From an optimization exercise on the open Yosys and OpenROAD flow, aimed at small area and a short achievable clock period; shortcuts taken in it are not production practice. RTL that was checked went through simulation tests only; none was proved equivalent to the original. Some runs may be left out. An edit can pass the tests and still lose a function that they never use. The RTL of run 11 was laid out without a check of its function.

==> run_1/wires.png <==
Only two layers are drawn.
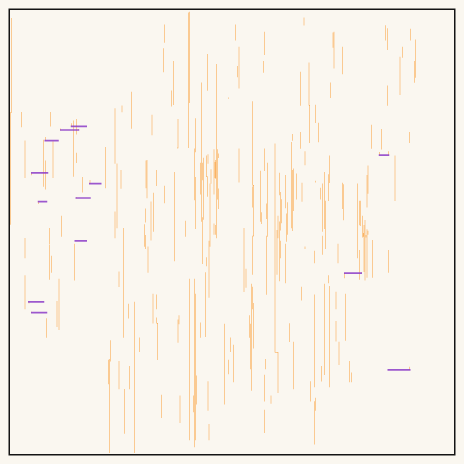
==> run_1/layer_met3.png <==
Bar = 100 um.
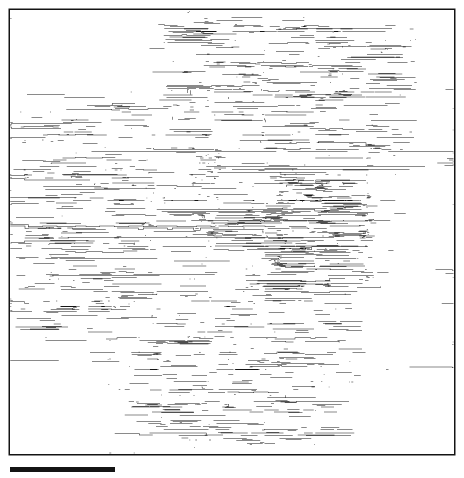
==> run_1/layer_met2.png <==
Bar = 100 um.
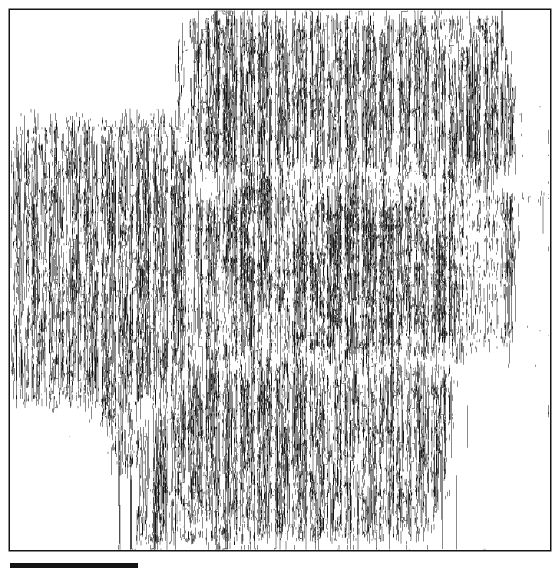
==> run_1/power_grid.png <==
Pins as bars on the die edge.
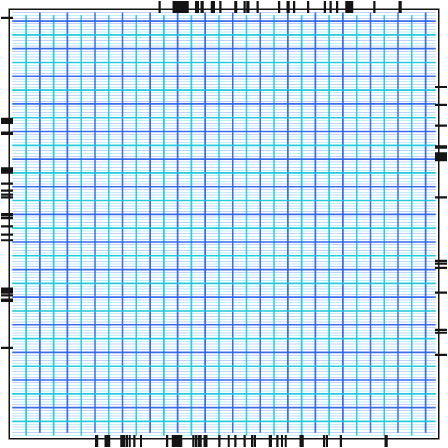
--- flow/design.v: outline only ---
// module fifo: 65 lines
// module multiplier: 2759 lines
// module adder: 482 lines
// module component: 55 lines
module component (
    input  wire         clk,
    input  wire         rst,
    input  wire [31:0]  fifo1_data_in,
    input  wire [31:0]  fifo2_data_in,
    input  wire [31:0]  fifo3_data_in,
    input  wire         fifo1_write_en,
    input  wire         fifo2_write_en,
    input  wire         fifo3_write_en,
    input  wire         fifo1_read_en,
    input  wire         fifo2_read_en,
    input  wire         fifo3_read_en,
    output wire [31:0]  result_out,
    output wire         fifo1_empty,
    output wire         fifo2_empty,
    output wire         fifo3_empty,
    output wire         fifo1_full,
    output wire         fifo2_full,
    output wire         fifo3_full
);
  // ...
==> flow/flow/run.sh <==
#!/bin/bash
set -euo pipefail
MARGIN=${MARGIN:-6}
bash standard.sh \
  SETUP_SLACK_MARGIN=$MARGIN \
  "CTS_ARGS=-sink_clustering_enable -repair_clock_nets -dont_use_dummy_load -buf_list sky130_fd_sc_hd__clkbuf_8" \
  "BUFFER_PORTS_ARGS=-buffer_cell sky130_fd_sc_hd__buf_2" \
  finish > make_finish.log 2>&1
==> flow/standard.sh <==
#!/bin/bash
# synth_recipe.tcl (not shown) runs the flow's synth.tcl, then flattens the netlist and writes it again
# the make line also repeats each setting of config.mk as NAME=value (left out here)
make -C /OpenROAD-flow-scripts/flow DESIGN_CONFIG=/design/flow/config.mk WORK_HOME=/design/flow/orfs CLKGATE_MAP_FILE= SYNTH_SCRIPT=/design/flow/synth_recipe.tcl "${@:-finish}"
==> flow/config.mk <==
export PLATFORM = sky130hd
export DESIGN_NAME = component
export DESIGN_NICKNAME = component
export VERILOG_FILES = /design/flow/design.v
export SDC_FILE = /design/flow/constraint.sdc
export NUM_CORES = 4
export LEC_CHECK = 0
export CAP_MARGIN = 20
export CORE_MARGIN = 2
export CORE_UTILIZATION = 45
export PLACE_DENSITY = 0.6
export SLEW_MARGIN = 20
==> flow/constraint.sdc <==
create_clock -name core_clock -period 13.0 [get_ports {clk}]
set_input_delay 2.6000 -clock core_clock [delete_from_list [all_inputs] [get_ports {clk}]]
set_output_delay 2.6000 -clock core_clock [all_outputs]
set_load 0.01 [all_outputs]
==> notes.md, run 1 <==
run status=timing/DRC/antenna clean; total global-route track usage=0.261; Initial Util=0.452; Final Max Slew Viols=0; largest area contributor in the netlist=edfxtp_1; slowest cell delay on critical path=550 ps; Resized Gates After CTS=108; reg2reg path depth=17; 1st-pass router iterations=6; most frequent cells in the layout=edfxtp_1, nand2_1, inv_1, a22oi_1, fa_1; maximum number of pins on one net before global-route repair=58; yosys warns=2; multi-input logic area=24800 um2; reg2reg setup slack=7340 ps; EDFF count, synth=1448; most common cell after layout, fill and taps aside=edfxtp_1; CP bufs+invs=5; num rows=153; ys async rst share=0.0468; FF+latch count=1794; Cell variety after synth=70; first-pass GRT wire length=338000 um; post-synthesis mux area share=0; Tapcells=2325; WP data arrival=5410 ps; Placer Congestion=0.887; critical path's top delay family=adder cells; Num CTS Buffers=311; n_diodes=12; CP max stage cell=fa_1; placed cell area=82200 um2; xor and xnor area share after synthesis=0.0117
Back to the opening pictures, wires.png:
Key: purple = metal 5 [wire length 169 um]; orange = metal 4 [wire length 7630 um]

Back to the opening pictures, layer_met3.png:
The layer holds 9.3% of the routed length. 513 nets have wire on it. The wires run mostly horizontal. The layer carries 21.8 mm of wire. The longest straight run is 253 um.

Back to the opening pictures, layer_met2.png:
The wires run mostly vertical. 5394 nets have wire on it. The layer holds 47% of the routed length. The longest straight run is 113 um. The layer carries 110 mm of wire.

Back to the opening pictures, power_grid.png:
Key: blue = VDD; cyan = VSS
The core has 153 rows. 154 met1 rails follow the rows.

[run 1: layer usage]
layer,share of wire,GRT usage,up-vias,wire length (um)
met1,0.40,0.358,25100,94500
met5,0.00072,0,-,169
li1,-,-,20300,-
met2,0.47,0.413,2502,110000
met4,0.033,0.0910,26,7630
met3,0.093,0.0552,509,21800
[run 1: cells in the mapped netlist, types with 18 or more instances]
| cell type | instances |
|---|---|
| edfxtp_1 | 1448 |
| inv_1 | 610 |
| nand2_1 | 610 |
| a22oi_1 | 514 |
| fa_1 | 439 |
| dfxtp_1 | 262 |
| and2_1 | 183 |
| clkbuf_1 | 156 |
| nor2_1 | 140 |
| buf_2 | 95 |
| nand4_1 | 92 |
| a21oi_1 | 88 |
| xnor2_1 | 81 |
| nand3_1 | 80 |
| dfrtp_1 | 78 |
| ha_1 | 76 |
| o21ai_0 | 73 |
| a22o_1 | 66 |
| a221oi_1 | 63 |
| nor3_1 | 62 |
| a222oi_1 | 30 |
| a21o_1 | 26 |
| buf_4 | 25 |
| o22ai_1 | 23 |
| and3_1 | 20 |
| buf_6 | 20 |
| buf_1 | 19 |
| xor2_1 | 19 |
| a31oi_1 | 18 |
==> run_1/layout.png <==
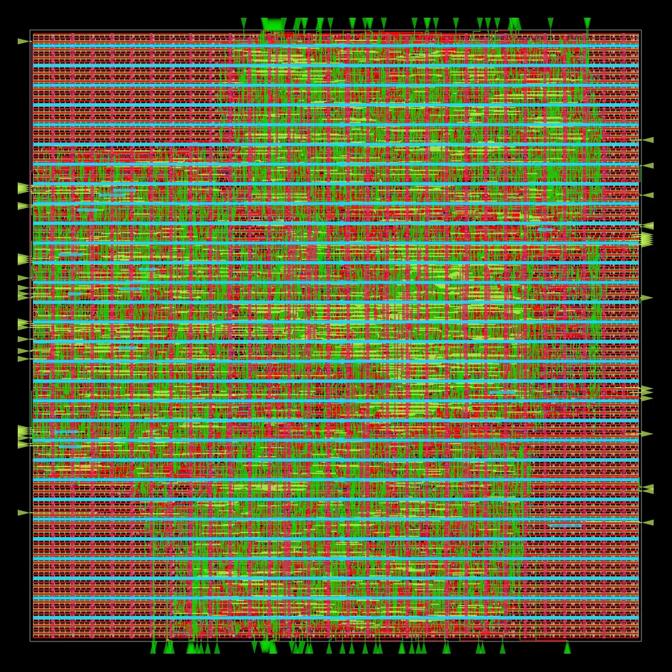

--- run 2 (diff from run 1) ---
==> flow/run.sh (new file) <==
#!/bin/bash
# synth_recipe.tcl (not shown) runs the flow's synth.tcl, then flattens the netlist and writes it again
# the make line also repeats each setting of config.mk as NAME=value (left out here)
make -C /OpenROAD-flow-scripts/flow DESIGN_CONFIG=/design/flow/config.mk WORK_HOME=/design/flow/orfs CLKGATE_MAP_FILE= SYNTH_SCRIPT=/design/flow/synth_recipe.tcl finish
--- a/flow/config.mk
+++ b/flow/config.mk
@@ -9,4 +9,5 @@
 export CORE_MARGIN = 2
 export CORE_UTILIZATION = 45
 export PLACE_DENSITY = 0.6
+export SETUP_SLACK_MARGIN = 5
 export SLEW_MARGIN = 20
removed: flow/flow/run.sh
removed: flow/standard.sh
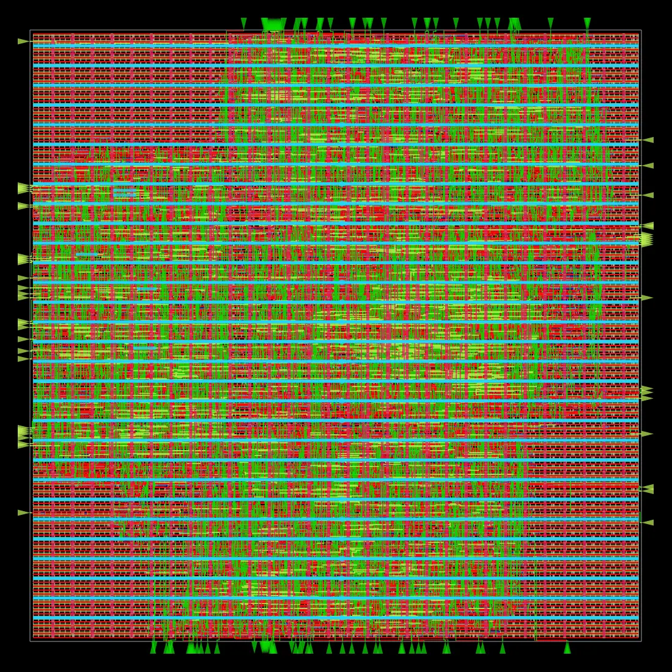
(run_2/layout.png)
Ports: 142
DIE HEIGHT: 422 um
num rows: 153
Die Area: 178000 um2

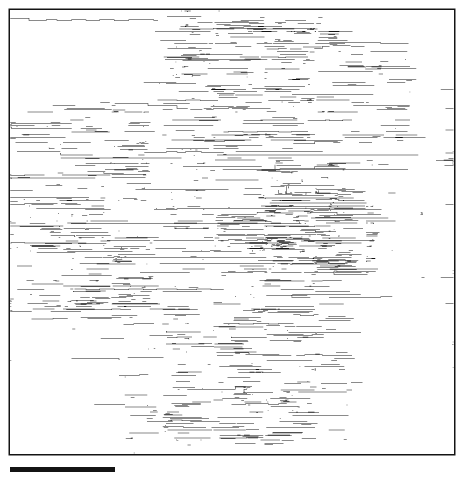
(run_2/layer_met3.png)
Bar = 100 um.
The longest straight run is 218 um. 434 nets have wire on it. The layer carries 19900 um of wire. The wires run mostly horizontal. The layer holds 8.6% of the routed length.

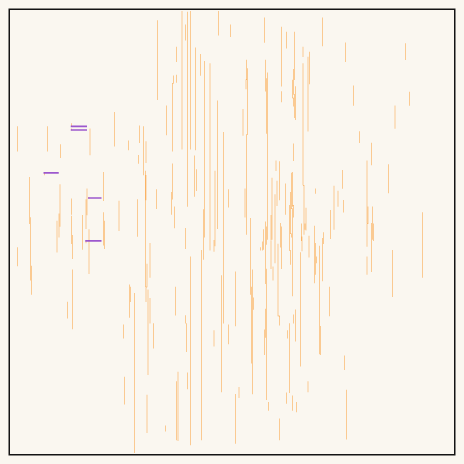
(run_2/wires.png)
Only two layers are drawn.
Key: purple = metal 5 [wire length 65.3 um]; orange = metal 4 [wire length 7700 um]

==> notes.md, run 2 <==
xor and xnor area share after synthesis=0.0117; grt peak-use layer=met2; post-synthesis mux area share=0; ys async rst share=0.0468; CP max stage cell=fa_1; most common cell after layout, fill and taps aside=edfxtp_1; WP data arrival=5350 ps; M1 GR Usage=0.357; hold crit path type=reg2reg; yosys warns=2; Num CTS Buffers=180; Post-synth top cells=edfxtp_1, inv_1, nand2_1; slowest cell delay on critical path=530 ps; Cell variety after synth=70; met3 Usage GRT=0.0486; reg2reg path depth=15; CP bufs+invs=3; Placer Congestion=0.883; 1st-pass router iterations=6; total global-route track usage=0.260; Final Max Slew Viols=0; most frequent cell after synthesis=edfxtp_1; maximum number of pins on one net before global-route repair=52; most frequent cells in the layout=edfxtp_1, nand2_1, inv_1, a22oi_1, fa_1; run status=timing/DRC/antenna clean; reg2reg setup slack=7010 ps; largest area contributor in the netlist=edfxtp_1; Initial Util=0.452; critical path's top delay family=adder cells; first-pass GRT wire length=338000 um
[run 2: timing repair]
item,4_1_cts,5_1_grt
pin swaps,14,16
resized for setup,51,42
endpoints found under the setup margin,20,17
gates cloned,0,0
setup buffers,8,6
[run 2: through the flow]
stage / hold WS (ps) / cells / instance area [um2] / setup WS [ps]
2_1_floorplan: 494 / 5569 / 78500 / 6060
6_report: 526 / 8240 / 89500 / 5050
3_5_place_dp: 524 / 7887 / 82900 / 4630
3_3_place_gp: 522 / 7887 / 82900 / 4730
5_1_grt: 582 / 8236 / 89500 / 4890
4_1_cts: 532 / 8227 / 89300 / 4870
[run 2: layout make-up]
class	count	area, um2	area share
clock buffer	245	5050	0.0565
sequential	1794	50800	0.568
clock inverter	87	1030	0.0115
inverter	620	2330	0.0260
multi-input combinational	2840	24500	0.274
antenna	7	17.5	0.000196
tap	2325	2910	0.0325
timing repair buffer	322	2750	0.0308
[run 2: metal layers]
layer,share of wire,wire (um)
met5,0.00028,65
met1,0.41,94700
met4,0.033,7700
met2,0.47,110000
met3,0.086,19900
==> run_2/layer_met2.png <==
Bar = 100 um.
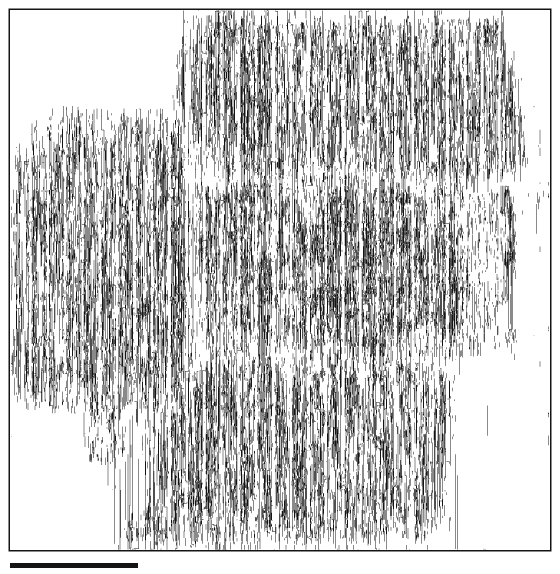

## Run 3: large edit since run 2, in outline
flow/design.v: 3361 -> 3239 lines; modules unchanged: 2
  multiplier: edited, 2759 -> 2871 lines
  adder: edited, 482 -> 248 lines
==> module adder as of run 3 <==
module adder #(
    parameter NB = 182
) (
    input  wire [NB-1:0] rows,
    output wire [31:0] sum
);
    wire u1;
    wire u2;
    wire u3;
    wire u4;
    wire u5;
    wire u6;
    wire u7;
    wire u8;
    wire u9;
    wire u10;
    wire u11;
    wire u12;
    wire u13;
    wire u14;
    wire u15;
    wire u16;
    wire u17;
    wire u18;
    wire u19;
    wire u20;
    wire u21;
    wire u22;
    wire u23;
    wire u24;
    wire u25;
    wire u26;
    wire u27;
    wire u28;
    wire u29;
    wire u30;
    wire u31;
    wire u32;
    wire u33;
    wire u34;
    wire u35;
    wire u36;
    wire u37;
    wire u38;
    wire u39;
    wire u40;
    wire u41;
    wire u42;
    wire u43;
    wire u44;
    wire u45;
    wire u46;
    wire u47;
    wire u48;
    wire u49;
    wire u50;
    wire u51;
    wire u52;
    wire u53;
    wire u54;
    wire u55;
    wire u56;
    wire u57;
    wire u58;
    wire u59;
    wire u60;
    wire u61;
    wire u62;
    wire u63;
    wire u64;
    wire u65;
    wire u66;
    wire u67;
    wire u68;
    wire u69;
    wire u70;
    wire u71;
    wire u72;
    wire u73;
    wire u74;
    wire u75;
    wire u76;
    wire u77;
    wire u78;
    wire u79;
    wire u80;
    wire u81;
    wire u82;
    wire u83;
    wire u84;
    wire u85;
    wire u86;
    wire u87;
    wire u88;
    wire u89;
    wire u90;
    wire u91;
    wire u92;
    wire u93;
    wire u94;
    wire u95;
    wire u96;
    wire u97;
    wire u98;
    wire u99;
    wire u100;
    wire u101;
    wire u102;
    wire u103;
    wire u104;
    wire u105;
    wire u106;
    wire u107;
    wire u108;
    wire u109;
    wire u110;
    wire u111;
    wire u112;
    wire u113;
    wire u114;
    wire u115;
    wire u116;
    wire u117;
    wire u118;
    wire u119;
    assign u1 = rows[5] ^ rows[6];
    assign u2 = rows[5] & rows[6];
    assign u3 = rows[9] ^ rows[10] ^ rows[11];
    assign u4 = (rows[9] & rows[10]) | (rows[9] & rows[11]) | (rows[10] & rows[11]);
    assign u5 = rows[13] ^ rows[14] ^ rows[15];
    assign u6 = (rows[13] & rows[14]) | (rows[13] & rows[15]) | (rows[14] & rows[15]);
    assign u7 = rows[17] ^ rows[18] ^ rows[19];
    assign u8 = (rows[17] & rows[18]) | (rows[17] & rows[19]) | (rows[18] & rows[19]);
    assign u9 = rows[21] ^ rows[22] ^ rows[23];
    assign u10 = (rows[21] & rows[22]) | (rows[21] & rows[23]) | (rows[22] & rows[23]);
    assign u11 = rows[25] ^ rows[26] ^ rows[27];
    assign u12 = (rows[25] & rows[26]) | (rows[25] & rows[27]) | (rows[26] & rows[27]);
    assign u13 = rows[29] ^ rows[30] ^ rows[31];
    assign u14 = (rows[29] & rows[30]) | (rows[29] & rows[31]) | (rows[30] & rows[31]);
    assign u15 = rows[33] ^ rows[34] ^ rows[35];
    assign u16 = (rows[33] & rows[34]) | (rows[33] & rows[35]) | (rows[34] & rows[35]);
    assign u17 = rows[37] ^ rows[38] ^ rows[39];
    assign u18 = (rows[37] & rows[38]) | (rows[37] & rows[39]) | (rows[38] & rows[39]);
    assign u19 = rows[41] ^ rows[42] ^ rows[43];
    assign u20 = (rows[41] & rows[42]) | (rows[41] & rows[43]) | (rows[42] & rows[43]);
    assign u21 = rows[45] ^ rows[46] ^ rows[47];
    assign u22 = (rows[45] & rows[46]) | (rows[45] & rows[47]) | (rows[46] & rows[47]);
    assign u23 = rows[49] ^ rows[50] ^ rows[51];
    assign u24 = (rows[49] & rows[50]) | (rows[49] & rows[51]) | (rows[50] & rows[51]);
    assign u25 = rows[53] ^ rows[54] ^ rows[55];
    assign u26 = (rows[53] & rows[54]) | (rows[53] & rows[55]) | (rows[54] & rows[55]);
    assign u27 = rows[57] ^ rows[58] ^ rows[59];
    assign u28 = (rows[57] & rows[58]) | (rows[57] & rows[59]) | (rows[58] & rows[59]);
    assign u29 = rows[61] ^ rows[62] ^ rows[63];
    assign u30 = (rows[61] & rows[62]) | (rows[61] & rows[63]) | (rows[62] & rows[63]);
    assign u31 = rows[65] ^ rows[66] ^ rows[67];
    assign u32 = (rows[65] & rows[66]) | (rows[65] & rows[67]) | (rows[66] & rows[67]);
    assign u33 = rows[69] ^ rows[70] ^ rows[71];
    assign u34 = (rows[69] & rows[70]) | (rows[69] & rows[71]) | (rows[70] & rows[71]);
    assign u35 = rows[73] ^ rows[74] ^ rows[75];
    assign u36 = (rows[73] & rows[74]) | (rows[73] & rows[75]) | (rows[74] & rows[75]);
    assign u37 = rows[77] ^ rows[78] ^ rows[79];
    assign u38 = (rows[77] & rows[78]) | (rows[77] & rows[79]) | (rows[78] & rows[79]);
    assign u39 = rows[81] ^ rows[82] ^ rows[83];
    assign u40 = (rows[81] & rows[82]) | (rows[81] & rows[83]) | (rows[82] & rows[83]);
    assign u41 = rows[85] ^ rows[86] ^ rows[87];
    assign u42 = (rows[85] & rows[86]) | (rows[85] & rows[87]) | (rows[86] & rows[87]);
    assign u43 = rows[89] ^ rows[90] ^ rows[91];
    assign u44 = (rows[89] & rows[90]) | (rows[89] & rows[91]) | (rows[90] & rows[91]);
    assign u45 = rows[93] ^ rows[94] ^ rows[95];
    assign u46 = (rows[93] & rows[94]) | (rows[93] & rows[95]) | (rows[94] & rows[95]);
    assign u47 = rows[97] ^ rows[98] ^ rows[99];
    assign u48 = (rows[97] & rows[98]) | (rows[97] & rows[99]) | (rows[98] & rows[99]);
    assign u49 = rows[101] ^ rows[102] ^ rows[103];
    assign u50 = (rows[101] & rows[102]) | (rows[101] & rows[103]) | (rows[102] & rows[103]);
    assign u51 = rows[105] ^ rows[106] ^ rows[107];
    assign u52 = (rows[105] & rows[106]) | (rows[105] & rows[107]) | (rows[106] & rows[107]);
    assign u53 = rows[109] ^ rows[110] ^ rows[111];
    assign u54 = (rows[109] & rows[110]) | (rows[109] & rows[111]) | (rows[110] & rows[111]);
    assign u55 = rows[113] ^ rows[114] ^ rows[115];
    assign u56 = (rows[113] & rows[114]) | (rows[113] & rows[115]) | (rows[114] & rows[115]);
    assign u57 = rows[117] ^ rows[118] ^ rows[119];
    assign u58 = (rows[117] & rows[118]) | (rows[117] & rows[119]) | (rows[118] & rows[119]);
    assign u59 = rows[2] ^ rows[3];
    assign u60 = rows[2] & rows[3];
    assign u61 = rows[7] ^ rows[8] ^ u1;
    assign u62 = (rows[7] & rows[8]) | (rows[7] & u1) | (rows[8] & u1);
    assign u63 = rows[12] ^ u2 ^ u3;
    assign u64 = (rows[12] & u2) | (rows[12] & u3) | (u2 & u3);
    assign u65 = rows[16] ^ u4 ^ u5;
    assign u66 = (rows[16] & u4) | (rows[16] & u5) | (u4 & u5);
    assign u67 = rows[20] ^ u6 ^ u7;
    assign u68 = (rows[20] & u6) | (rows[20] & u7) | (u6 & u7);
    assign u69 = rows[24] ^ u8 ^ u9;
    assign u70 = (rows[24] & u8) | (rows[24] & u9) | (u8 & u9);
    assign u71 = rows[28] ^ u10 ^ u11;
    assign u72 = (rows[28] & u10) | (rows[28] & u11) | (u10 & u11);
    assign u73 = rows[32] ^ u12 ^ u13;
    assign u74 = (rows[32] & u12) | (rows[32] & u13) | (u12 & u13);
    assign u75 = rows[36] ^ u14 ^ u15;
    assign u76 = (rows[36] & u14) | (rows[36] & u15) | (u14 & u15);
    assign u77 = rows[40] ^ u16 ^ u17;
    assign u78 = (rows[40] & u16) | (rows[40] & u17) | (u16 & u17);
    assign u79 = rows[44] ^ u18 ^ u19;
    assign u80 = (rows[44] & u18) | (rows[44] & u19) | (u18 & u19);
    assign u81 = rows[48] ^ u20 ^ u21;
    assign u82 = (rows[48] & u20) | (rows[48] & u21) | (u20 & u21);
    assign u83 = rows[52] ^ u22 ^ u23;
    assign u84 = (rows[52] & u22) | (rows[52] & u23) | (u22 & u23);
    assign u85 = rows[56] ^ u24 ^ u25;
    assign u86 = (rows[56] & u24) | (rows[56] & u25) | (u24 & u25);
    assign u87 = rows[60] ^ u26 ^ u27;
    assign u88 = (rows[60] & u26) | (rows[60] & u27) | (u26 & u27);
    assign u89 = rows[64] ^ u28 ^ u29;
    assign u90 = (rows[64] & u28) | (rows[64] & u29) | (u28 & u29);
    assign u91 = rows[68] ^ u30 ^ u31;
    assign u92 = (rows[68] & u30) | (rows[68] & u31) | (u30 & u31);
    assign u93 = rows[72] ^ u32 ^ u33;
    assign u94 = (rows[72] & u32) | (rows[72] & u33) | (u32 & u33);
    assign u95 = rows[76] ^ u34 ^ u35;
    assign u96 = (rows[76] & u34) | (rows[76] & u35) | (u34 & u35);
    assign u97 = rows[80] ^ u36 ^ u37;
    assign u98 = (rows[80] & u36) | (rows[80] & u37) | (u36 & u37);
    assign u99 = rows[84] ^ u38 ^ u39;
    assign u100 = (rows[84] & u38) | (rows[84] & u39) | (u38 & u39);
    assign u101 = rows[88] ^ u40 ^ u41;
    assign u102 = (rows[88] & u40) | (rows[88] & u41) | (u40 & u41);
    assign u103 = rows[92] ^ u42 ^ u43;
    assign u104 = (rows[92] & u42) | (rows[92] & u43) | (u42 & u43);
    assign u105 = rows[96] ^ u44 ^ u45;
    assign u106 = (rows[96] & u44) | (rows[96] & u45) | (u44 & u45);
    assign u107 = rows[100] ^ u46 ^ u47;
    assign u108 = (rows[100] & u46) | (rows[100] & u47) | (u46 & u47);
    assign u109 = rows[104] ^ u48 ^ u49;
    assign u110 = (rows[104] & u48) | (rows[104] & u49) | (u48 & u49);
    assign u111 = rows[108] ^ u50 ^ u51;
    assign u112 = (rows[108] & u50) | (rows[108] & u51) | (u50 & u51);
    assign u113 = rows[112] ^ u52 ^ u53;
    assign u114 = (rows[112] & u52) | (rows[112] & u53) | (u52 & u53);
    assign u115 = rows[116] ^ u54 ^ u55;
    assign u116 = (rows[116] & u54) | (rows[116] & u55) | (u54 & u55);
    assign u117 = rows[120] ^ u56 ^ u57;
    assign u118 = (rows[120] & u56) | (rows[120] & u57) | (u56 & u57);
    assign u119 = rows[121] ^ rows[122] ^ rows[123] ^ rows[124] ^ rows[125] ^ rows[126] ^ rows[127] ^ rows[128] ^ rows[129] ^ rows[130] ^ rows[131] ^ rows[132] ^ rows[133] ^ rows[134] ^ rows[135] ^ rows[136] ^ rows[137] ^ rows[138] ^ rows[139] ^ rows[140] ^ rows[141] ^ rows[142] ^ rows[143] ^ rows[144] ^ rows[145] ^ rows[146] ^ rows[147] ^ rows[148] ^ rows[149] ^ rows[150] ^ rows[151] ^ rows[152] ^ rows[153] ^ rows[154] ^ rows[155] ^ rows[156] ^ rows[157] ^ rows[158] ^ rows[159] ^ rows[160] ^ rows[161] ^ rows[162] ^ rows[163] ^ rows[164] ^ rows[165] ^ rows[166] ^ rows[167] ^ rows[168] ^ rows[169] ^ rows[170] ^ rows[171] ^ rows[172] ^ rows[173] ^ rows[174] ^ rows[175] ^ rows[176] ^ rows[177] ^ rows[178] ^ rows[179] ^ rows[180] ^ rows[181] ^ u58 ^ u118;
    wire [31:0] x = {u119, u116, u114, u112, u110, u108, u106, u104, u102, u100, u98, u96, u94, u92, u90, u88, u86, u84, u82, u80, u78, u76, u74, u72, u70, u68, u66, u64, u62, u60, rows[4], rows[0]};
    wire [31:0] y = {1'b0, u117, u115, u113, u111, u109, u107, u105, u103, u101, u99, u97, u95, u93, u91, u89, u87, u85, u83, u81, u79, u77, u75, u73, u71, u69, u67, u65, u63, u61, u59, rows[1]};
    assign sum = x + y;
endmodule
==> flow/flow/run.sh (new file) <==
#!/bin/bash
set -euo pipefail
MARGIN=${MARGIN:-6}
bash standard.sh \
  SETUP_SLACK_MARGIN=$MARGIN \
  "CTS_ARGS=-sink_clustering_enable -repair_clock_nets -dont_use_dummy_load -buf_list sky130_fd_sc_hd__clkbuf_16 -sink_clustering_size 30 -sink_clustering_max_diameter 100" \
  "BUFFER_PORTS_ARGS=-buffer_cell sky130_fd_sc_hd__buf_2" \
  finish > make_finish.log 2>&1
==> flow/standard.sh (new file) <==
#!/bin/bash
# synth_recipe.tcl (not shown) runs the flow's synth.tcl, then flattens the netlist and writes it again
# the make line also repeats each setting of config.mk as NAME=value (left out here)
make -C /OpenROAD-flow-scripts/flow DESIGN_CONFIG=/design/flow/config.mk WORK_HOME=/design/flow/orfs CLKGATE_MAP_FILE= SYNTH_SCRIPT=/design/flow/synth_recipe.tcl "${@:-finish}"
--- a/flow/config.mk
+++ b/flow/config.mk
@@ -10,4 +10,3 @@
 export CORE_UTILIZATION = 45
 export PLACE_DENSITY = 0.6
-export SETUP_SLACK_MARGIN = 5
 export SLEW_MARGIN = 20
removed: flow/run.sh
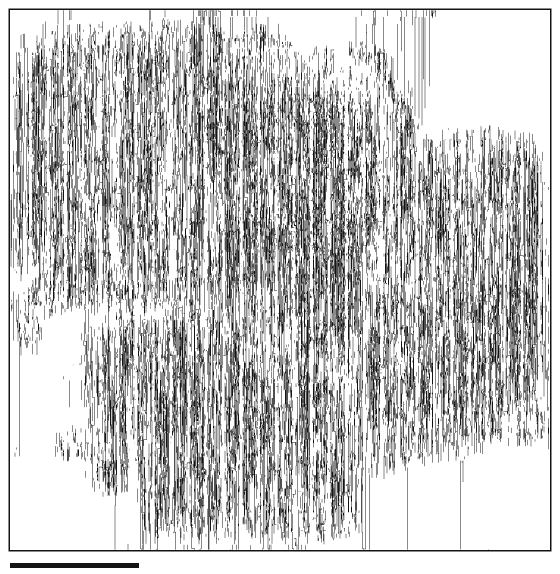
(run_3/layer_met2.png)
Bar = 100 um.
The wires run mostly vertical. The layer carries 113 mm of wire. The longest straight run is 114 um. 5068 nets have wire on it.

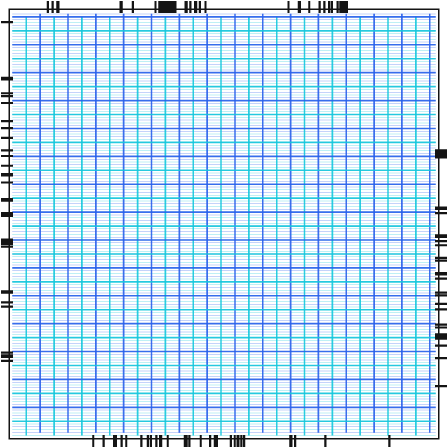
(run_3/power_grid.png)
Pins as bars on the die edge.
Key: cyan = VSS; blue = VDD
30 straps on met5. 142 signal pins sit on the boundary. The core has 151 rows. 152 met1 rails follow the rows.

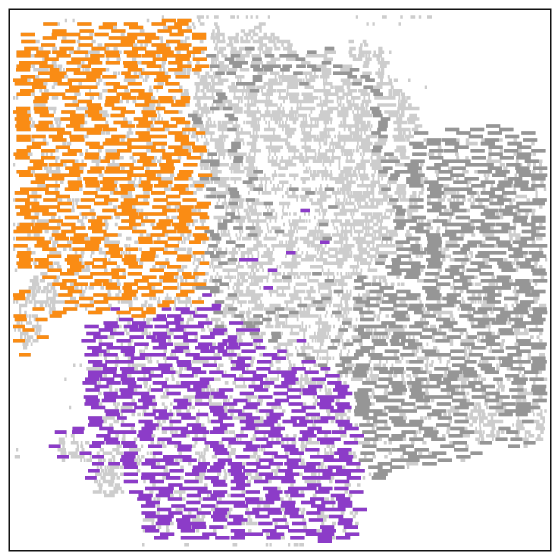
(run_3/by_instance.png)
Key: purple = `fifo1_inst` [placed flops 540]; orange = `fifo3_inst` [placed flops 539]
Another 717 sequential cells are not colored.

==> notes.md, run 3 <==
run status=timing/DRC/antenna clean; slowest cell delay on critical path=650 ps; 1st-pass router iterations=5; DR top layer=met5; reg2reg setup slack=7000 ps; first-pass GRT wire length=333000 um; Final Max Slew Viols=0; Num CTS Buffers=73; Initial Util=0.453; ys async rst share=0.0468; most frequent cell after synthesis=edfxtp_1; maximum number of pins on one net before global-route repair=65; Resized Gates After CTS=38; Placer Congestion=0.944; largest area contributor in the netlist=edfxtp_1; num rows=151; Ports=142; M1 GR Usage=0.360; M1 WL=91300 um; hold crit path type=reg2reg; critical path's top delay family=adder cells; final setup margin=6040 ps; Placed Instances=7611; xor and xnor area share after synthesis=0.0114; most common cell after layout, fill and taps aside=edfxtp_1; DIE HEIGHT=417 um; yosys warns=2; Placement Setup Slack=4820 ps; post-synthesis mux area share=0.000130; routed wl met2=113000 um; Die Area=174000 um2; Worst Hold Slack=605 ps; multi-input logic area=23800 um2; met3 Usage GRT=0.0394; routed wl met3=18900 um; FF+latch area=50900 um2; grt peak-use layer=met2; total global-route track usage=0.263
==> run 3: cell types whose count changed after synthesis, moves of 73 or more <==
cell | before | now
inv_1 | 610 | 465
nor2_1 | 140 | 498
a21oi_1 | 88 | 161
nand2_1 | 610 | 361
and2_1 | 183 | 8
clkbuf_1 | 156 | 237
==> run 3: final cells by class <==
class / count / area share
antenna: 10 / 0.000301
clock buffer: 73 / 0.0220
inverter: 479 / 0.0220
multi-input combinational: 2823 / 0.286
sequential: 1796 / 0.612
tap: 2218 / 0.0334
timing repair buffer: 312 / 0.0244
==> run 3: worst register-to-register path: stages, from the launching register on <==
cell	delay, ps
dfrtp_1	870
buf_4	500
a22oi_1	140
nand4_1	260
nor2_1	80
nor3_1	230
a21oi_2	50
buf_4	250
inv_1	580
nand2_1	180
fa_1	570
inv_1	60
fa_1	540
inv_1	50
fa_1	480
fa_1	550
inv_1	50
fa_1	430
==> run_3/layout.png <==
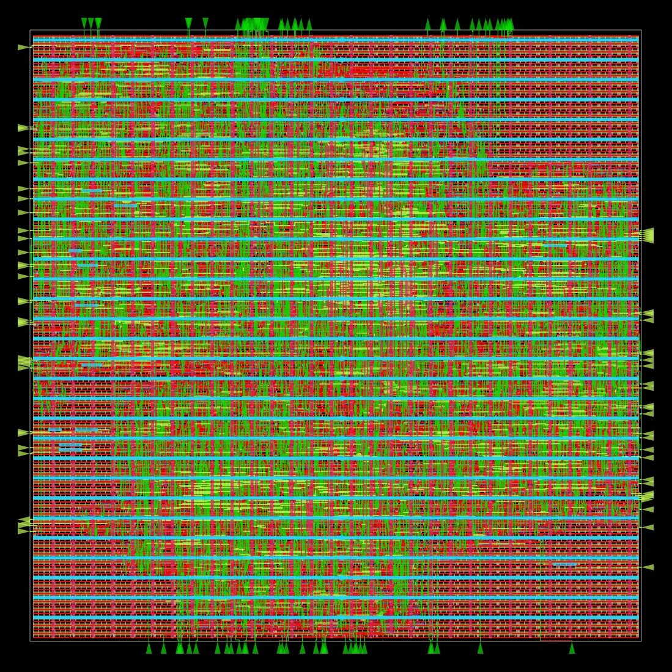

--- run 4 (diff from run 3) ---
--- a/flow/design.v
+++ b/flow/design.v
@@ -10,29 +10,33 @@
     output wire                   empty,
     output wire                   full
 );
-    localparam MDEPTH = 15;
+    localparam MDEPTH = 14;
     reg [DATA_WIDTH-1:0] memory [0:MDEPTH-1];
-    reg [DATA_WIDTH-1:0] head;
+    reg [DATA_WIDTH-1:0] head;       
+    reg [DATA_WIDTH-1:0] second;     
     reg [3:0] wr_ptr;
-    reg [MDEPTH-1:0] rd_sel;    
+    reg [MDEPTH-1:0] rd_sel;         
     reg [4:0] count;
     reg empty_reg;
     reg full_reg;
-    reg one_reg;
-    reg many_reg;
+    reg one_reg;                     
+    reg two_reg;                     
+    reg many_reg;                    
     integer i;
     wire wr_fire = wr_en && !full_reg;
     wire rd_fire = re_en && !empty_reg;
-    wire ld_din = wr_en && (empty_reg || (re_en && one_reg));
-    wire ld_mem = re_en && many_reg;
-    wire push   = wr_fire && !ld_din;
+    wire ld_din  = wr_en && (empty_reg || (re_en && one_reg));
+    wire ld_sec  = re_en && (two_reg || many_reg);
+    wire sec_din = wr_en && ((one_reg && !re_en) || (two_reg && re_en));
+    wire pop     = re_en && many_reg;
+    wire push    = wr_fire && !ld_din && !sec_din;
+    assign next_head = ld_din ? data_in : (ld_sec ? second : head);
     reg [DATA_WIDTH-1:0] mem_out;
     always @* begin
         mem_out = {DATA_WIDTH{1'b0}};
         for (i = 0; i < MDEPTH; i = i + 1)
             mem_out = mem_out | (memory[i] & {DATA_WIDTH{rd_sel[i]}});
     end
-    assign next_head = ld_din ? data_in : (ld_mem ? mem_out : head);
     wire [4:0] count_next = count + {4'd0, wr_fire} - {4'd0, rd_fire};
     always @ (posedge clk or posedge rst) begin
         if (rst) begin
@@ -42,21 +46,27 @@
             empty_reg <= 1'b1;
             full_reg  <= 1'b0;
             one_reg   <= 1'b0;
+            two_reg   <= 1'b0;
             many_reg  <= 1'b0;
         end else begin
             if (push)
                 wr_ptr <= (wr_ptr == MDEPTH - 1) ? 4'd0 : wr_ptr + 4'd1;
-            if (ld_mem)
+            if (pop)
                 rd_sel <= {rd_sel[MDEPTH-2:0], rd_sel[MDEPTH-1]};
             count     <= count_next;
             empty_reg <= (count_next == 5'd0);
             full_reg  <= (count_next == 5'd16);
             one_reg   <= (count_next == 5'd1);
-            many_reg  <= (count_next >= 5'd2);
+            two_reg   <= (count_next == 5'd2);
+            many_reg  <= (count_next >= 5'd3);
         end
     end
     always @ (posedge clk) begin
         head <= next_head;
+        if (sec_din)
+            second <= data_in;
+        else if (pop)
+            second <= mem_out;
         if (push)
             memory[wr_ptr] <= data_in;
     end
==> flow/flow/run.sh (replaced) <==
#!/bin/bash
set -euo pipefail
MARGIN=${MARGIN:-6.3}
bash standard.sh \
  SETUP_SLACK_MARGIN=$MARGIN \
  "CTS_ARGS=-sink_clustering_enable -repair_clock_nets -dont_use_dummy_load -buf_list sky130_fd_sc_hd__clkbuf_16 -sink_clustering_size 24 -sink_clustering_max_diameter 90" \
  "BUFFER_PORTS_ARGS=-buffer_cell sky130_fd_sc_hd__buf_2" \
  finish > make_finish.log 2>&1
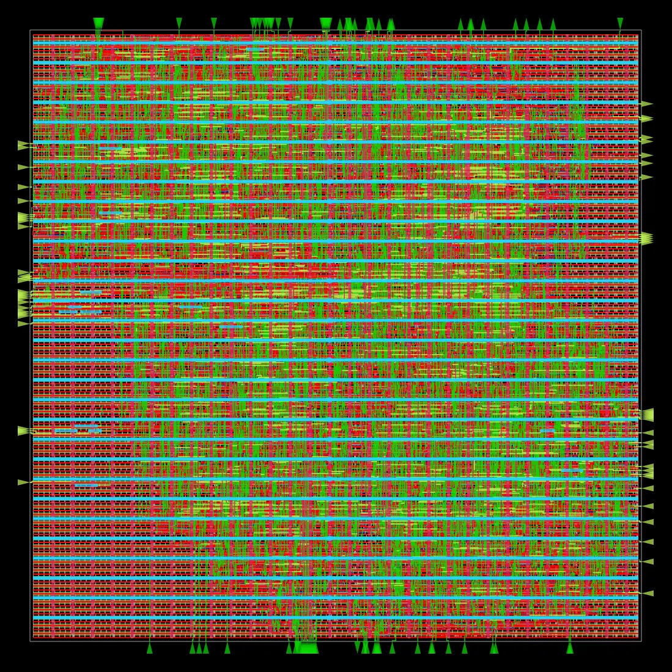
(run_4/layout.png)
DIE HEIGHT: 420 um
final core utilization: 0.493
final instance area: 84600 um2

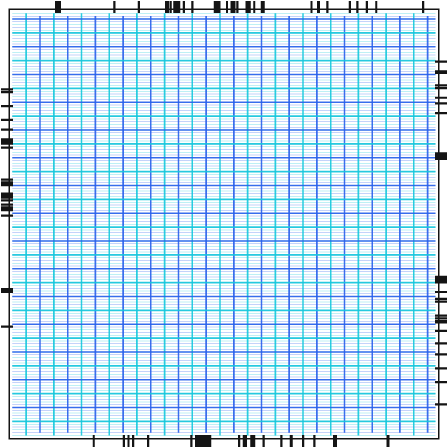
(run_4/power_grid.png)
Pins as bars on the die edge.
Key: blue = VDD; cyan = VSS
142 signal pins sit on the boundary. 30 straps on met5.

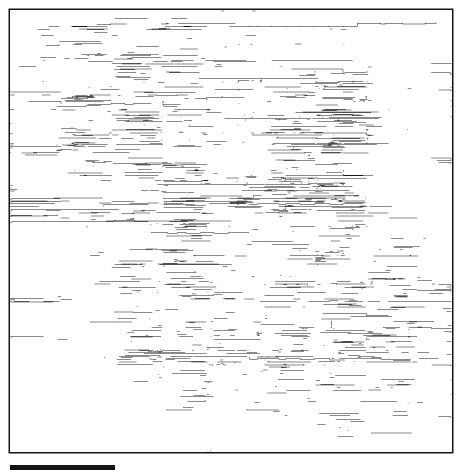
(run_4/layer_met3.png)
Bar = 100 um.
465 nets have wire on it. The wires run mostly horizontal. The layer holds 7.2% of the routed length. The longest straight run is 130 um.

==> notes.md, run 4 <==
EDFF count, synth=1446; multi-input combinational area share=0.292; Cell variety after synth=66; routed wl met3=16100 um; largest area contributor in the netlist=edfxtp_1; ClkCell Share=0.0269; M1 WL=92900 um; WP data arrival=4100 ps; most frequent cells in the layout=edfxtp_1, nor2_1, inv_1, fa_1, nand2_1; 1st-pass router iterations=5; Worst Hold Slack=524 ps; Initial Util=0.453; placed cell area=81600 um2; Placer Congestion=0.938; maximum number of pins on one net before global-route repair=66; Num CTS Buffers=91; Placed Instances=7644; Final Max Slew Viols=0; n_diodes=9; reg2reg setup slack=7850 ps; buffering overhead=0.0230; first-pass GRT wire length=324000 um; most frequent cell after synthesis=edfxtp_1; nonclk buf count=299; FF+latch area=50900 um2; Placement Setup Slack=4680 ps; inverters=494; DR top layer=met5; hold crit path type=reg2reg; routed wl met2=106000 um; Largest cell class=sequential cells; reg2reg path depth=17; num rows=152; multi-input logic area=24700 um2; Tapcells=2310; multi-input logic cell count=2762; run status=timing/DRC/antenna clean; final setup margin=6300 ps; post-CTS setup buffers=9; most common cell after layout, fill and taps aside=edfxtp_1; Post-synth top cells=edfxtp_1, nor2_1, inv_1
==> run 4: cell types whose count changed after synthesis, sizes merged, moves of 53 or more <==
cell / change
a221oi: +234
a22o: +138
nor2: +122
nand4: -124
a21oi: -53
mux2i: +72
a41oi: +94
a22oi: -342
==> run 4: metal layers <==
layer,global-route usage,vias up
met5,0,-
met4,0.0703,30
met3,0.0379,344
met2,0.414,1857
met1,0.353,24100
li1,-,19500
==> run 4: critical path, cell delays in order (launching register included) <==
cell     delay [ps]
dfxtp_2         330
fa_1            520
fa_2            660
ha_4            230
o21ai_0         320
nor3_2          110
nand2_4         150
buf_4           140
a31oi_1          90
nor2_1          200
nor2_1           60
o21ai_0         210
xnor2_1         150
buf_2           160
==> run 4: logic make-up after synthesis <==
logic type	after synthesis	synth area share
AND/OR/NAND/NOR	1021	0.0523
flip-flops	1796	0.654
multiplexers	118	0.0159
buffers and inverters	789	0.0387
XOR/XNOR	104	0.0117
adder cells (fa/ha/maj)	515	0.125
AO/OA/AOI/OAI	1004	0.102
==> run_4/by_instance.png <==
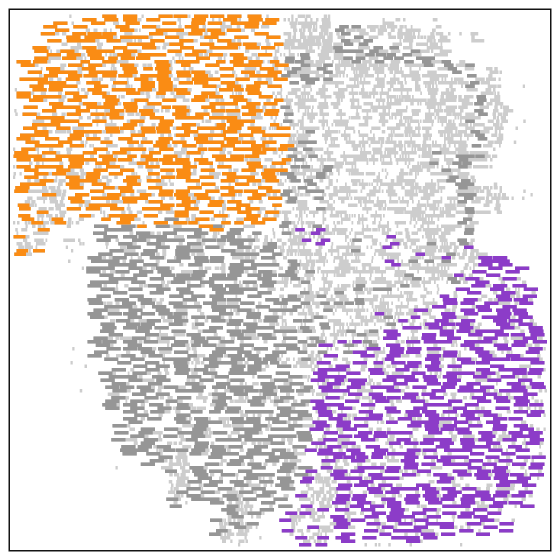

--- run 5 (diff from run 4) ---
==> flow/flow/run.sh (replaced) <==
#!/bin/bash
set -euo pipefail
MARGIN=${MARGIN:-6.3}
bash standard.sh \
  SETUP_SLACK_MARGIN=$MARGIN \
  "CTS_ARGS=-sink_clustering_enable -repair_clock_nets -dont_use_dummy_load -buf_list sky130_fd_sc_hd__clkbuf_16 -sink_clustering_size 27 -sink_clustering_max_diameter 90" \
  "BUFFER_PORTS_ARGS=-buffer_cell sky130_fd_sc_hd__buf_2" \
  finish > make_finish.log 2>&1
--- a/flow/config.mk
+++ b/flow/config.mk
@@ -7,6 +7,6 @@
 export LEC_CHECK = 0
 export CAP_MARGIN = 20
 export CORE_MARGIN = 2
-export CORE_UTILIZATION = 45
-export PLACE_DENSITY = 0.6
+export CORE_UTILIZATION = 55
+export PLACE_DENSITY = 0.7
 export SLEW_MARGIN = 20
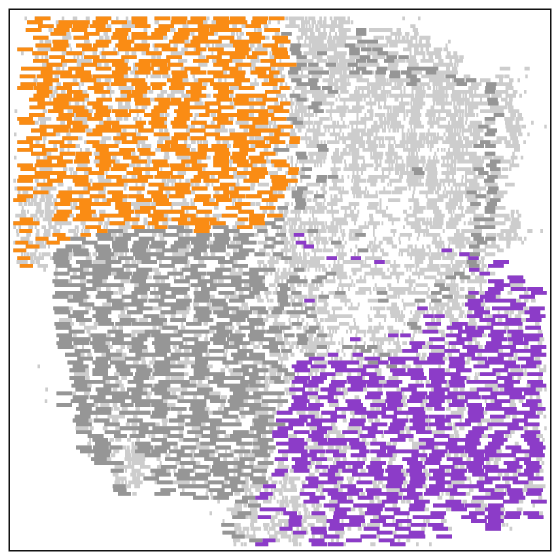
(run_5/by_instance.png)
Key: orange = `fifo3_inst` [placed flops 539]; purple = `fifo1_inst` [placed flops 540]
Another 717 sequential cells are not colored.

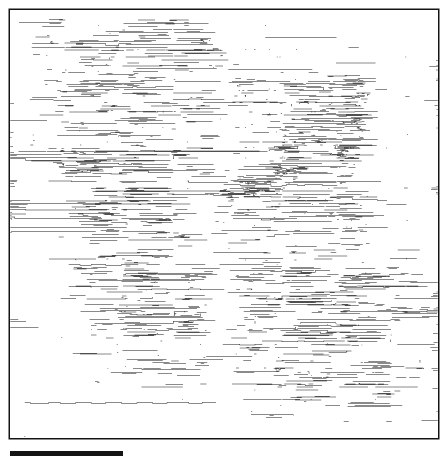
(run_5/layer_met3.png)
Bar = 100 um.
562 nets have wire on it. The longest straight run is 163 um. The layer holds 10% of the routed length. The layer carries 22.0 mm of wire.

==> notes.md, run 5 <==
Cell variety after synth=66; Final Max Slew Viols=0; num rows=137; most frequent cells in the layout=edfxtp_1, nor2_1, inv_1, fa_1, nand2_1; first-pass GRT wire length=312000 um; reg2reg setup slack=7900 ps; critical path's top delay family=adder cells; Worst path depth=12; run status=timing/DRC/antenna clean; FF+latch area=50900 um2; fraction of area in registers=0.607; Detailed Route Iter0 Violations=5627; hold crit path type=reg2reg; n_diodes=6; Largest cell class=sequential cells; Placer Congestion=0.955; Initial Util=0.556; CP bufs+invs=1; slowest cell delay on critical path=620 ps; ClkCell Share=0.0242; Num CTS Buffers=81; CP max stage cell=fa_2; FF+latch count=1796; EDFF count, synth=1446; multi-input logic area=24700 um2; final core utilization=0.599; most frequent cell after synthesis=edfxtp_1; multi-input logic cell count=2763; 1st-pass router iterations=6; total global-route track usage=0.294; multi-input combinational area share=0.295; Top FF cell, synth=edfxtp_1; number of max-cap violations=0; WP data arrival=4030 ps; Clock buffer cells=81; CP Cell Sequence=fa_2, fa_1, ha_4, o211ai_1, a21oi_2, a21oi_2, a31oi_4, nand3b_1, o2111a_2, nor3_2, nand3b_1, buf_2; ys async rst share=0.0468; inverters=494; yosys warns=2; Post-synth top cells=edfxtp_1, nor2_1, inv_1; Ports=142; buffering overhead=0.0227; Die Area=144000 um2
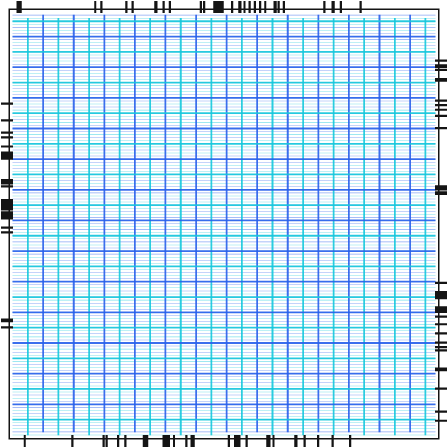
(run_5/power_grid.png)
Pins as bars on the die edge.
Key: cyan = VSS; blue = VDD
142 signal pins sit on the boundary. 138 met1 rails follow the rows.

run 5: cell counts after synthesis:
No cell type changed its count.
run 5: timing repair:
item                       CTS  global route
setup endpoints to repair   46            31
pin swaps                   22            24
gates cloned                 1             0
buffers inserted             8            12
gates resized for setup     49            45
run 5: per-layer routing:
layer  wire, um  global-route usage
met1      84100               0.423
met2      98500               0.460
met3      22000              0.0516
met4       7430              0.0957
met5        115                   0
run 5: stage by stage:
step	cell area (um2)	setup slack, ps	hold WS (ps)	instances
4_1_cts	83400	6300	518	7290
6_report	83700	6370	515	7308
3_5_place_dp	81000	5170	496	7200
3_3_place_gp	81000	5150	489	7199
5_1_grt	83700	6170	542	7306
2_1_floorplan	77800	6290	482	5347
run 5: cell families after synthesis:
group	Yosys count	synth area share
xor gates and xnor gates	104	0.0117
and+or+nand+nor	1021	0.0523
DFF	1796	0.654
adders and majority gates	515	0.125
muxes	118	0.0159
AOI/OAI and AO/OA	1004	0.102
buffers and inverters	789	0.0387
==> run_5/layer_met2.png <==
Bar = 100 um.
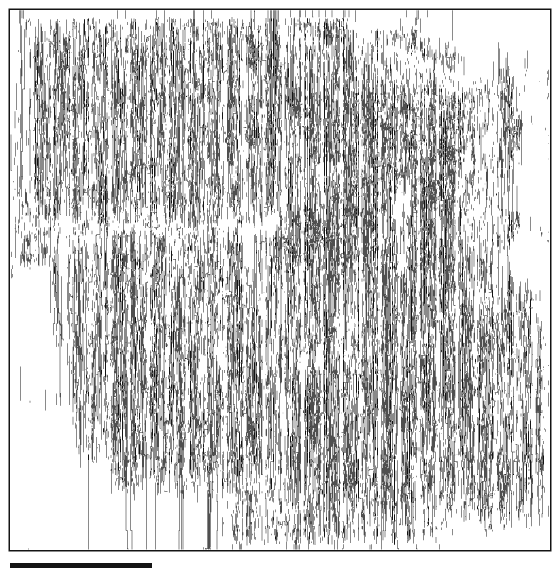

--- run 6 (diff from run 5) ---
--- a/flow/design.v
+++ b/flow/design.v
@@ -26,11 +26,10 @@
     wire wr_fire = wr_en && !full_reg;
     wire rd_fire = re_en && !empty_reg;
     wire ld_din  = wr_en && (empty_reg || (re_en && one_reg));
-    wire ld_sec  = re_en && (two_reg || many_reg);
     wire sec_din = wr_en && ((one_reg && !re_en) || (two_reg && re_en));
     wire pop     = re_en && many_reg;
     wire push    = wr_fire && !ld_din && !sec_din;
-    assign next_head = ld_din ? data_in : (ld_sec ? second : head);
+    assign next_head = ld_din ? data_in : (re_en ? second : head);
     reg [DATA_WIDTH-1:0] mem_out;
     always @* begin
         mem_out = {DATA_WIDTH{1'b0}};
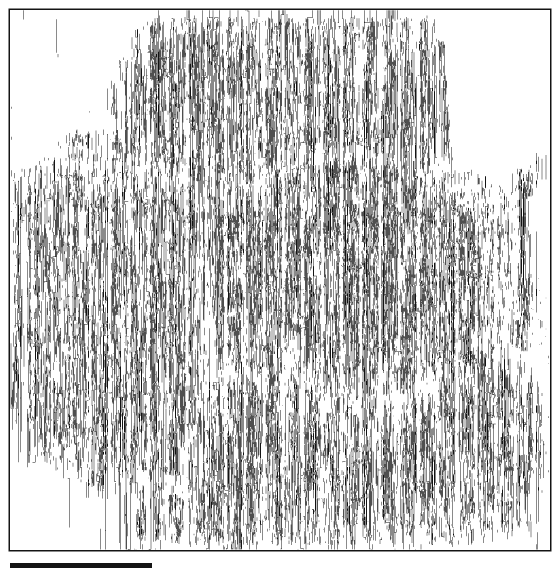
(run_6/layer_met2.png)
Bar = 100 um.
5037 nets have wire on it. The layer carries 97.6 mm of wire. The layer holds 47% of the routed length. The longest straight run is 136 um. The wires run mostly vertical.

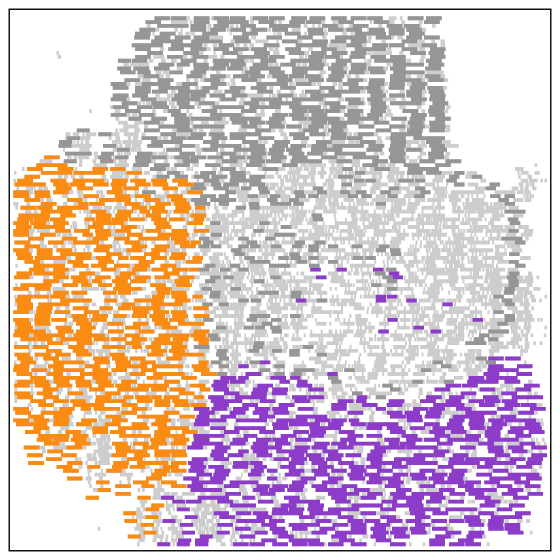
(run_6/by_instance.png)
Key: orange = `fifo3_inst` [placed flops 539]; purple = `fifo1_inst` [placed flops 540]

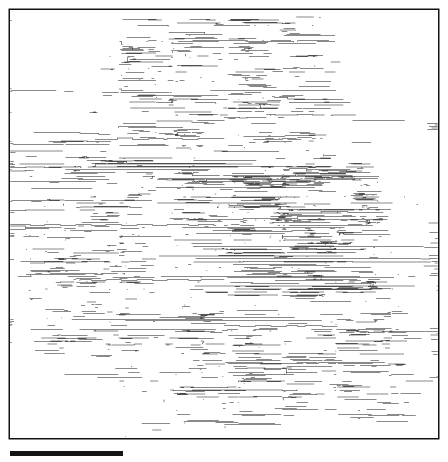
(run_6/layer_met3.png)
Bar = 100 um.
The layer holds 11% of the routed length. The wires run mostly horizontal. The layer carries 22.0 mm of wire.

==> notes.md, run 6 <==
Largest cell class=sequential cells; Detailed Route Iter0 Violations=4978; ys async rst share=0.0468; DR top layer=met5; Layout Cells excl Fill=7256; largest area contributor in the netlist=edfxtp_1; CP Cell Sequence=fa_1, fa_1, ha_4, and2_4, nor3b_4, a2111oi_4, buf_4, o31ai_4, a31o_4, nand4_1, a31oi_2, xnor2_1, buf_2; reg2reg setup slack=7920 ps; 1st-pass router iterations=6; M1 GR Usage=0.399; yosys warns=2; Clock buffer cells=79; Top FF cell, synth=edfxtp_1; nonclk buf count=295; critical path's top delay family=adder cells; EDFF count, synth=1446; placed cell area=80900 um2; Placed Instances=7146; final setup margin=5860 ps; WP data arrival=4540 ps; run status=timing/DRC/antenna clean; DIE HEIGHT=380 um; buffering overhead=0.0230; multi-input logic area=24600 um2; slowest cell delay on critical path=580 ps; Num CTS Buffers=79; num rows=137; Worst path depth=13; Tapcells=1876; n_diodes=6; routed wl met3=22000 um; Cell variety after synth=57; met3 Usage GRT=0.0715; first-pass GRT wire length=307000 um; FF+latch count=1796; number of max-cap violations=0; most common cell after layout, fill and taps aside=edfxtp_1; reg2reg path depth=14; M1 WL=82100 um; inverters=487
run 6: cell types whose count changed after synthesis, moves of 5 or more:
| cell | previous run | this run |
|---|---|---|
| buf_2 | 27 | 9 |
| buf_1 | 7 | 30 |
| o21ai_1 | 3 | 12 |
| a21oi_1 | 112 | 41 |
| a21oi_2 | 14 | 1 |
| mux2i_1 | 73 | 90 |
| a21o_1 | 27 | 84 |
| nand3_1 | 6 | 13 |
| nor2b_1 | 12 | 7 |
| o21ai_0 | 45 | 36 |
| nand2_1 | 310 | 278 |
| inv_1 | 487 | 480 |
| clkbuf_1 | 258 | 265 |
run 6: cells by family after synthesis:
logic type,Yosys count,share of synthesized area
flops,1796,0.655
simple gates,985,0.0503
compound gates,973,0.101
buf+inv,791,0.0384
fa+ha+maj,515,0.125
mux,136,0.0183
xor+xnor,105,0.0118
run 6: repair_timing:
action | 4_1_cts | 5_1_grt
pin swaps | 27 | 32
setup endpoints to repair | 50 | 37
gates cloned | 2 | 1
buffers inserted | 9 | 13
gates resized for setup | 61 | 40
==> run_6/layout.png <==
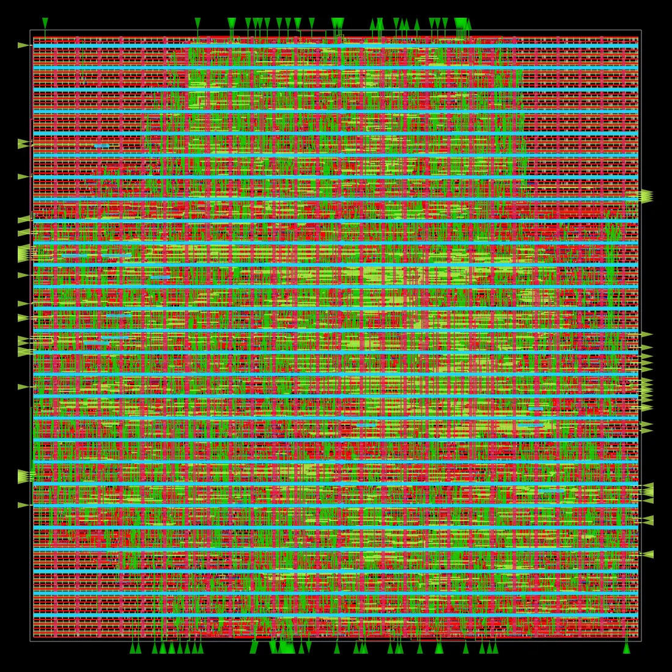

--- run 7 (diff from run 6) ---
--- a/flow/flow/run.sh
+++ b/flow/flow/run.sh
@@ -1,6 +1,6 @@
 #!/bin/bash
 set -euo pipefail
-MARGIN=${MARGIN:-6.3}
+MARGIN=${MARGIN:-6.5}
 bash standard.sh \
   SETUP_SLACK_MARGIN=$MARGIN \
   "CTS_ARGS=-sink_clustering_enable -repair_clock_nets -dont_use_dummy_load -buf_list sky130_fd_sc_hd__clkbuf_16 -sink_clustering_size 27 -sink_clustering_max_diameter 90" \
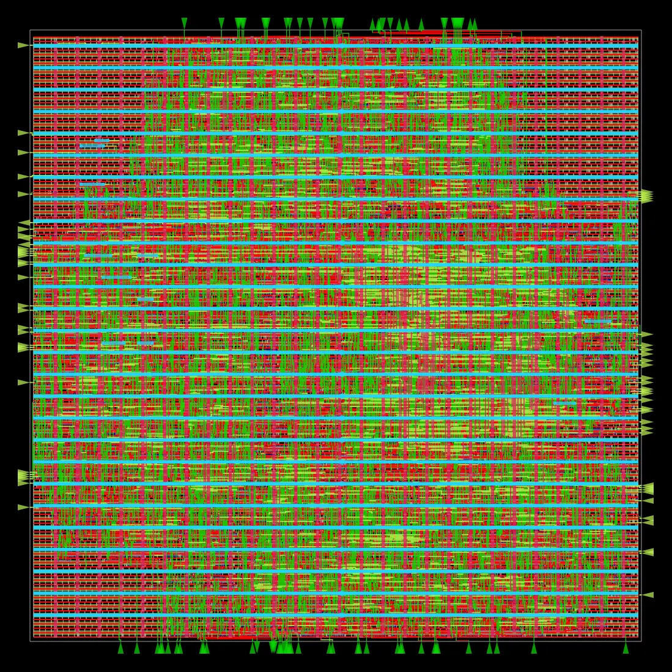
(run_7/layout.png)
final core utilization: 0.602
final instance area: 84100 um2

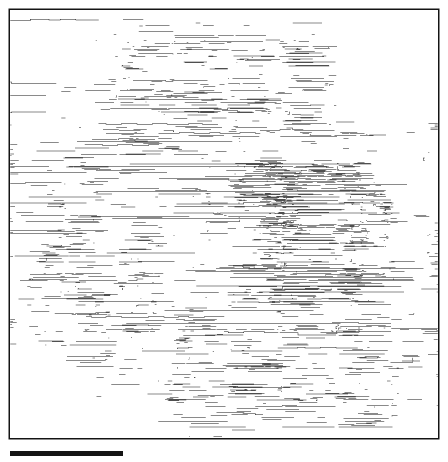
(run_7/layer_met3.png)
Bar = 100 um.
The longest straight run is 226 um. The layer carries 21.8 mm of wire.

==> notes.md, run 7 <==
Worst path depth=14; yosys warns=2; Post-synth top cells=edfxtp_1, nor2_1, inv_1; Cell variety after synth=57; run status=timing/DRC/antenna clean; most common cell after layout, fill and taps aside=edfxtp_1; CP max stage cell=fa_2; reg2reg setup slack=8110 ps; DIE HEIGHT=380 um; final setup margin=5860 ps; EDFF count, synth=1446; num rows=137; placed cell area=80900 um2; FF+latch area=50900 um2; slowest cell delay on critical path=610 ps; most frequent cell after synthesis=edfxtp_1; Placement Setup Slack=4680 ps; Final Max Slew Viols=0; Layout Cells excl Fill=7269; Placer Congestion=0.969; CP bufs+invs=4; largest area contributor in the netlist=edfxtp_1; Worst Hold Slack=527 ps; 1st-pass router iterations=6; total global-route track usage=0.290; ys async rst share=0.0468; Detailed Route Iter0 Violations=5773; Ports=142
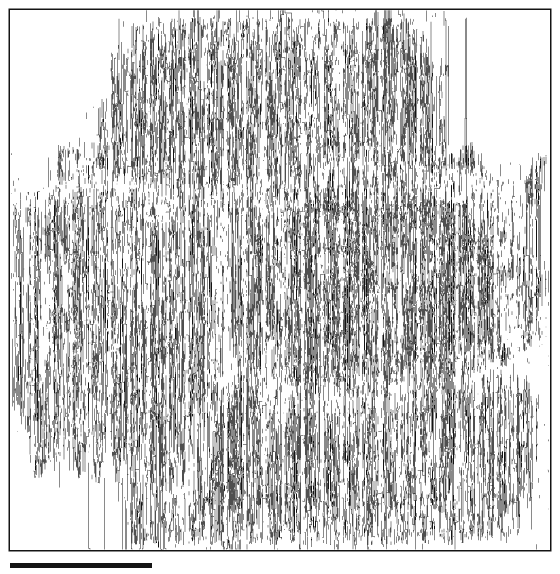
(run_7/layer_met2.png)
Bar = 100 um.
The layer carries 98.0 mm of wire. The longest straight run is 109 um.

run 7: cell counts after synthesis:
Identical to the previous run, type by type.
run 7: area by class of cell:
class                      instances  share of cell area
inverter                         487              0.0222
tap                             1876              0.0279
sequential                      1796               0.605
timing repair buffer             305              0.0264
clock buffer                      80              0.0238
multi-input combinational       2716               0.295
antenna                            9            0.000268
run 7: cells by family after synthesis:
| logic type | count (synthesis) | synth area share |
|---|---|---|
| multiplexers | 136 | 0.0183 |
| flip-flops | 1796 | 0.655 |
| XOR/XNOR | 105 | 0.0118 |
| adder cells (fa/ha/maj) | 515 | 0.125 |
| AO/OA/AOI/OAI | 973 | 0.101 |
| buffers and inverters | 791 | 0.0384 |
| AND/OR/NAND/NOR | 985 | 0.0503 |
run 7: per-layer routing:
metal  GRT usage  vias up  routed length [um]
li1            -    19300                   -
met1       0.412    23600               83500
met2       0.457     2563               98000
met3      0.0598      411               21800
met4      0.0866       22                7040
met5           0        -                 134
==> run_7/by_instance.png <==
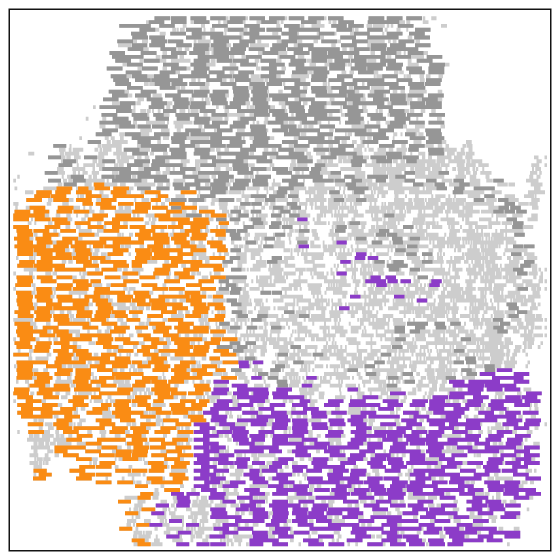

--- run 8 (diff from run 7) ---
--- a/flow/design.v
+++ b/flow/design.v
@@ -15,7 +15,7 @@
     reg [DATA_WIDTH-1:0] head;       
     reg [DATA_WIDTH-1:0] second;     
     reg [3:0] wr_ptr;
-    reg [MDEPTH-1:0] rd_sel;         
+    reg [3:0] rd_ptr;
     reg [4:0] count;
     reg empty_reg;
     reg full_reg;
@@ -26,21 +26,22 @@
     wire wr_fire = wr_en && !full_reg;
     wire rd_fire = re_en && !empty_reg;
     wire ld_din  = wr_en && (empty_reg || (re_en && one_reg));
+    wire ld_sec  = re_en && (two_reg || many_reg);
     wire sec_din = wr_en && ((one_reg && !re_en) || (two_reg && re_en));
     wire pop     = re_en && many_reg;
     wire push    = wr_fire && !ld_din && !sec_din;
-    assign next_head = ld_din ? data_in : (re_en ? second : head);
+    assign next_head = ld_din ? data_in : (ld_sec ? second : head);
     reg [DATA_WIDTH-1:0] mem_out;
     always @* begin
         mem_out = {DATA_WIDTH{1'b0}};
         for (i = 0; i < MDEPTH; i = i + 1)
-            mem_out = mem_out | (memory[i] & {DATA_WIDTH{rd_sel[i]}});
+            mem_out = mem_out | (memory[i] & {DATA_WIDTH{rd_ptr == i}});
     end
     wire [4:0] count_next = count + {4'd0, wr_fire} - {4'd0, rd_fire};
     always @ (posedge clk or posedge rst) begin
         if (rst) begin
             wr_ptr    <= 4'd0;
-            rd_sel    <= {{(MDEPTH-1){1'b0}}, 1'b1};
+            rd_ptr    <= 4'd0;
             count     <= 5'd0;
             empty_reg <= 1'b1;
             full_reg  <= 1'b0;
@@ -51,7 +52,7 @@
             if (push)
                 wr_ptr <= (wr_ptr == MDEPTH - 1) ? 4'd0 : wr_ptr + 4'd1;
             if (pop)
-                rd_sel <= {rd_sel[MDEPTH-2:0], rd_sel[MDEPTH-1]};
+                rd_ptr <= (rd_ptr == MDEPTH - 1) ? 4'd0 : rd_ptr + 4'd1;
             count     <= count_next;
             empty_reg <= (count_next == 5'd0);
             full_reg  <= (count_next == 5'd16);
--- a/flow/flow/run.sh
+++ b/flow/flow/run.sh
@@ -1,6 +1,6 @@
 #!/bin/bash
 set -euo pipefail
-MARGIN=${MARGIN:-6.5}
+MARGIN=${MARGIN:-6.3}
 bash standard.sh \
   SETUP_SLACK_MARGIN=$MARGIN \
   "CTS_ARGS=-sink_clustering_enable -repair_clock_nets -dont_use_dummy_load -buf_list sky130_fd_sc_hd__clkbuf_16 -sink_clustering_size 27 -sink_clustering_max_diameter 90" \
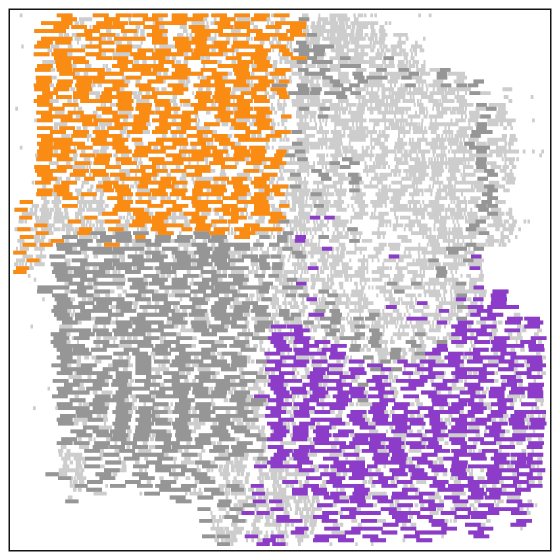
(run_8/by_instance.png)
Key: orange = `fifo3_inst` [placed flops 529]; purple = `fifo1_inst` [placed flops 530]
Another 707 sequential cells are not colored.

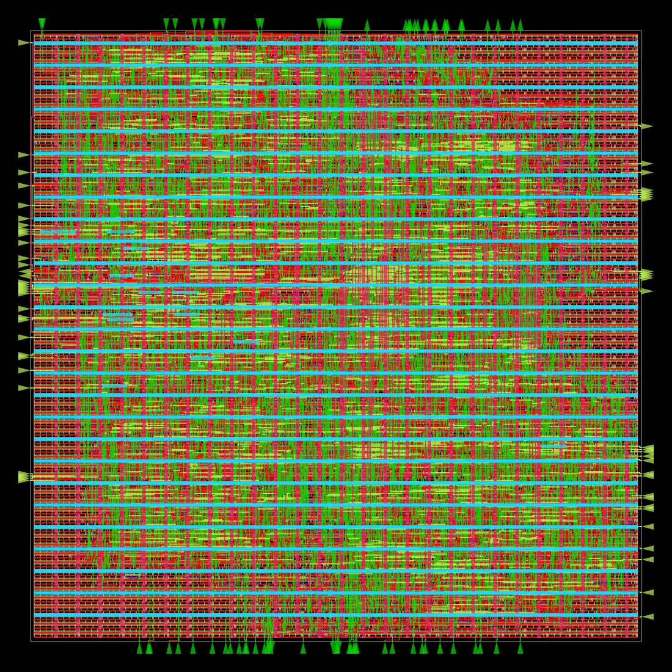
(run_8/layout.png)
Layout Cells excl Fill: 7320
final instance area: 83000 um2

==> notes.md, run 8 <==
run status=timing/DRC/antenna clean; hold crit path type=reg2reg; compound-cell area share of the yosys netlist=0.105; total global-route track usage=0.302; main combinational cell family by area after synthesis=adder cells; most frequent cell after synthesis=edfxtp_1; ClkCell Share=0.0235; final setup margin=6180 ps; DIE HEIGHT=378 um; Resized Gates After CTS=43; CP dominant cell by count=fa_1; post-synthesis adder-cell area fraction=0.127; CP bufs+invs=1; multi-input logic area=24700 um2; Synth Area in Simple Gates=0.0557; 1st-pass router iterations=5; CP max stage cell=fa_1; post-synthesis mux area share=0.00995; met2 usage=0.478; inverters=496; most frequent cells in the layout=edfxtp_1, nor2_1, inv_1, fa_1, nand2_1; Num CTS Buffers=78; Worst path depth=12; FF+latch count=1766; most common cell after layout, fill and taps aside=edfxtp_1; Die Area=143000 um2; CP Cell Sequence=fa_1, fa_1, ha_4, nand2_4, nor3_4, a2111oi_4, o32ai_4, nand2_2, a211o_4, o21ai_4, xnor2_1, buf_2; grt peak-use layer=met2; reg2reg path depth=16; routed wl met2=101000 um; Cell variety after synth=66; Placement Setup Slack=5270 ps; n_diodes=14; fraction of area in registers=0.603; number of max-cap violations=0; yosys warns=2; maximum number of pins on one net before global-route repair=66; critical path's top delay family=adder cells; EDFF count, synth=1446; xor and xnor area share after synthesis=0.0123; ys async rst share=0.0306; Initial Util=0.553; num rows=137
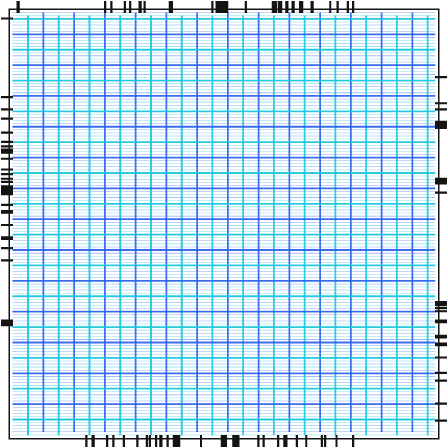
(run_8/power_grid.png)
Pins as bars on the die edge.
Key: cyan = VSS; blue = VDD
27 straps on met4. The core has 137 rows. 138 met1 rails follow the rows.

run 8: cell count changes in the layout (fill, tap and decap cells not counted), sizes merged, moves of 17 or more:
| cell | change |
|---|---|
| inv | +17 |
| a21oi | +91 |
| dfrtp | -27 |
| mux2i | -17 |
| nand2 | +27 |
| a22o | +17 |
| a21o | -60 |
| nor2 | +24 |
| mux2 | -43 |
| a22oi | -34 |
| nor3 | +20 |
run 8: through the flow:
| step | instance area (um2) | util | std cells |
|---|---|---|---|
| global placement | 80500 | 0.579 | 7210 |
| floorplan | 76900 | - | 5311 |
| CTS | 82800 | 0.595 | 7297 |
| detailed placement | 80500 | 0.579 | 7211 |
| global route | 83000 | 0.597 | 7317 |
| finish | 83000 | 0.597 | 7320 |
==> run_8/layer_met3.png <==
Bar = 100 um.
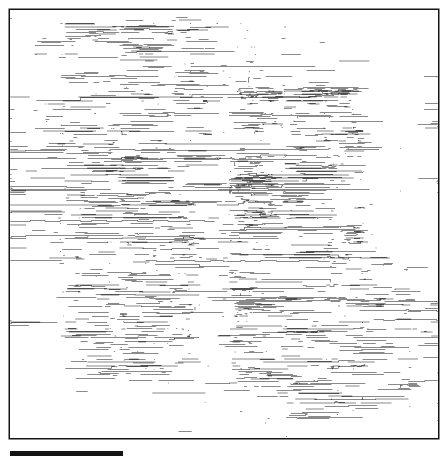

--- run 9 (diff from run 8) ---
--- a/flow/config.mk
+++ b/flow/config.mk
@@ -7,6 +7,6 @@
 export LEC_CHECK = 0
 export CAP_MARGIN = 20
 export CORE_MARGIN = 2
-export CORE_UTILIZATION = 55
-export PLACE_DENSITY = 0.7
+export CORE_UTILIZATION = 65
+export PLACE_DENSITY = 0.8
 export SLEW_MARGIN = 20
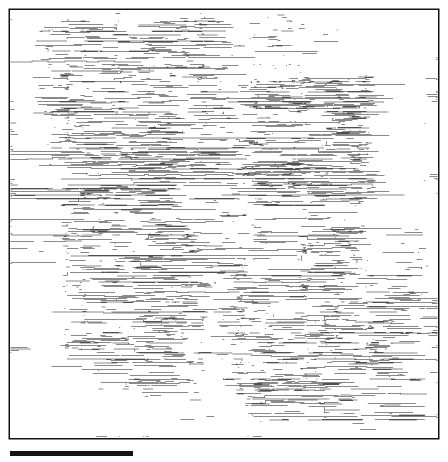
(run_9/layer_met3.png)
Bar = 100 um.
The layer holds 14% of the routed length. The wires run mostly horizontal. The longest straight run is 169 um. The layer carries 29.2 mm of wire. 633 nets have wire on it.

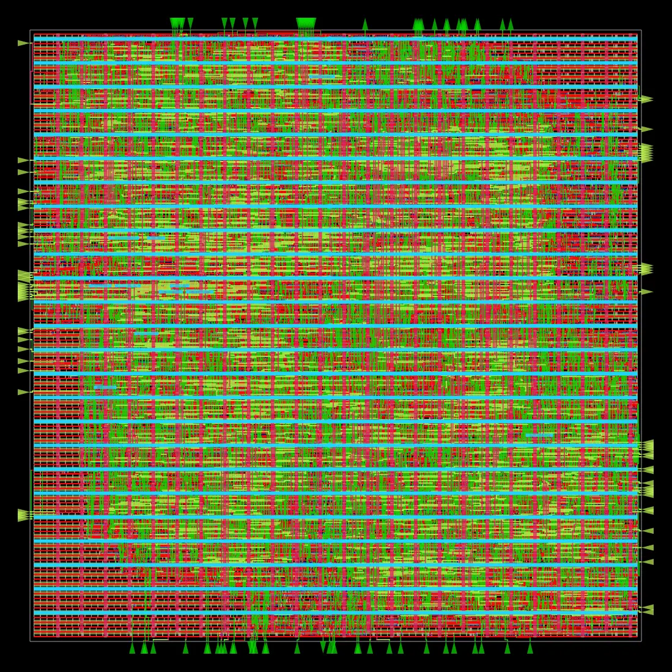
(run_9/layout.png)
WL final: 211000 um
final instance area: 82500 um2
DIE HEIGHT: 348 um

==> notes.md, run 9 <==
Worst path depth=15; xor and xnor area share after synthesis=0.0123; number of max-cap violations=0; post-synthesis adder-cell area fraction=0.127; hold crit path type=reg2reg; EDFF count, synth=1446; ys async rst share=0.0306; slowest cell delay on critical path=520 ps; reg2reg path depth=14; Initial Util=0.653; max_slew headroom=0.248; run status=timing/DRC/antenna clean; Resized Gates After CTS=39; WP data arrival=4180 ps; Worst Hold Slack=522 ps; reg2reg setup slack=7990 ps; first-pass GRT wire length=308000 um; yosys warns=2; post-CTS setup buffers=8; CP Cell Sequence=fa_1, inv_2, fa_1, inv_2, ha_4, a211oi_4, nor2_4, o221ai_4, a31oi_4, a31oi_4, buf_6, o21bai_1, a21oi_1, xnor2_1, buf_2; Detailed Route Iter0 Violations=7028; CP bufs+invs=4; post-synthesis mux area share=0.00995; CP max stage cell=fa_1; Die Area=121000 um2; Cell variety after synth=66; final core utilization=0.702; Synth Area in Simple Gates=0.0557; Top FF cell, synth=edfxtp_1; 1st-pass router iterations=6; CP Launch Type=register; num rows=126; largest area contributor in the netlist=edfxtp_1; Ports=142; most frequent cell after synthesis=edfxtp_1; critical path's top delay family=compound AO/OA/AOI/OAI gates; most common cell after layout, fill and taps aside=edfxtp_1; compound-cell area share of the yosys netlist=0.105; total global-route track usage=0.351; Post-Syn Nets=5930; Post-synth top cells=edfxtp_1, nor2_1, inv_1; Placer Congestion=0.973; final worst-path cycle share=0.522
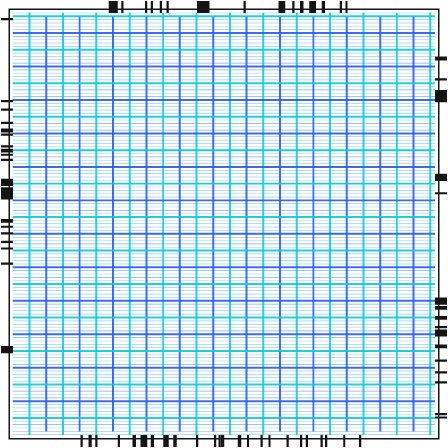
(run_9/power_grid.png)
Pins as bars on the die edge.
Key: cyan = VSS; blue = VDD
142 signal pins sit on the boundary. 25 straps on met4.

## run 9: cell counts after synthesis
Identical to the previous run, type by type.
## run 9: routing by layer
layer | up-vias | wire length (um) | track usage
met3 | 664 | 29200 | 0.0834
met2 | 3575 | 97200 | 0.547
met5 | - | 132 | 0
met1 | 23500 | 73800 | 0.479
li1 | 19400 | - | -
met4 | 22 | 10500 | 0.153
## run 9: area by class of cell
| class | instances | area, um2 | share of cell area |
|---|---|---|---|
| antenna | 17 | 42.5 | 0.000516 |
| clock buffer | 78 | 1950 | 0.0237 |
| timing repair buffer | 292 | 1900 | 0.0230 |
| sequential | 1766 | 50100 | 0.607 |
| inverter | 496 | 1860 | 0.0226 |
| multi-input combinational | 2787 | 24700 | 0.300 |
| tap | 1536 | 1920 | 0.0233 |
## run 9: per-stage QoR
step	cells	worst slack, ps
after CTS	6948	6110
after floorplan	5311	6290
after global placement	6862	5300
after detailed placement	6862	5190
after global routing	6967	6060
final	6972	6220
==> run_9/layer_met2.png <==
Bar = 100 um.
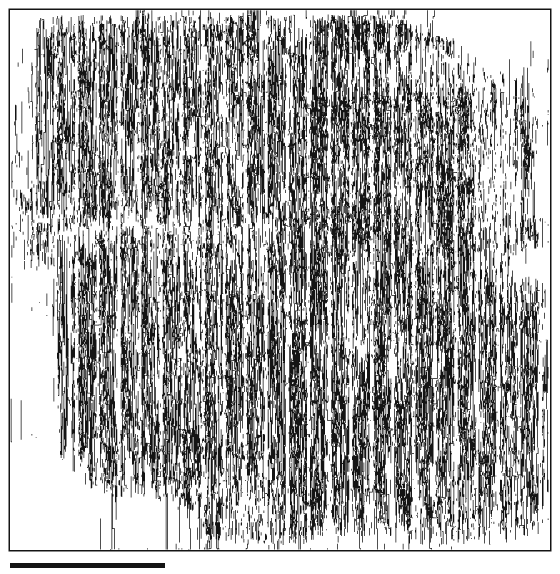

--- run 10 (diff from run 9) ---
--- a/flow/config.mk
+++ b/flow/config.mk
@@ -7,6 +7,6 @@
 export LEC_CHECK = 0
 export CAP_MARGIN = 20
 export CORE_MARGIN = 2
-export CORE_UTILIZATION = 65
-export PLACE_DENSITY = 0.8
+export CORE_UTILIZATION = 72
+export PLACE_DENSITY = 0.85
 export SLEW_MARGIN = 20
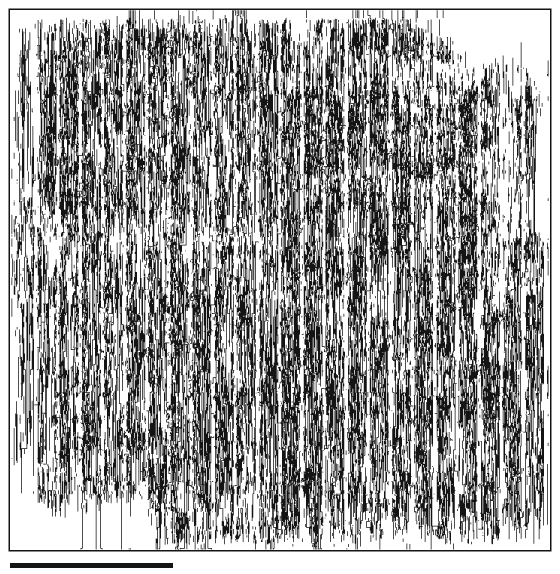
(run_10/layer_met2.png)
Bar = 100 um.
The wires run mostly vertical. The layer holds 47% of the routed length.

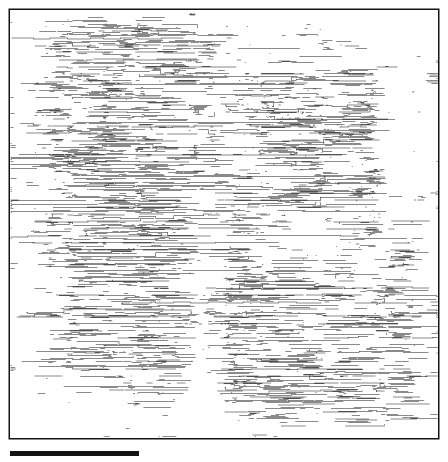
(run_10/layer_met3.png)
Bar = 100 um.
724 nets have wire on it. The layer holds 14% of the routed length.

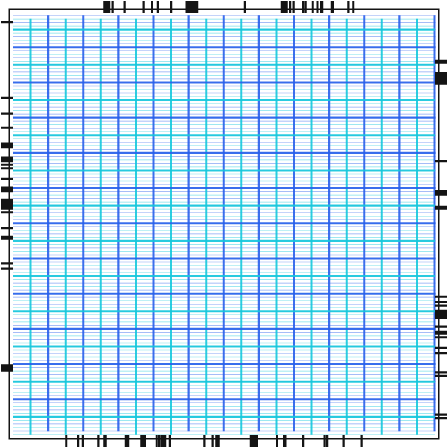
(run_10/power_grid.png)
Pins as bars on the die edge.
Key: cyan = VSS; blue = VDD
24 straps on met4. 23 straps on met5. 142 signal pins sit on the boundary. The core has 119 rows.

==> notes.md, run 10 <==
reg2reg path depth=14; CP Launch Type=register; ys async rst share=0.0306; M1 GR Usage=0.535; reg2reg setup slack=7870 ps; yosys warns=2; final core utilization=0.781; Placed Instances=6718; Ports=142; Placer Congestion=0.953; post-CTS setup buffers=11; WL final=215000 um; Resized Gates After CTS=58; EDFF count, synth=1446; run status=timing/DRC/antenna clean; final worst-path cycle share=0.522; Die Area=109000 um2; num rows=119; Cell variety after synth=66; final instance area=82500 um2; CP Cell Sequence=fa_2, fa_2, ha_4, and3_4, o211ai_1, o32ai_4, nand2_2, a211o_4, o21ai_4, xnor2_2, buf_2; number of max-cap violations=0; CP max stage cell=fa_2; Post-synth top cells=edfxtp_1, nor2_1, inv_1
## run 10: final cells by class
cell class | count | area (um2)
Timing Repair Buffer | 297 | 1920
Sequential cell | 1766 | 50100
Clock buffer | 77 | 1930
Antenna cell | 19 | 47.5
Tap cell | 1391 | 1740
Fill cell | 5694 | 23100
Multi-Input combinational cell | 2789 | 24800
Inverter | 496 | 1870
## run 10: routing by layer
metal	share of wire	up-vias
met5	0.00041	-
met4	0.055	14
met3	0.14	816
met2	0.47	4215
met1	0.33	23800
li1	-	19400
## run 10: stage by stage
stage,setup WS (ps),hold WS (ps)
after floorplan,6290,481
after global placement,4670,501
after detailed placement,4890,507
after CTS,6170,525
after global routing,6110,551
final,6210,523
## run 10: kinds of logic (layout without fill, tap and decap cells)
group                    count (synthesis)  in the layout  share of synthesized area
AND/OR/NAND/NOR                       1066           1067                     0.0557
adder cells (fa/ha/maj)                515            515                      0.127
multiplexers                            76             76                    0.00995
AO/OA/AOI/OAI                         1022           1023                      0.105
XOR/XNOR                               108            108                     0.0123
buffers and inverters                  758            870                     0.0382
flip-flops                            1766           1766                      0.652
other                                    0             19                          0
==> run_10/layout.png <==
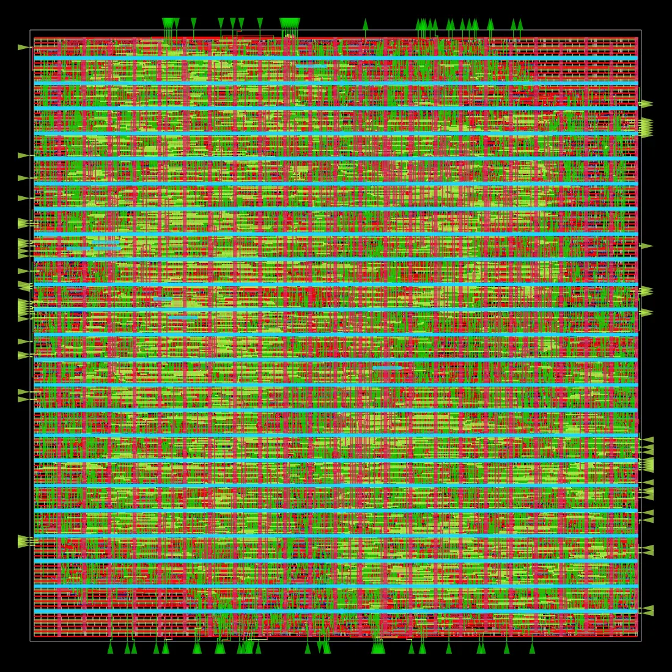

--- run 11: outline of the changes from run 10 ---
flow/design.v: 3249 -> 3211 lines; modules unchanged: 0
  fifo: edited, 75 -> 65 lines
  multiplier: edited, 2871 -> 2959 lines
  adder: edited, 248 -> 132 lines
  component: edited, 55 -> 55 lines
==> module adder as of run 11 <==
module adder #(
    parameter NB = 154
) (
    input  wire [NB-1:0] rows,
    output wire [31:0] sum
);
    wire u1;
    wire u2;
    wire u3;
    wire u4;
    wire u5;
    wire u6;
    wire u7;
    wire u8;
    wire u9;
    wire u10;
    wire u11;
    wire u12;
    wire u13;
    wire u14;
    wire u15;
    wire u16;
    wire u17;
    wire u18;
    wire u19;
    wire u20;
    wire u21;
    wire u22;
    wire u23;
    wire u24;
    wire u25;
    wire u26;
    wire u27;
    wire u28;
    wire u29;
    wire u30;
    wire u31;
    wire u32;
    wire u33;
    wire u34;
    wire u35;
    wire u36;
    wire u37;
    wire u38;
    wire u39;
    wire u40;
    wire u41;
    wire u42;
    wire u43;
    wire u44;
    wire u45;
    wire u46;
    wire u47;
    wire u48;
    wire u49;
    wire u50;
    wire u51;
    wire u52;
    wire u53;
    wire u54;
    wire u55;
    wire u56;
    wire u57;
    wire u58;
    wire u59;
    wire u60;
    wire u61;
    assign u1 = rows[2] ^ rows[3];
    assign u2 = rows[2] & rows[3];
    assign u3 = rows[5] ^ rows[6] ^ rows[7];
    assign u4 = (rows[5] & rows[6]) | (rows[5] & rows[7]) | (rows[6] & rows[7]);
    assign u5 = rows[8] ^ rows[9] ^ rows[10];
    assign u6 = (rows[8] & rows[9]) | (rows[8] & rows[10]) | (rows[9] & rows[10]);
    assign u7 = rows[11] ^ rows[12] ^ rows[13];
    assign u8 = (rows[11] & rows[12]) | (rows[11] & rows[13]) | (rows[12] & rows[13]);
    assign u9 = rows[14] ^ rows[15] ^ rows[16];
    assign u10 = (rows[14] & rows[15]) | (rows[14] & rows[16]) | (rows[15] & rows[16]);
    assign u11 = rows[17] ^ rows[18] ^ rows[19];
    assign u12 = (rows[17] & rows[18]) | (rows[17] & rows[19]) | (rows[18] & rows[19]);
    assign u13 = rows[20] ^ rows[21] ^ rows[22];
    assign u14 = (rows[20] & rows[21]) | (rows[20] & rows[22]) | (rows[21] & rows[22]);
    assign u15 = rows[23] ^ rows[24] ^ rows[25];
    assign u16 = (rows[23] & rows[24]) | (rows[23] & rows[25]) | (rows[24] & rows[25]);
    assign u17 = rows[26] ^ rows[27] ^ rows[28];
    assign u18 = (rows[26] & rows[27]) | (rows[26] & rows[28]) | (rows[27] & rows[28]);
    assign u19 = rows[29] ^ rows[30] ^ rows[31];
    assign u20 = (rows[29] & rows[30]) | (rows[29] & rows[31]) | (rows[30] & rows[31]);
    assign u21 = rows[32] ^ rows[33] ^ rows[34];
    assign u22 = (rows[32] & rows[33]) | (rows[32] & rows[34]) | (rows[33] & rows[34]);
    assign u23 = rows[35] ^ rows[36] ^ rows[37];
    assign u24 = (rows[35] & rows[36]) | (rows[35] & rows[37]) | (rows[36] & rows[37]);
    assign u25 = rows[38] ^ rows[39] ^ rows[40];
    assign u26 = (rows[38] & rows[39]) | (rows[38] & rows[40]) | (rows[39] & rows[40]);
    assign u27 = rows[41] ^ rows[42] ^ rows[43];
    assign u28 = (rows[41] & rows[42]) | (rows[41] & rows[43]) | (rows[42] & rows[43]);
    assign u29 = rows[44] ^ rows[45] ^ rows[46];
    assign u30 = (rows[44] & rows[45]) | (rows[44] & rows[46]) | (rows[45] & rows[46]);
    assign u31 = rows[47] ^ rows[48] ^ rows[49];
    assign u32 = (rows[47] & rows[48]) | (rows[47] & rows[49]) | (rows[48] & rows[49]);
    assign u33 = rows[50] ^ rows[51] ^ rows[52];
    assign u34 = (rows[50] & rows[51]) | (rows[50] & rows[52]) | (rows[51] & rows[52]);
    assign u35 = rows[53] ^ rows[54] ^ rows[55];
    assign u36 = (rows[53] & rows[54]) | (rows[53] & rows[55]) | (rows[54] & rows[55]);
    assign u37 = rows[56] ^ rows[57] ^ rows[58];
    assign u38 = (rows[56] & rows[57]) | (rows[56] & rows[58]) | (rows[57] & rows[58]);
    assign u39 = rows[59] ^ rows[60] ^ rows[61];
    assign u40 = (rows[59] & rows[60]) | (rows[59] & rows[61]) | (rows[60] & rows[61]);
    assign u41 = rows[62] ^ rows[63] ^ rows[64];
    assign u42 = (rows[62] & rows[63]) | (rows[62] & rows[64]) | (rows[63] & rows[64]);
    assign u43 = rows[65] ^ rows[66] ^ rows[67];
    assign u44 = (rows[65] & rows[66]) | (rows[65] & rows[67]) | (rows[66] & rows[67]);
    assign u45 = rows[68] ^ rows[69] ^ rows[70];
    assign u46 = (rows[68] & rows[69]) | (rows[68] & rows[70]) | (rows[69] & rows[70]);
    assign u47 = rows[71] ^ rows[72] ^ rows[73];
    assign u48 = (rows[71] & rows[72]) | (rows[71] & rows[73]) | (rows[72] & rows[73]);
    assign u49 = rows[74] ^ rows[75] ^ rows[76];
    assign u50 = (rows[74] & rows[75]) | (rows[74] & rows[76]) | (rows[75] & rows[76]);
    assign u51 = rows[77] ^ rows[78] ^ rows[79];
    assign u52 = (rows[77] & rows[78]) | (rows[77] & rows[79]) | (rows[78] & rows[79]);
    assign u53 = rows[80] ^ rows[81] ^ rows[82];
    assign u54 = (rows[80] & rows[81]) | (rows[80] & rows[82]) | (rows[81] & rows[82]);
    assign u55 = rows[83] ^ rows[84] ^ rows[85];
    assign u56 = (rows[83] & rows[84]) | (rows[83] & rows[85]) | (rows[84] & rows[85]);
    assign u57 = rows[86] ^ rows[87] ^ rows[88];
    assign u58 = (rows[86] & rows[87]) | (rows[86] & rows[88]) | (rows[87] & rows[88]);
    assign u59 = rows[89] ^ rows[90] ^ rows[91];
    assign u60 = (rows[89] & rows[90]) | (rows[89] & rows[91]) | (rows[90] & rows[91]);
    assign u61 = rows[92] ^ rows[93] ^ rows[94] ^ rows[95] ^ rows[96] ^ rows[97] ^ rows[98] ^ rows[99] ^ rows[100] ^ rows[101] ^ rows[102] ^ rows[103] ^ rows[104] ^ rows[105] ^ rows[106] ^ rows[107] ^ rows[108] ^ rows[109] ^ rows[110] ^ rows[111] ^ rows[112] ^ rows[113] ^ rows[114] ^ rows[115] ^ rows[116] ^ rows[117] ^ rows[118] ^ rows[119] ^ rows[120] ^ rows[121] ^ rows[122] ^ rows[123] ^ rows[124] ^ rows[125] ^ rows[126] ^ rows[127] ^ rows[128] ^ rows[129] ^ rows[130] ^ rows[131] ^ rows[132] ^ rows[133] ^ rows[134] ^ rows[135] ^ rows[136] ^ rows[137] ^ rows[138] ^ rows[139] ^ rows[140] ^ rows[141] ^ rows[142] ^ rows[143] ^ rows[144] ^ rows[145] ^ rows[146] ^ rows[147] ^ rows[148] ^ rows[149] ^ rows[150] ^ rows[151] ^ rows[152] ^ rows[153] ^ u60;
    wire [31:0] x = {u61, u58, u56, u54, u52, u50, u48, u46, u44, u42, u40, u38, u36, u34, u32, u30, u28, u26, u24, u22, u20, u18, u16, u14, u12, u10, u8, u6, u4, u2, rows[4], rows[0]};
    wire [31:0] y = {1'b0, u59, u57, u55, u53, u51, u49, u47, u45, u43, u41, u39, u37, u35, u33, u31, u29, u27, u25, u23, u21, u19, u17, u15, u13, u11, u9, u7, u5, u3, u1, rows[1]};
    assign sum = x + y;
endmodule
==> module fifo as of run 11 <==
module fifo #(
    parameter DATA_WIDTH = 32
) (
    input  wire                   clk,
    input  wire                   rst,
    input  wire                   wr_en,
    input  wire                   re_en,
    input  wire [DATA_WIDTH-1:0]  data_in,
    output wire [DATA_WIDTH-1:0]  next_head,
    output wire                   empty,
    output wire                   full
);
    localparam MDEPTH = 15;
    reg [DATA_WIDTH-1:0] memory [0:MDEPTH-1];
    reg [DATA_WIDTH-1:0] head;
    reg [3:0] wr_ptr;
    reg [MDEPTH-1:0] rd_sel;    
    reg [4:0] count;
    reg empty_reg;
    reg full_reg;
    reg one_reg;
    reg many_reg;
    integer i;
    wire wr_fire = wr_en && !full_reg;
    wire rd_fire = re_en && !empty_reg;
    wire ld_din = wr_en && (empty_reg || (re_en && one_reg));
    wire ld_mem = re_en && many_reg;
    wire push   = wr_fire && !ld_din;
    reg [DATA_WIDTH-1:0] mem_out;
    always @* begin
        mem_out = {DATA_WIDTH{1'b0}};
        for (i = 0; i < MDEPTH; i = i + 1)
            mem_out = mem_out | (memory[i] & {DATA_WIDTH{rd_sel[i]}});
    end
    assign next_head = ld_din ? data_in : (ld_mem ? mem_out : head);
    wire [4:0] count_next = count + {4'd0, wr_fire} - {4'd0, rd_fire};
    always @ (posedge clk or posedge rst) begin
        if (rst) begin
            wr_ptr    <= 4'd0;
            rd_sel    <= {{(MDEPTH-1){1'b0}}, 1'b1};
            count     <= 5'd0;
            empty_reg <= 1'b1;
            full_reg  <= 1'b0;
            one_reg   <= 1'b0;
            many_reg  <= 1'b0;
        end else begin
            if (push)
                wr_ptr <= (wr_ptr == MDEPTH - 1) ? 4'd0 : wr_ptr + 4'd1;
            if (ld_mem)
                rd_sel <= {rd_sel[MDEPTH-2:0], rd_sel[MDEPTH-1]};
            count     <= count_next;
            empty_reg <= (count_next == 5'd0);
            full_reg  <= (count_next == 5'd16);
            one_reg   <= (count_next == 5'd1);
            many_reg  <= (count_next >= 5'd2);
        end
    end
    always @ (posedge clk) begin
        head <= next_head;
        if (push)
            memory[wr_ptr] <= data_in;
    end
    assign empty = empty_reg;
    assign full  = full_reg;
endmodule
==> module component as of run 11 <==
module component (
    input  wire         clk,
    input  wire         rst,
    input  wire [31:0]  fifo1_data_in,
    input  wire [31:0]  fifo2_data_in,
    input  wire [31:0]  fifo3_data_in,
    input  wire         fifo1_write_en,
    input  wire         fifo2_write_en,
    input  wire         fifo3_write_en,
    input  wire         fifo1_read_en,
    input  wire         fifo2_read_en,
    input  wire         fifo3_read_en,
    output wire [31:0]  result_out,
    output wire         fifo1_empty,
    output wire         fifo2_empty,
    output wire         fifo3_empty,
    output wire         fifo1_full,
    output wire         fifo2_full,
    output wire         fifo3_full
);
    wire [31:0] fifo1_next;
    wire [31:0] fifo2_next;
    wire [31:0] fifo3_next;
    fifo #(.DATA_WIDTH(32)) fifo1_inst (
        .clk(clk), .rst(rst),
        .wr_en(fifo1_write_en), .re_en(fifo1_read_en),
        .data_in(fifo1_data_in), .next_head(fifo1_next),
        .empty(fifo1_empty), .full(fifo1_full)
    );
    fifo #(.DATA_WIDTH(32)) fifo2_inst (
        .clk(clk), .rst(rst),
        .wr_en(fifo2_write_en), .re_en(fifo2_read_en),
        .data_in(fifo2_data_in), .next_head(fifo2_next),
        .empty(fifo2_empty), .full(fifo2_full)
    );
    fifo #(.DATA_WIDTH(32)) fifo3_inst (
        .clk(clk), .rst(rst),
        .wr_en(fifo3_write_en), .re_en(fifo3_read_en),
        .data_in(fifo3_data_in), .next_head(fifo3_next),
        .empty(fifo3_empty), .full(fifo3_full)
    );
    localparam NB = 154;   
    wire [NB-1:0] rows_next;
    reg  [NB-1:0] rows;
    multiplier #(.NB(NB)) mult_inst (
        .a(fifo1_next), .b(fifo2_next), .c(fifo3_next),
        .rows(rows_next)
    );
    always @ (posedge clk)
        rows <= rows_next;
    adder #(.NB(NB)) adder_inst (
        .rows(rows),
        .sum(result_out)
    );
endmodule
==> flow/flow/run.sh (replaced) <==
#!/bin/bash
set -euo pipefail
MARGIN=${MARGIN:-6}
bash standard.sh \
  SETUP_SLACK_MARGIN=$MARGIN \
  "CTS_ARGS=-sink_clustering_enable -repair_clock_nets -dont_use_dummy_load -buf_list sky130_fd_sc_hd__clkbuf_16 -sink_clustering_size 30 -sink_clustering_max_diameter 100" \
  "BUFFER_PORTS_ARGS=-buffer_cell sky130_fd_sc_hd__buf_2" \
  finish > make_finish.log 2>&1
--- a/flow/config.mk
+++ b/flow/config.mk
@@ -8,5 +8,5 @@
 export CAP_MARGIN = 20
 export CORE_MARGIN = 2
-export CORE_UTILIZATION = 72
-export PLACE_DENSITY = 0.85
+export CORE_UTILIZATION = 45
+export PLACE_DENSITY = 0.6
 export SLEW_MARGIN = 20
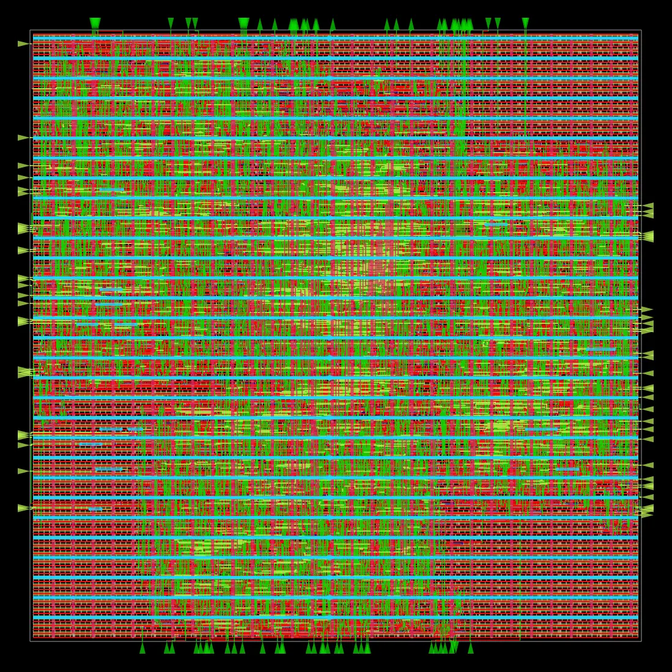
(run_11/layout.png)
DIE HEIGHT: 416 um
final core utilization: 0.490
num rows: 151

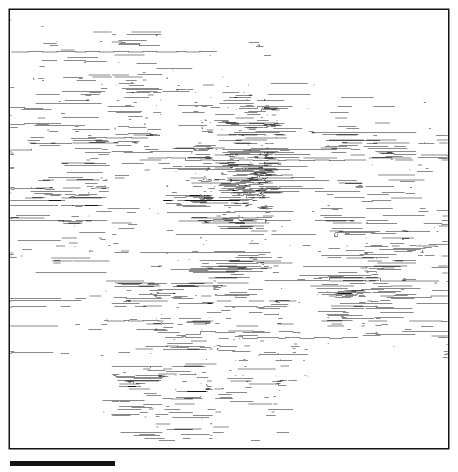
(run_11/layer_met3.png)
Bar = 100 um.
The longest straight run is 124 um. The wires run mostly horizontal. The layer carries 18500 um of wire. 521 nets have wire on it.

==> notes.md, run 11 <==
run status=timing/DRC/antenna clean; inverters=541; Placer Congestion=0.923; WP data arrival=7450 ps; hold crit path type=reg2reg; Cell variety after synth=57; Worst path depth=18; multi-input logic area=23600 um2; n_diodes=6; routed wl met3=18500 um; first-pass GRT wire length=328000 um; fraction of area in registers=0.607; Tapcells=2218; routed wl met2=110000 um; Num CTS Buffers=72; Post-synth top cells=edfxtp_1, inv_1, a22oi_1; buffering overhead=0.0277; ys async rst share=0.0475; Initial Util=0.453; Post-Syn Nets=6047; Die Area=173000 um2; slowest cell delay on critical path=610 ps; final worst-path cycle share=0.529; Top FF cell, synth=edfxtp_1; FF+latch count=1770; main combinational cell family by area after synthesis=adder cells; Final Max Slew Viols=0; met3 Usage GRT=0.0418; 1st-pass router iterations=6; CP dominant cell by count=fa_1; CP Launch Type=input port; fill cell count=14400; M1 GR Usage=0.349; ClkCell Share=0.0217; grt peak-use layer=met2; CP Cell Sequence=buf_2, nand2_2, buf_12, a21oi_1, nand4_1, nor2_1, o31a_1, inv_1, nand2_1, fa_1, inv_1, fa_1, inv_1, fa_1, fa_1, inv_1, fa_1, fa_1; max_slew headroom=0.214
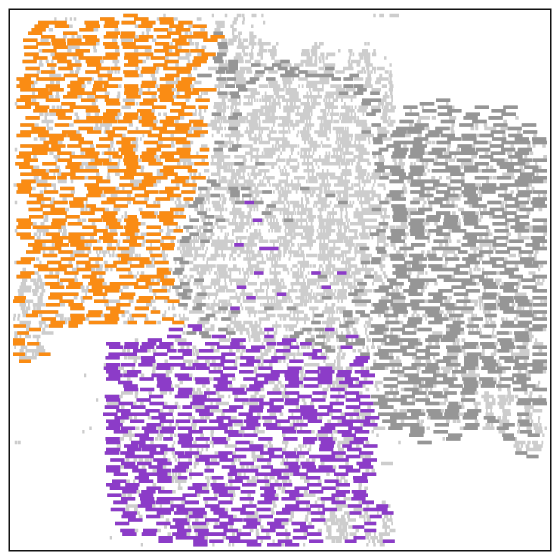
(run_11/by_instance.png)
Key: purple = `fifo1_inst` [placed flops 540]; orange = `fifo3_inst` [placed flops 539]
Another 691 sequential cells are not colored.

run 11: cell count changes in the layout (fill, tap and decap cells not counted), sizes merged, moves of 40 or more:
cell    previous run  this run
nand3              9        57
a22oi            158       530
nand4              4       123
nor2             642       444
a21oi            134       176
a221oi           289        57
nand2            305       396
o22ai              1        41
mux2i             73         0
a41oi             96         0
a22o             209        56
run 11: per-stage QoR:
| stage | cell area, um2 | utilization | setup slack (ps) | hold WS [ps] |
|---|---|---|---|---|
| 6_report | 82900 | 0.490 | 6130 | 615 |
| 5_1_grt | 82900 | 0.490 | 5980 | 655 |
| 4_1_cts | 82400 | 0.488 | 5950 | 615 |
| 3_5_place_dp | 80500 | 0.476 | 4560 | 595 |
| 3_3_place_gp | 80500 | 0.476 | 4620 | 573 |
| 2_1_floorplan | 76600 | - | 6010 | 535 |
run 11: timing repair:
action                                  CTS  global route
hold endpoints to repair                  0             0
gates cloned                              1             1
endpoints found under the setup margin   28            22
setup buffers                             6            32
pin swaps                                 4             3
gates resized for setup                  31            51
run 11: tightest hold or removal path, cell delays in order, from the launching register on:
cell and delay (ps):
dfrtp_1 430, o21ai_0 90, nand2_1 60
==> run_11/power_grid.png <==
Pins as bars on the die edge.
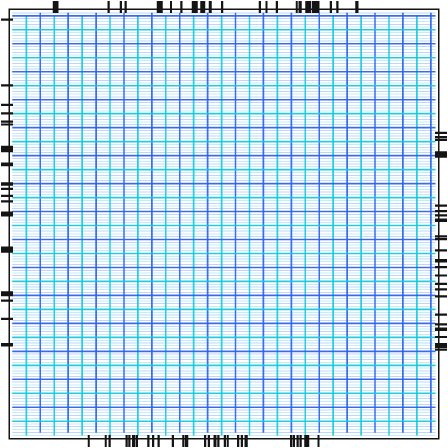

--- run 12 (diff from run 11) ---
--- a/flow/design.v
+++ b/flow/design.v
@@ -10,29 +10,33 @@
     output wire                   empty,
     output wire                   full
 );
-    localparam MDEPTH = 15;
+    localparam MDEPTH = 14;
     reg [DATA_WIDTH-1:0] memory [0:MDEPTH-1];
-    reg [DATA_WIDTH-1:0] head;
+    reg [DATA_WIDTH-1:0] head;       
+    reg [DATA_WIDTH-1:0] second;     
     reg [3:0] wr_ptr;
-    reg [MDEPTH-1:0] rd_sel;    
+    reg [MDEPTH-1:0] rd_sel;         
     reg [4:0] count;
     reg empty_reg;
     reg full_reg;
-    reg one_reg;
-    reg many_reg;
+    reg one_reg;                     
+    reg two_reg;                     
+    reg many_reg;                    
     integer i;
     wire wr_fire = wr_en && !full_reg;
     wire rd_fire = re_en && !empty_reg;
-    wire ld_din = wr_en && (empty_reg || (re_en && one_reg));
-    wire ld_mem = re_en && many_reg;
-    wire push   = wr_fire && !ld_din;
+    wire ld_din  = wr_en && (empty_reg || (re_en && one_reg));
+    wire ld_sec  = re_en && (two_reg || many_reg);
+    wire sec_din = wr_en && ((one_reg && !re_en) || (two_reg && re_en));
+    wire pop     = re_en && many_reg;
+    wire push    = wr_fire && !ld_din && !sec_din;
+    assign next_head = ld_din ? data_in : (ld_sec ? second : head);
     reg [DATA_WIDTH-1:0] mem_out;
     always @* begin
         mem_out = {DATA_WIDTH{1'b0}};
         for (i = 0; i < MDEPTH; i = i + 1)
             mem_out = mem_out | (memory[i] & {DATA_WIDTH{rd_sel[i]}});
     end
-    assign next_head = ld_din ? data_in : (ld_mem ? mem_out : head);
     wire [4:0] count_next = count + {4'd0, wr_fire} - {4'd0, rd_fire};
     always @ (posedge clk or posedge rst) begin
         if (rst) begin
@@ -42,21 +46,27 @@
             empty_reg <= 1'b1;
             full_reg  <= 1'b0;
             one_reg   <= 1'b0;
+            two_reg   <= 1'b0;
             many_reg  <= 1'b0;
         end else begin
             if (push)
                 wr_ptr <= (wr_ptr == MDEPTH - 1) ? 4'd0 : wr_ptr + 4'd1;
-            if (ld_mem)
+            if (pop)
                 rd_sel <= {rd_sel[MDEPTH-2:0], rd_sel[MDEPTH-1]};
             count     <= count_next;
             empty_reg <= (count_next == 5'd0);
             full_reg  <= (count_next == 5'd16);
             one_reg   <= (count_next == 5'd1);
-            many_reg  <= (count_next >= 5'd2);
+            two_reg   <= (count_next == 5'd2);
+            many_reg  <= (count_next >= 5'd3);
         end
     end
     always @ (posedge clk) begin
         head <= next_head;
+        if (sec_din)
+            second <= data_in;
+        else if (pop)
+            second <= mem_out;
         if (push)
             memory[wr_ptr] <= data_in;
     end
--- a/flow/flow/run.sh
+++ b/flow/flow/run.sh
@@ -1,6 +1,6 @@
 #!/bin/bash
 set -euo pipefail
-MARGIN=${MARGIN:-6}
+MARGIN=${MARGIN:-7.5}
 bash standard.sh \
   SETUP_SLACK_MARGIN=$MARGIN \
   "CTS_ARGS=-sink_clustering_enable -repair_clock_nets -dont_use_dummy_load -buf_list sky130_fd_sc_hd__clkbuf_16 -sink_clustering_size 30 -sink_clustering_max_diameter 100" \
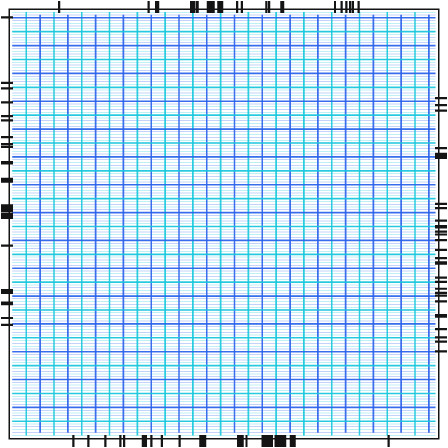
(run_12/power_grid.png)
Pins as bars on the die edge.
Key: cyan = VSS; blue = VDD
142 signal pins sit on the boundary. 30 straps on met4. The core has 152 rows. 153 met1 rails follow the rows. 30 straps on met5.

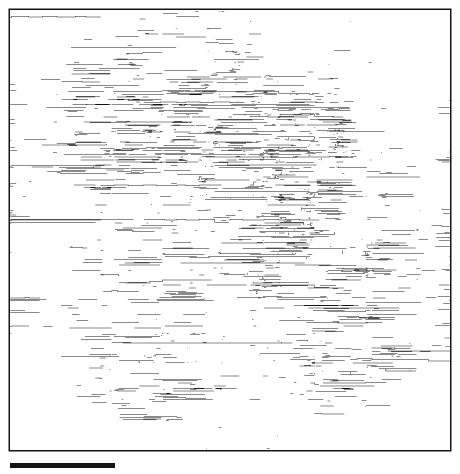
(run_12/layer_met3.png)
Bar = 100 um.
603 nets have wire on it. The wires run mostly horizontal. The longest straight run is 161 um. The layer holds 7.8% of the routed length.

==> notes.md, run 12 <==
run status=timing/DRC/antenna clean; fraction of area in registers=0.563; Detailed Route Iter0 Violations=5468; WL final=235000 um; inverters=555; num rows=152; reg2reg path depth=18; 1st-pass router iterations=6; Cell variety after synth=61; fill cell count=13800; CP max stage cell=fa_1; routed wl met3=18200 um; met3 Usage GRT=0.0378; CP Launch Type=register; Num CTS Buffers=73; post-CTS setup buffers=230; Post-Syn Nets=5980; FF+latch area=50300 um2; Tapcells=2233; multi-input logic cell count=2744; multi-input combinational area share=0.290; maximum number of pins on one net before global-route repair=66; buffering overhead=0.0696; Clock buffer cells=73; Resized Gates After CTS=550; yosys warns=2; CP bufs+invs=2; most common cell after layout, fill and taps aside=edfxtp_1; nonclk buf count=594; Worst path depth=12; Top FF cell, synth=edfxtp_1; most frequent cell after synthesis=edfxtp_1; FF+latch count=1770; met2 usage=0.442; final worst-path cycle share=0.512; DIE HEIGHT=418 um; ClkCell Share=0.0204; largest area contributor in the netlist=edfxtp_1; slowest cell delay on critical path=580 ps
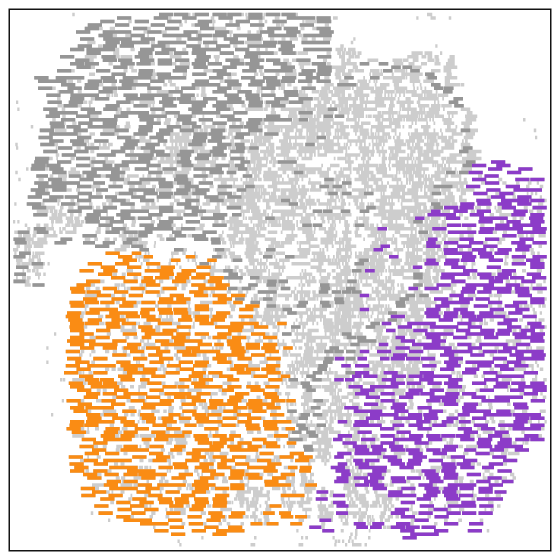
(run_12/by_instance.png)
Key: orange = `fifo3_inst` [placed flops 539]; purple = `fifo1_inst` [placed flops 540]

## run 12: cell count changes after synthesis, moves of 57 or more
| cell | change |
|---|---|
| nor3_1 | -57 |
| nand2_1 | -83 |
| a221oi_1 | +234 |
| a22oi_1 | -338 |
| a41oi_1 | +96 |
| mux2i_1 | +73 |
| nand4_1 | -120 |
| nor2_1 | +165 |
| a22o_1 | +136 |
## run 12: logic make-up after synthesis
logic type | Yosys count | synth area share
compound gates | 1004 | 0.102
xor+xnor | 105 | 0.0119
mux | 117 | 0.0159
buf+inv | 848 | 0.0415
fa+ha+maj | 515 | 0.126
flops | 1770 | 0.651
simple gates | 1002 | 0.0511
## run 12: stage by stage
| step | hold WS, ps | instances | setup slack (ps) | cell area [um2] |
|---|---|---|---|---|
| floorplan | 481 | 5361 | 6160 | 77800 |
| global placement | 490 | 7580 | 4390 | 81400 |
| detailed placement | 494 | 7582 | 4280 | 81400 |
| CTS | 519 | 7919 | 6190 | 88400 |
| global route | 535 | 7973 | 6200 | 89400 |
| finish | 516 | 7976 | 6340 | 89400 |
==> run_12/layer_met2.png <==
Bar = 100 um.
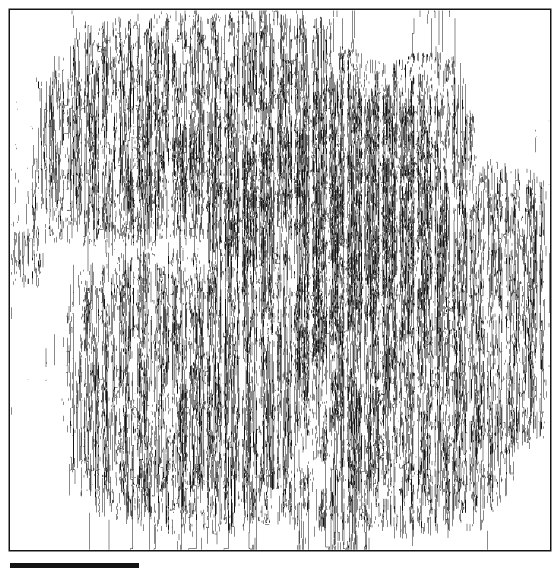

--- run 13 (diff from run 12) ---
--- a/flow/design.v
+++ b/flow/design.v
@@ -15,7 +15,7 @@
     reg [DATA_WIDTH-1:0] head;       
     reg [DATA_WIDTH-1:0] second;     
     reg [3:0] wr_ptr;
-    reg [MDEPTH-1:0] rd_sel;         
+    reg [3:0] rd_ptr;
     reg [4:0] count;
     reg empty_reg;
     reg full_reg;
@@ -35,13 +35,13 @@
     always @* begin
         mem_out = {DATA_WIDTH{1'b0}};
         for (i = 0; i < MDEPTH; i = i + 1)
-            mem_out = mem_out | (memory[i] & {DATA_WIDTH{rd_sel[i]}});
+            mem_out = mem_out | (memory[i] & {DATA_WIDTH{rd_ptr == i}});
     end
     wire [4:0] count_next = count + {4'd0, wr_fire} - {4'd0, rd_fire};
     always @ (posedge clk or posedge rst) begin
         if (rst) begin
             wr_ptr    <= 4'd0;
-            rd_sel    <= {{(MDEPTH-1){1'b0}}, 1'b1};
+            rd_ptr    <= 4'd0;
             count     <= 5'd0;
             empty_reg <= 1'b1;
             full_reg  <= 1'b0;
@@ -52,7 +52,7 @@
             if (push)
                 wr_ptr <= (wr_ptr == MDEPTH - 1) ? 4'd0 : wr_ptr + 4'd1;
             if (pop)
-                rd_sel <= {rd_sel[MDEPTH-2:0], rd_sel[MDEPTH-1]};
+                rd_ptr <= (rd_ptr == MDEPTH - 1) ? 4'd0 : rd_ptr + 4'd1;
             count     <= count_next;
             empty_reg <= (count_next == 5'd0);
             full_reg  <= (count_next == 5'd16);
==> flow/flow/run.sh (replaced) <==
#!/bin/bash
set -euo pipefail
MARGIN=${MARGIN:-6.3}
bash standard.sh \
  SETUP_SLACK_MARGIN=$MARGIN \
  "CTS_ARGS=-sink_clustering_enable -repair_clock_nets -dont_use_dummy_load -buf_list sky130_fd_sc_hd__clkbuf_16 -sink_clustering_size 27 -sink_clustering_max_diameter 90" \
  "BUFFER_PORTS_ARGS=-buffer_cell sky130_fd_sc_hd__buf_2" \
  finish > make_finish.log 2>&1
--- a/flow/config.mk
+++ b/flow/config.mk
@@ -7,6 +7,6 @@
 export LEC_CHECK = 0
 export CAP_MARGIN = 20
 export CORE_MARGIN = 2
-export CORE_UTILIZATION = 45
-export PLACE_DENSITY = 0.6
+export CORE_UTILIZATION = 55
+export PLACE_DENSITY = 0.7
 export SLEW_MARGIN = 20
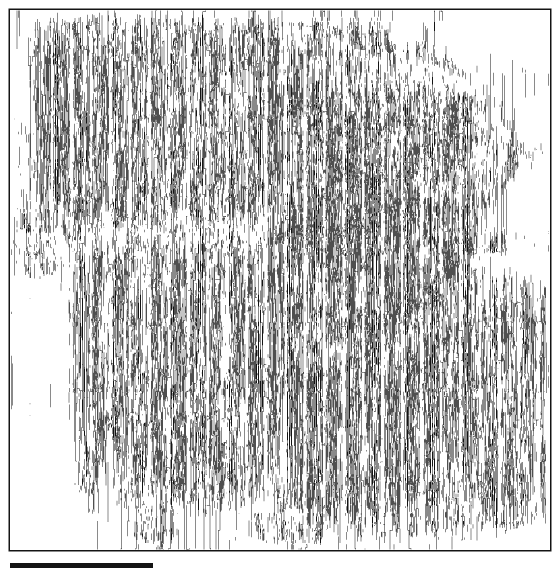
(run_13/layer_met2.png)
Bar = 100 um.
The layer holds 47% of the routed length. 5140 nets have wire on it. The layer carries 104 mm of wire. The wires run mostly vertical.

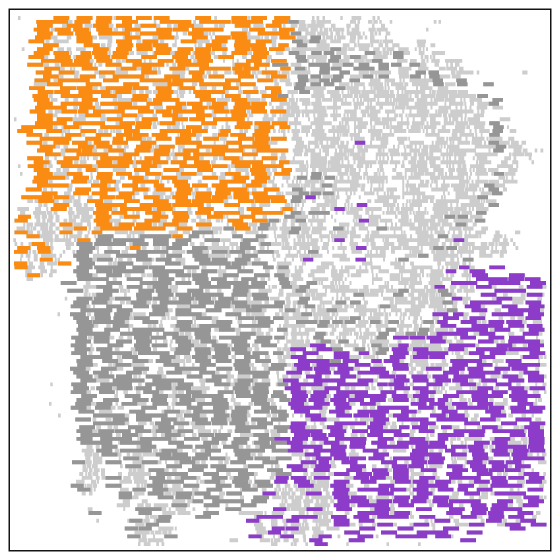
(run_13/by_instance.png)
Key: orange = `fifo3_inst` [placed flops 529]; purple = `fifo1_inst` [placed flops 530]
Another 681 sequential cells are not colored.

==> notes.md, run 13 <==
M1 GR Usage=0.421; Clock buffer cells=77; multi-input logic area=24800 um2; DR top layer=met5; multi-input combinational area share=0.297; WP data arrival=7250 ps; first-pass GRT wire length=318000 um; reg2reg setup slack=7650 ps; run status=timing/DRC/antenna clean; nonclk buf count=355; num rows=136; Final Max Slew Viols=0; yosys warns=2; Worst Hold Slack=530 ps; multi-input logic cell count=2803; met3 Usage GRT=0.0659; CP bufs+invs=5; Tapcells=1794; CP max stage cell=fa_1; buffering overhead=0.0330; FF+latch area=49600 um2; fill cell count=10200; EDFF count, synth=1444; reg2reg path depth=15; final worst-path cycle share=0.515; WL final=222000 um; hold crit path type=reg2reg; Largest cell class=sequential cells; max_slew headroom=0.215; n_diodes=10
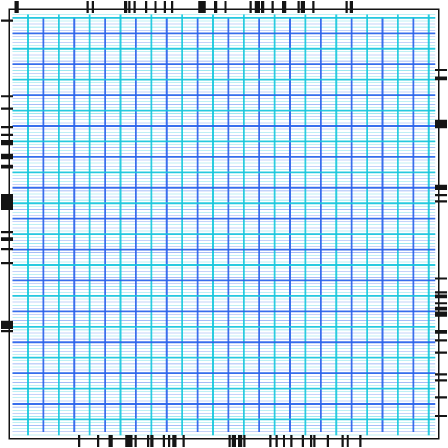
(run_13/power_grid.png)
Pins as bars on the die edge.
Key: cyan = VSS; blue = VDD
The core has 136 rows. 27 straps on met5. 27 straps on met4.

-- run 13: cell types whose count changed in the layout (fill, tap and decap cells not counted), moves of 32 or more --
cell / previous run / this run
a21oi_1: 55 / 87
buf_12: 75 / 15
buf_4: 254 / 166
buf_6: 81 / 18
fa_1: 333 / 436
fa_2: 106 / 3
inv_1: 457 / 533
inv_2: 66 / 3
mux2_2: 44 / 4
nor2_1: 498 / 580
-- run 13: logic make-up (layout without fill, tap and decap cells) --
logic type,count (synthesis),count (layout),share of synthesized area
AO/OA/AOI/OAI,1025,1032,0.105
XOR/XNOR,109,109,0.0125
adder cells (fa/ha/maj),515,515,0.127
buffers and inverters,816,989,0.0406
flip-flops,1740,1740,0.648
multiplexers,77,77,0.0101
other,0,10,0
AND/OR/NAND/NOR,1070,1070,0.0558
-- run 13: through the flow --
step | setup WS, ps | util | area (um2)
3_5_place_dp | 4540 | 0.582 | 80100
4_1_cts | 6250 | 0.599 | 82500
6_report | 6300 | 0.606 | 83400
5_1_grt | 6260 | 0.606 | 83400
2_1_floorplan | 6140 | - | 76700
3_3_place_gp | 4620 | 0.582 | 80100
==> run_13/layer_met3.png <==
Bar = 100 um.
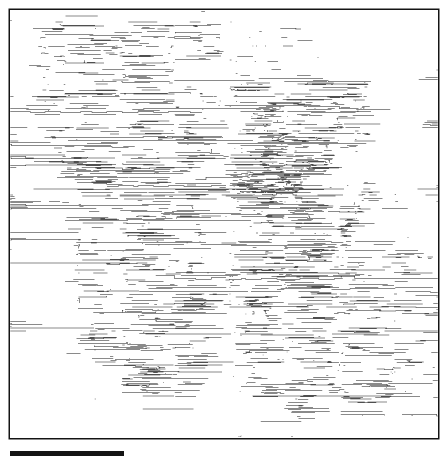

## Run 14: large edit since run 13, in outline
flow/design.v: 3221 -> 1939 lines; modules unchanged: 0
  fifo: edited, 75 -> 75 lines
  multiplier: edited, 2959 -> 1673 lines
  adder: edited, 132 -> 136 lines
  component: edited, 55 -> 55 lines
==> module component as of run 14 <==
module component (
    input  wire         clk,
    input  wire         rst,
    input  wire [31:0]  fifo1_data_in,
    input  wire [31:0]  fifo2_data_in,
    input  wire [31:0]  fifo3_data_in,
    input  wire         fifo1_write_en,
    input  wire         fifo2_write_en,
    input  wire         fifo3_write_en,
    input  wire         fifo1_read_en,
    input  wire         fifo2_read_en,
    input  wire         fifo3_read_en,
    output wire [31:0]  result_out,
    output wire         fifo1_empty,
    output wire         fifo2_empty,
    output wire         fifo3_empty,
    output wire         fifo1_full,
    output wire         fifo2_full,
    output wire         fifo3_full
);
    wire [31:0] fifo1_next;
    wire [31:0] fifo2_next;
    wire [31:0] fifo3_next;
    fifo #(.DATA_WIDTH(32)) fifo1_inst (
        .clk(clk), .rst(rst),
        .wr_en(fifo1_write_en), .re_en(fifo1_read_en),
        .data_in(fifo1_data_in), .next_head(fifo1_next),
        .empty(fifo1_empty), .full(fifo1_full)
    );
    fifo #(.DATA_WIDTH(32)) fifo2_inst (
        .clk(clk), .rst(rst),
        .wr_en(fifo2_write_en), .re_en(fifo2_read_en),
        .data_in(fifo2_data_in), .next_head(fifo2_next),
        .empty(fifo2_empty), .full(fifo2_full)
    );
    fifo #(.DATA_WIDTH(32)) fifo3_inst (
        .clk(clk), .rst(rst),
        .wr_en(fifo3_write_en), .re_en(fifo3_read_en),
        .data_in(fifo3_data_in), .next_head(fifo3_next),
        .empty(fifo3_empty), .full(fifo3_full)
    );
    localparam NB = 124;   
    wire [NB-1:0] rows_next;
    reg  [NB-1:0] rows;
    multiplier #(.NB(NB)) mult_inst (
        .a(fifo1_next), .b(fifo2_next), .c(fifo3_next),
        .rows(rows_next)
    );
    always @ (posedge clk)
        rows <= rows_next;
    adder #(.NB(NB)) adder_inst (
        .rows(rows),
        .sum(result_out)
    );
endmodule
==> flow/flow/run.sh (replaced) <==
#!/bin/bash
set -euo pipefail
MARGIN=${MARGIN:-6.5}
bash standard.sh \
  SETUP_SLACK_MARGIN=$MARGIN \
  "CTS_ARGS=-sink_clustering_enable -repair_clock_nets -dont_use_dummy_load -buf_list sky130_fd_sc_hd__clkbuf_16 -sink_clustering_size 24 -sink_clustering_max_diameter 90" \
  "BUFFER_PORTS_ARGS=-buffer_cell sky130_fd_sc_hd__buf_2" \
  finish > make_finish.log 2>&1
--- a/flow/config.mk
+++ b/flow/config.mk
@@ -8,5 +8,5 @@
 export CAP_MARGIN = 20
 export CORE_MARGIN = 2
-export CORE_UTILIZATION = 55
-export PLACE_DENSITY = 0.7
+export CORE_UTILIZATION = 45
+export PLACE_DENSITY = 0.6
 export SLEW_MARGIN = 20
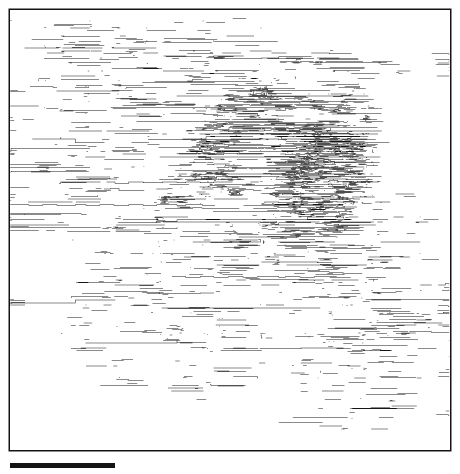
(run_14/layer_met3.png)
Bar = 100 um.
The wires run mostly horizontal. The layer carries 26.3 mm of wire. The layer holds 10% of the routed length. The longest straight run is 223 um. 753 nets have wire on it.

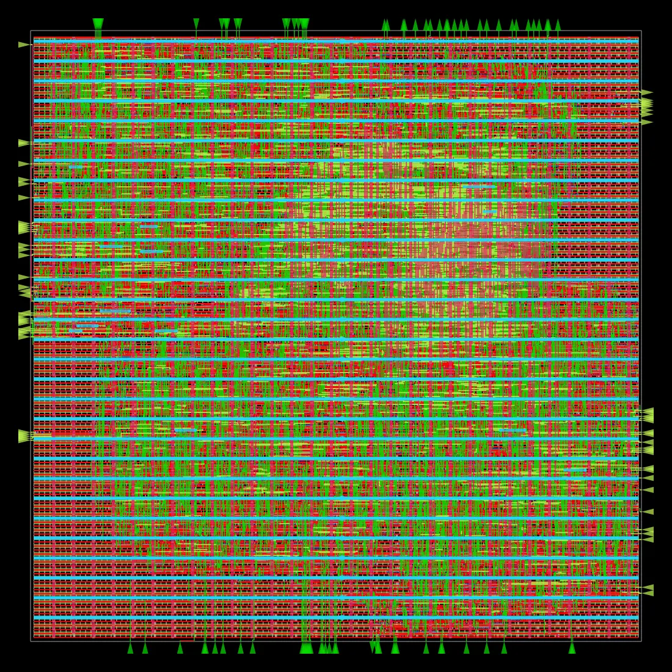
(run_14/layout.png)
WL final: 259000 um
Die X: 418 um

==> notes.md, run 14 <==
run status=timing/DRC/antenna clean; via count=53000; Resized Gates After CTS=212; Initial Util=0.454; total global-route track usage=0.282; largest area contributor in the netlist=edfxtp_1; critical path's top delay family=adder cells; slowest cell delay on critical path=690 ps; CP Launch Type=input port; EDFF count, synth=1445; CP dominant cell by count=fa_1; most common cell after layout, fill and taps aside=edfxtp_1; Ports=142; Cell variety after synth=75; number of max-cap violations=0; Num CTS Buffers=89; Placement Setup Slack=4480 ps; final worst-path cycle share=0.504; CP bufs+invs=7; Worst Hold Slack=503 ps; Die Area=175000 um2; Top FF cell, synth=edfxtp_1; reg2reg setup slack=7880 ps; first-pass GRT wire length=361000 um; CP Cell Sequence=buf_2, a21oi_4, buf_12, nor2b_4, buf_4, a21oi_2, buf_6, clkinvlp_4, buf_6, o22ai_1, o21ai_0, o221ai_1, fa_1, fa_1, inv_1, fa_1, fa_1; Layout Cells excl Fill=7977; final instance area=86900 um2; Detailed Route Iter0 Violations=7846; CP max stage cell=fa_1; most frequent cells in the layout=edfxtp_1, a21oi_1, buf_4, a221oi_1, o21ai_0; WL/cell=32.4 um; Final Max Slew Viols=0; 1st-pass router iterations=13; reg2reg path depth=16; Post-synth top cells=edfxtp_1, clkbuf_1, a21oi_1; max_slew headroom=0.208; post-CTS setup buffers=56; Placer Congestion=0.967; final setup margin=6450 ps; most frequent cell after synthesis=edfxtp_1; WP data arrival=7130 ps; num rows=151; hold crit path type=reg2reg; placed cell area=80300 um2; maximum number of pins on one net before global-route repair=66; final core utilization=0.512; Post-Syn Nets=6003; Worst path depth=17
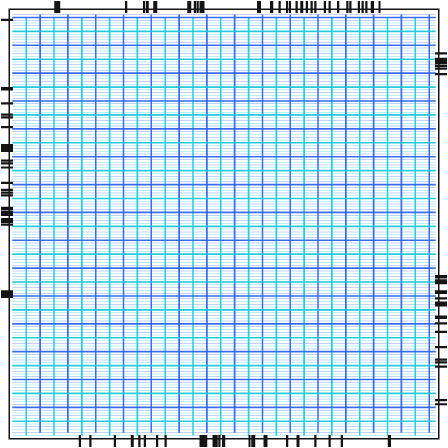
(run_14/power_grid.png)
Pins as bars on the die edge.
Key: blue = VDD; cyan = VSS
The core has 151 rows. 30 straps on met4.

-- run 14: cell count changes after synthesis, moves of 214 or more --
cell | before | now
fa_1 | 439 | 221
inv_1 | 550 | 251
nor2_1 | 637 | 224
o21ai_0 | 51 | 265
o221ai_1 | 0 | 223
o22ai_1 | 0 | 218
-- run 14: kinds of logic after synthesis --
group / Yosys count / synth area share
buf+inv: 769 / 0.0407
mux: 130 / 0.0178
flops: 1737 / 0.644
xor+xnor: 105 / 0.0123
fa+ha+maj: 298 / 0.0699
compound gates: 1963 / 0.182
simple gates: 599 / 0.0329
-- run 14: final cells by class --
cell class,count,area (um2)
Clock buffer,89,2230
Antenna cell,7,17.5
Timing Repair inverter,3,22.5
Multi-Input combinational cell,3110,26100
Sequential cell,1737,49700
Tap cell,2218,2780
Inverter,282,1260
Fill cell,14100,82900
Timing Repair Buffer,531,4880
-- run 14: layer usage --
metal | wire (um) | GRT usage | up-vias | share of wire
met3 | 26300 | 0.0612 | 769 | 0.10
met1 | 102000 | 0.383 | 27000 | 0.39
li1 | - | - | 22100 | -
met4 | 12700 | 0.0987 | 26 | 0.049
met5 | 169 | 0 | - | 0.00065
met2 | 118000 | 0.447 | 3118 | 0.46

separate check: timing with driven ports:
The results above use ideal ports. As a check the final layouts listed here were re-extracted and re-timed, cells and wires unchanged.
Step 1: set_driving_cell puts a clkbuf_16 on clk and a buf_2 on each other input, an assumption about the parent block.
Step 2 adds t to the input delays and takes it off the output delays; t is the mean of the earliest and latest rising clock arrival at the registers after step 1. Input paths then give back, and output paths get back, about the clock's delay inside the block.
Slacks: ideal / step 1 / step 2; pairs: ideal / step 1.
| run | t (ns) | slack for setup (ns) | worst setup path at the end |
|---|---|---|---|
| run 1 | 1.063 | 4.989 / 4.908 / 5.218 | input to register |
| run 2 | 0.908 | 5.049 / 4.960 / 4.573 | input to register |
| run 3 | 0.802 | 6.044 / 5.989 / 5.274 | input to register |
| run 4 | 0.799 | 6.296 / 6.208 / 5.626 | input to register |
| run 5 | 0.770 | 6.372 / 6.292 / 5.670 | input to register |
| run 6 | 0.773 | 5.856 / 5.781 / 5.678 | input to register |
| run 7 | 0.778 | 5.860 / 5.779 / 5.757 | input to register |
| run 8 | 0.770 | 6.177 / 6.101 / 5.665 | input to register |
| run 9 | 0.746 | 6.216 / 6.137 / 5.752 | input to register |
| run 10 | 0.754 | 6.210 / 6.131 / 5.635 | input to register |
| run 11 | 0.814 | 6.126 / 6.036 / 5.383 | input to register |
| run 12 | 0.797 | 6.338 / 6.244 / 5.704 | input to register |
| run 13 | 0.785 | 6.302 / 6.365 / 5.579 | input to register |
| run 14 | 0.811 | 6.453 / 6.475 / 5.664 | input to register |
After both steps every run listed still meets setup and hold. The setup slack of run 14, which loses most, moves by +0.022 ns with the drivers and by -0.789 ns with both steps.
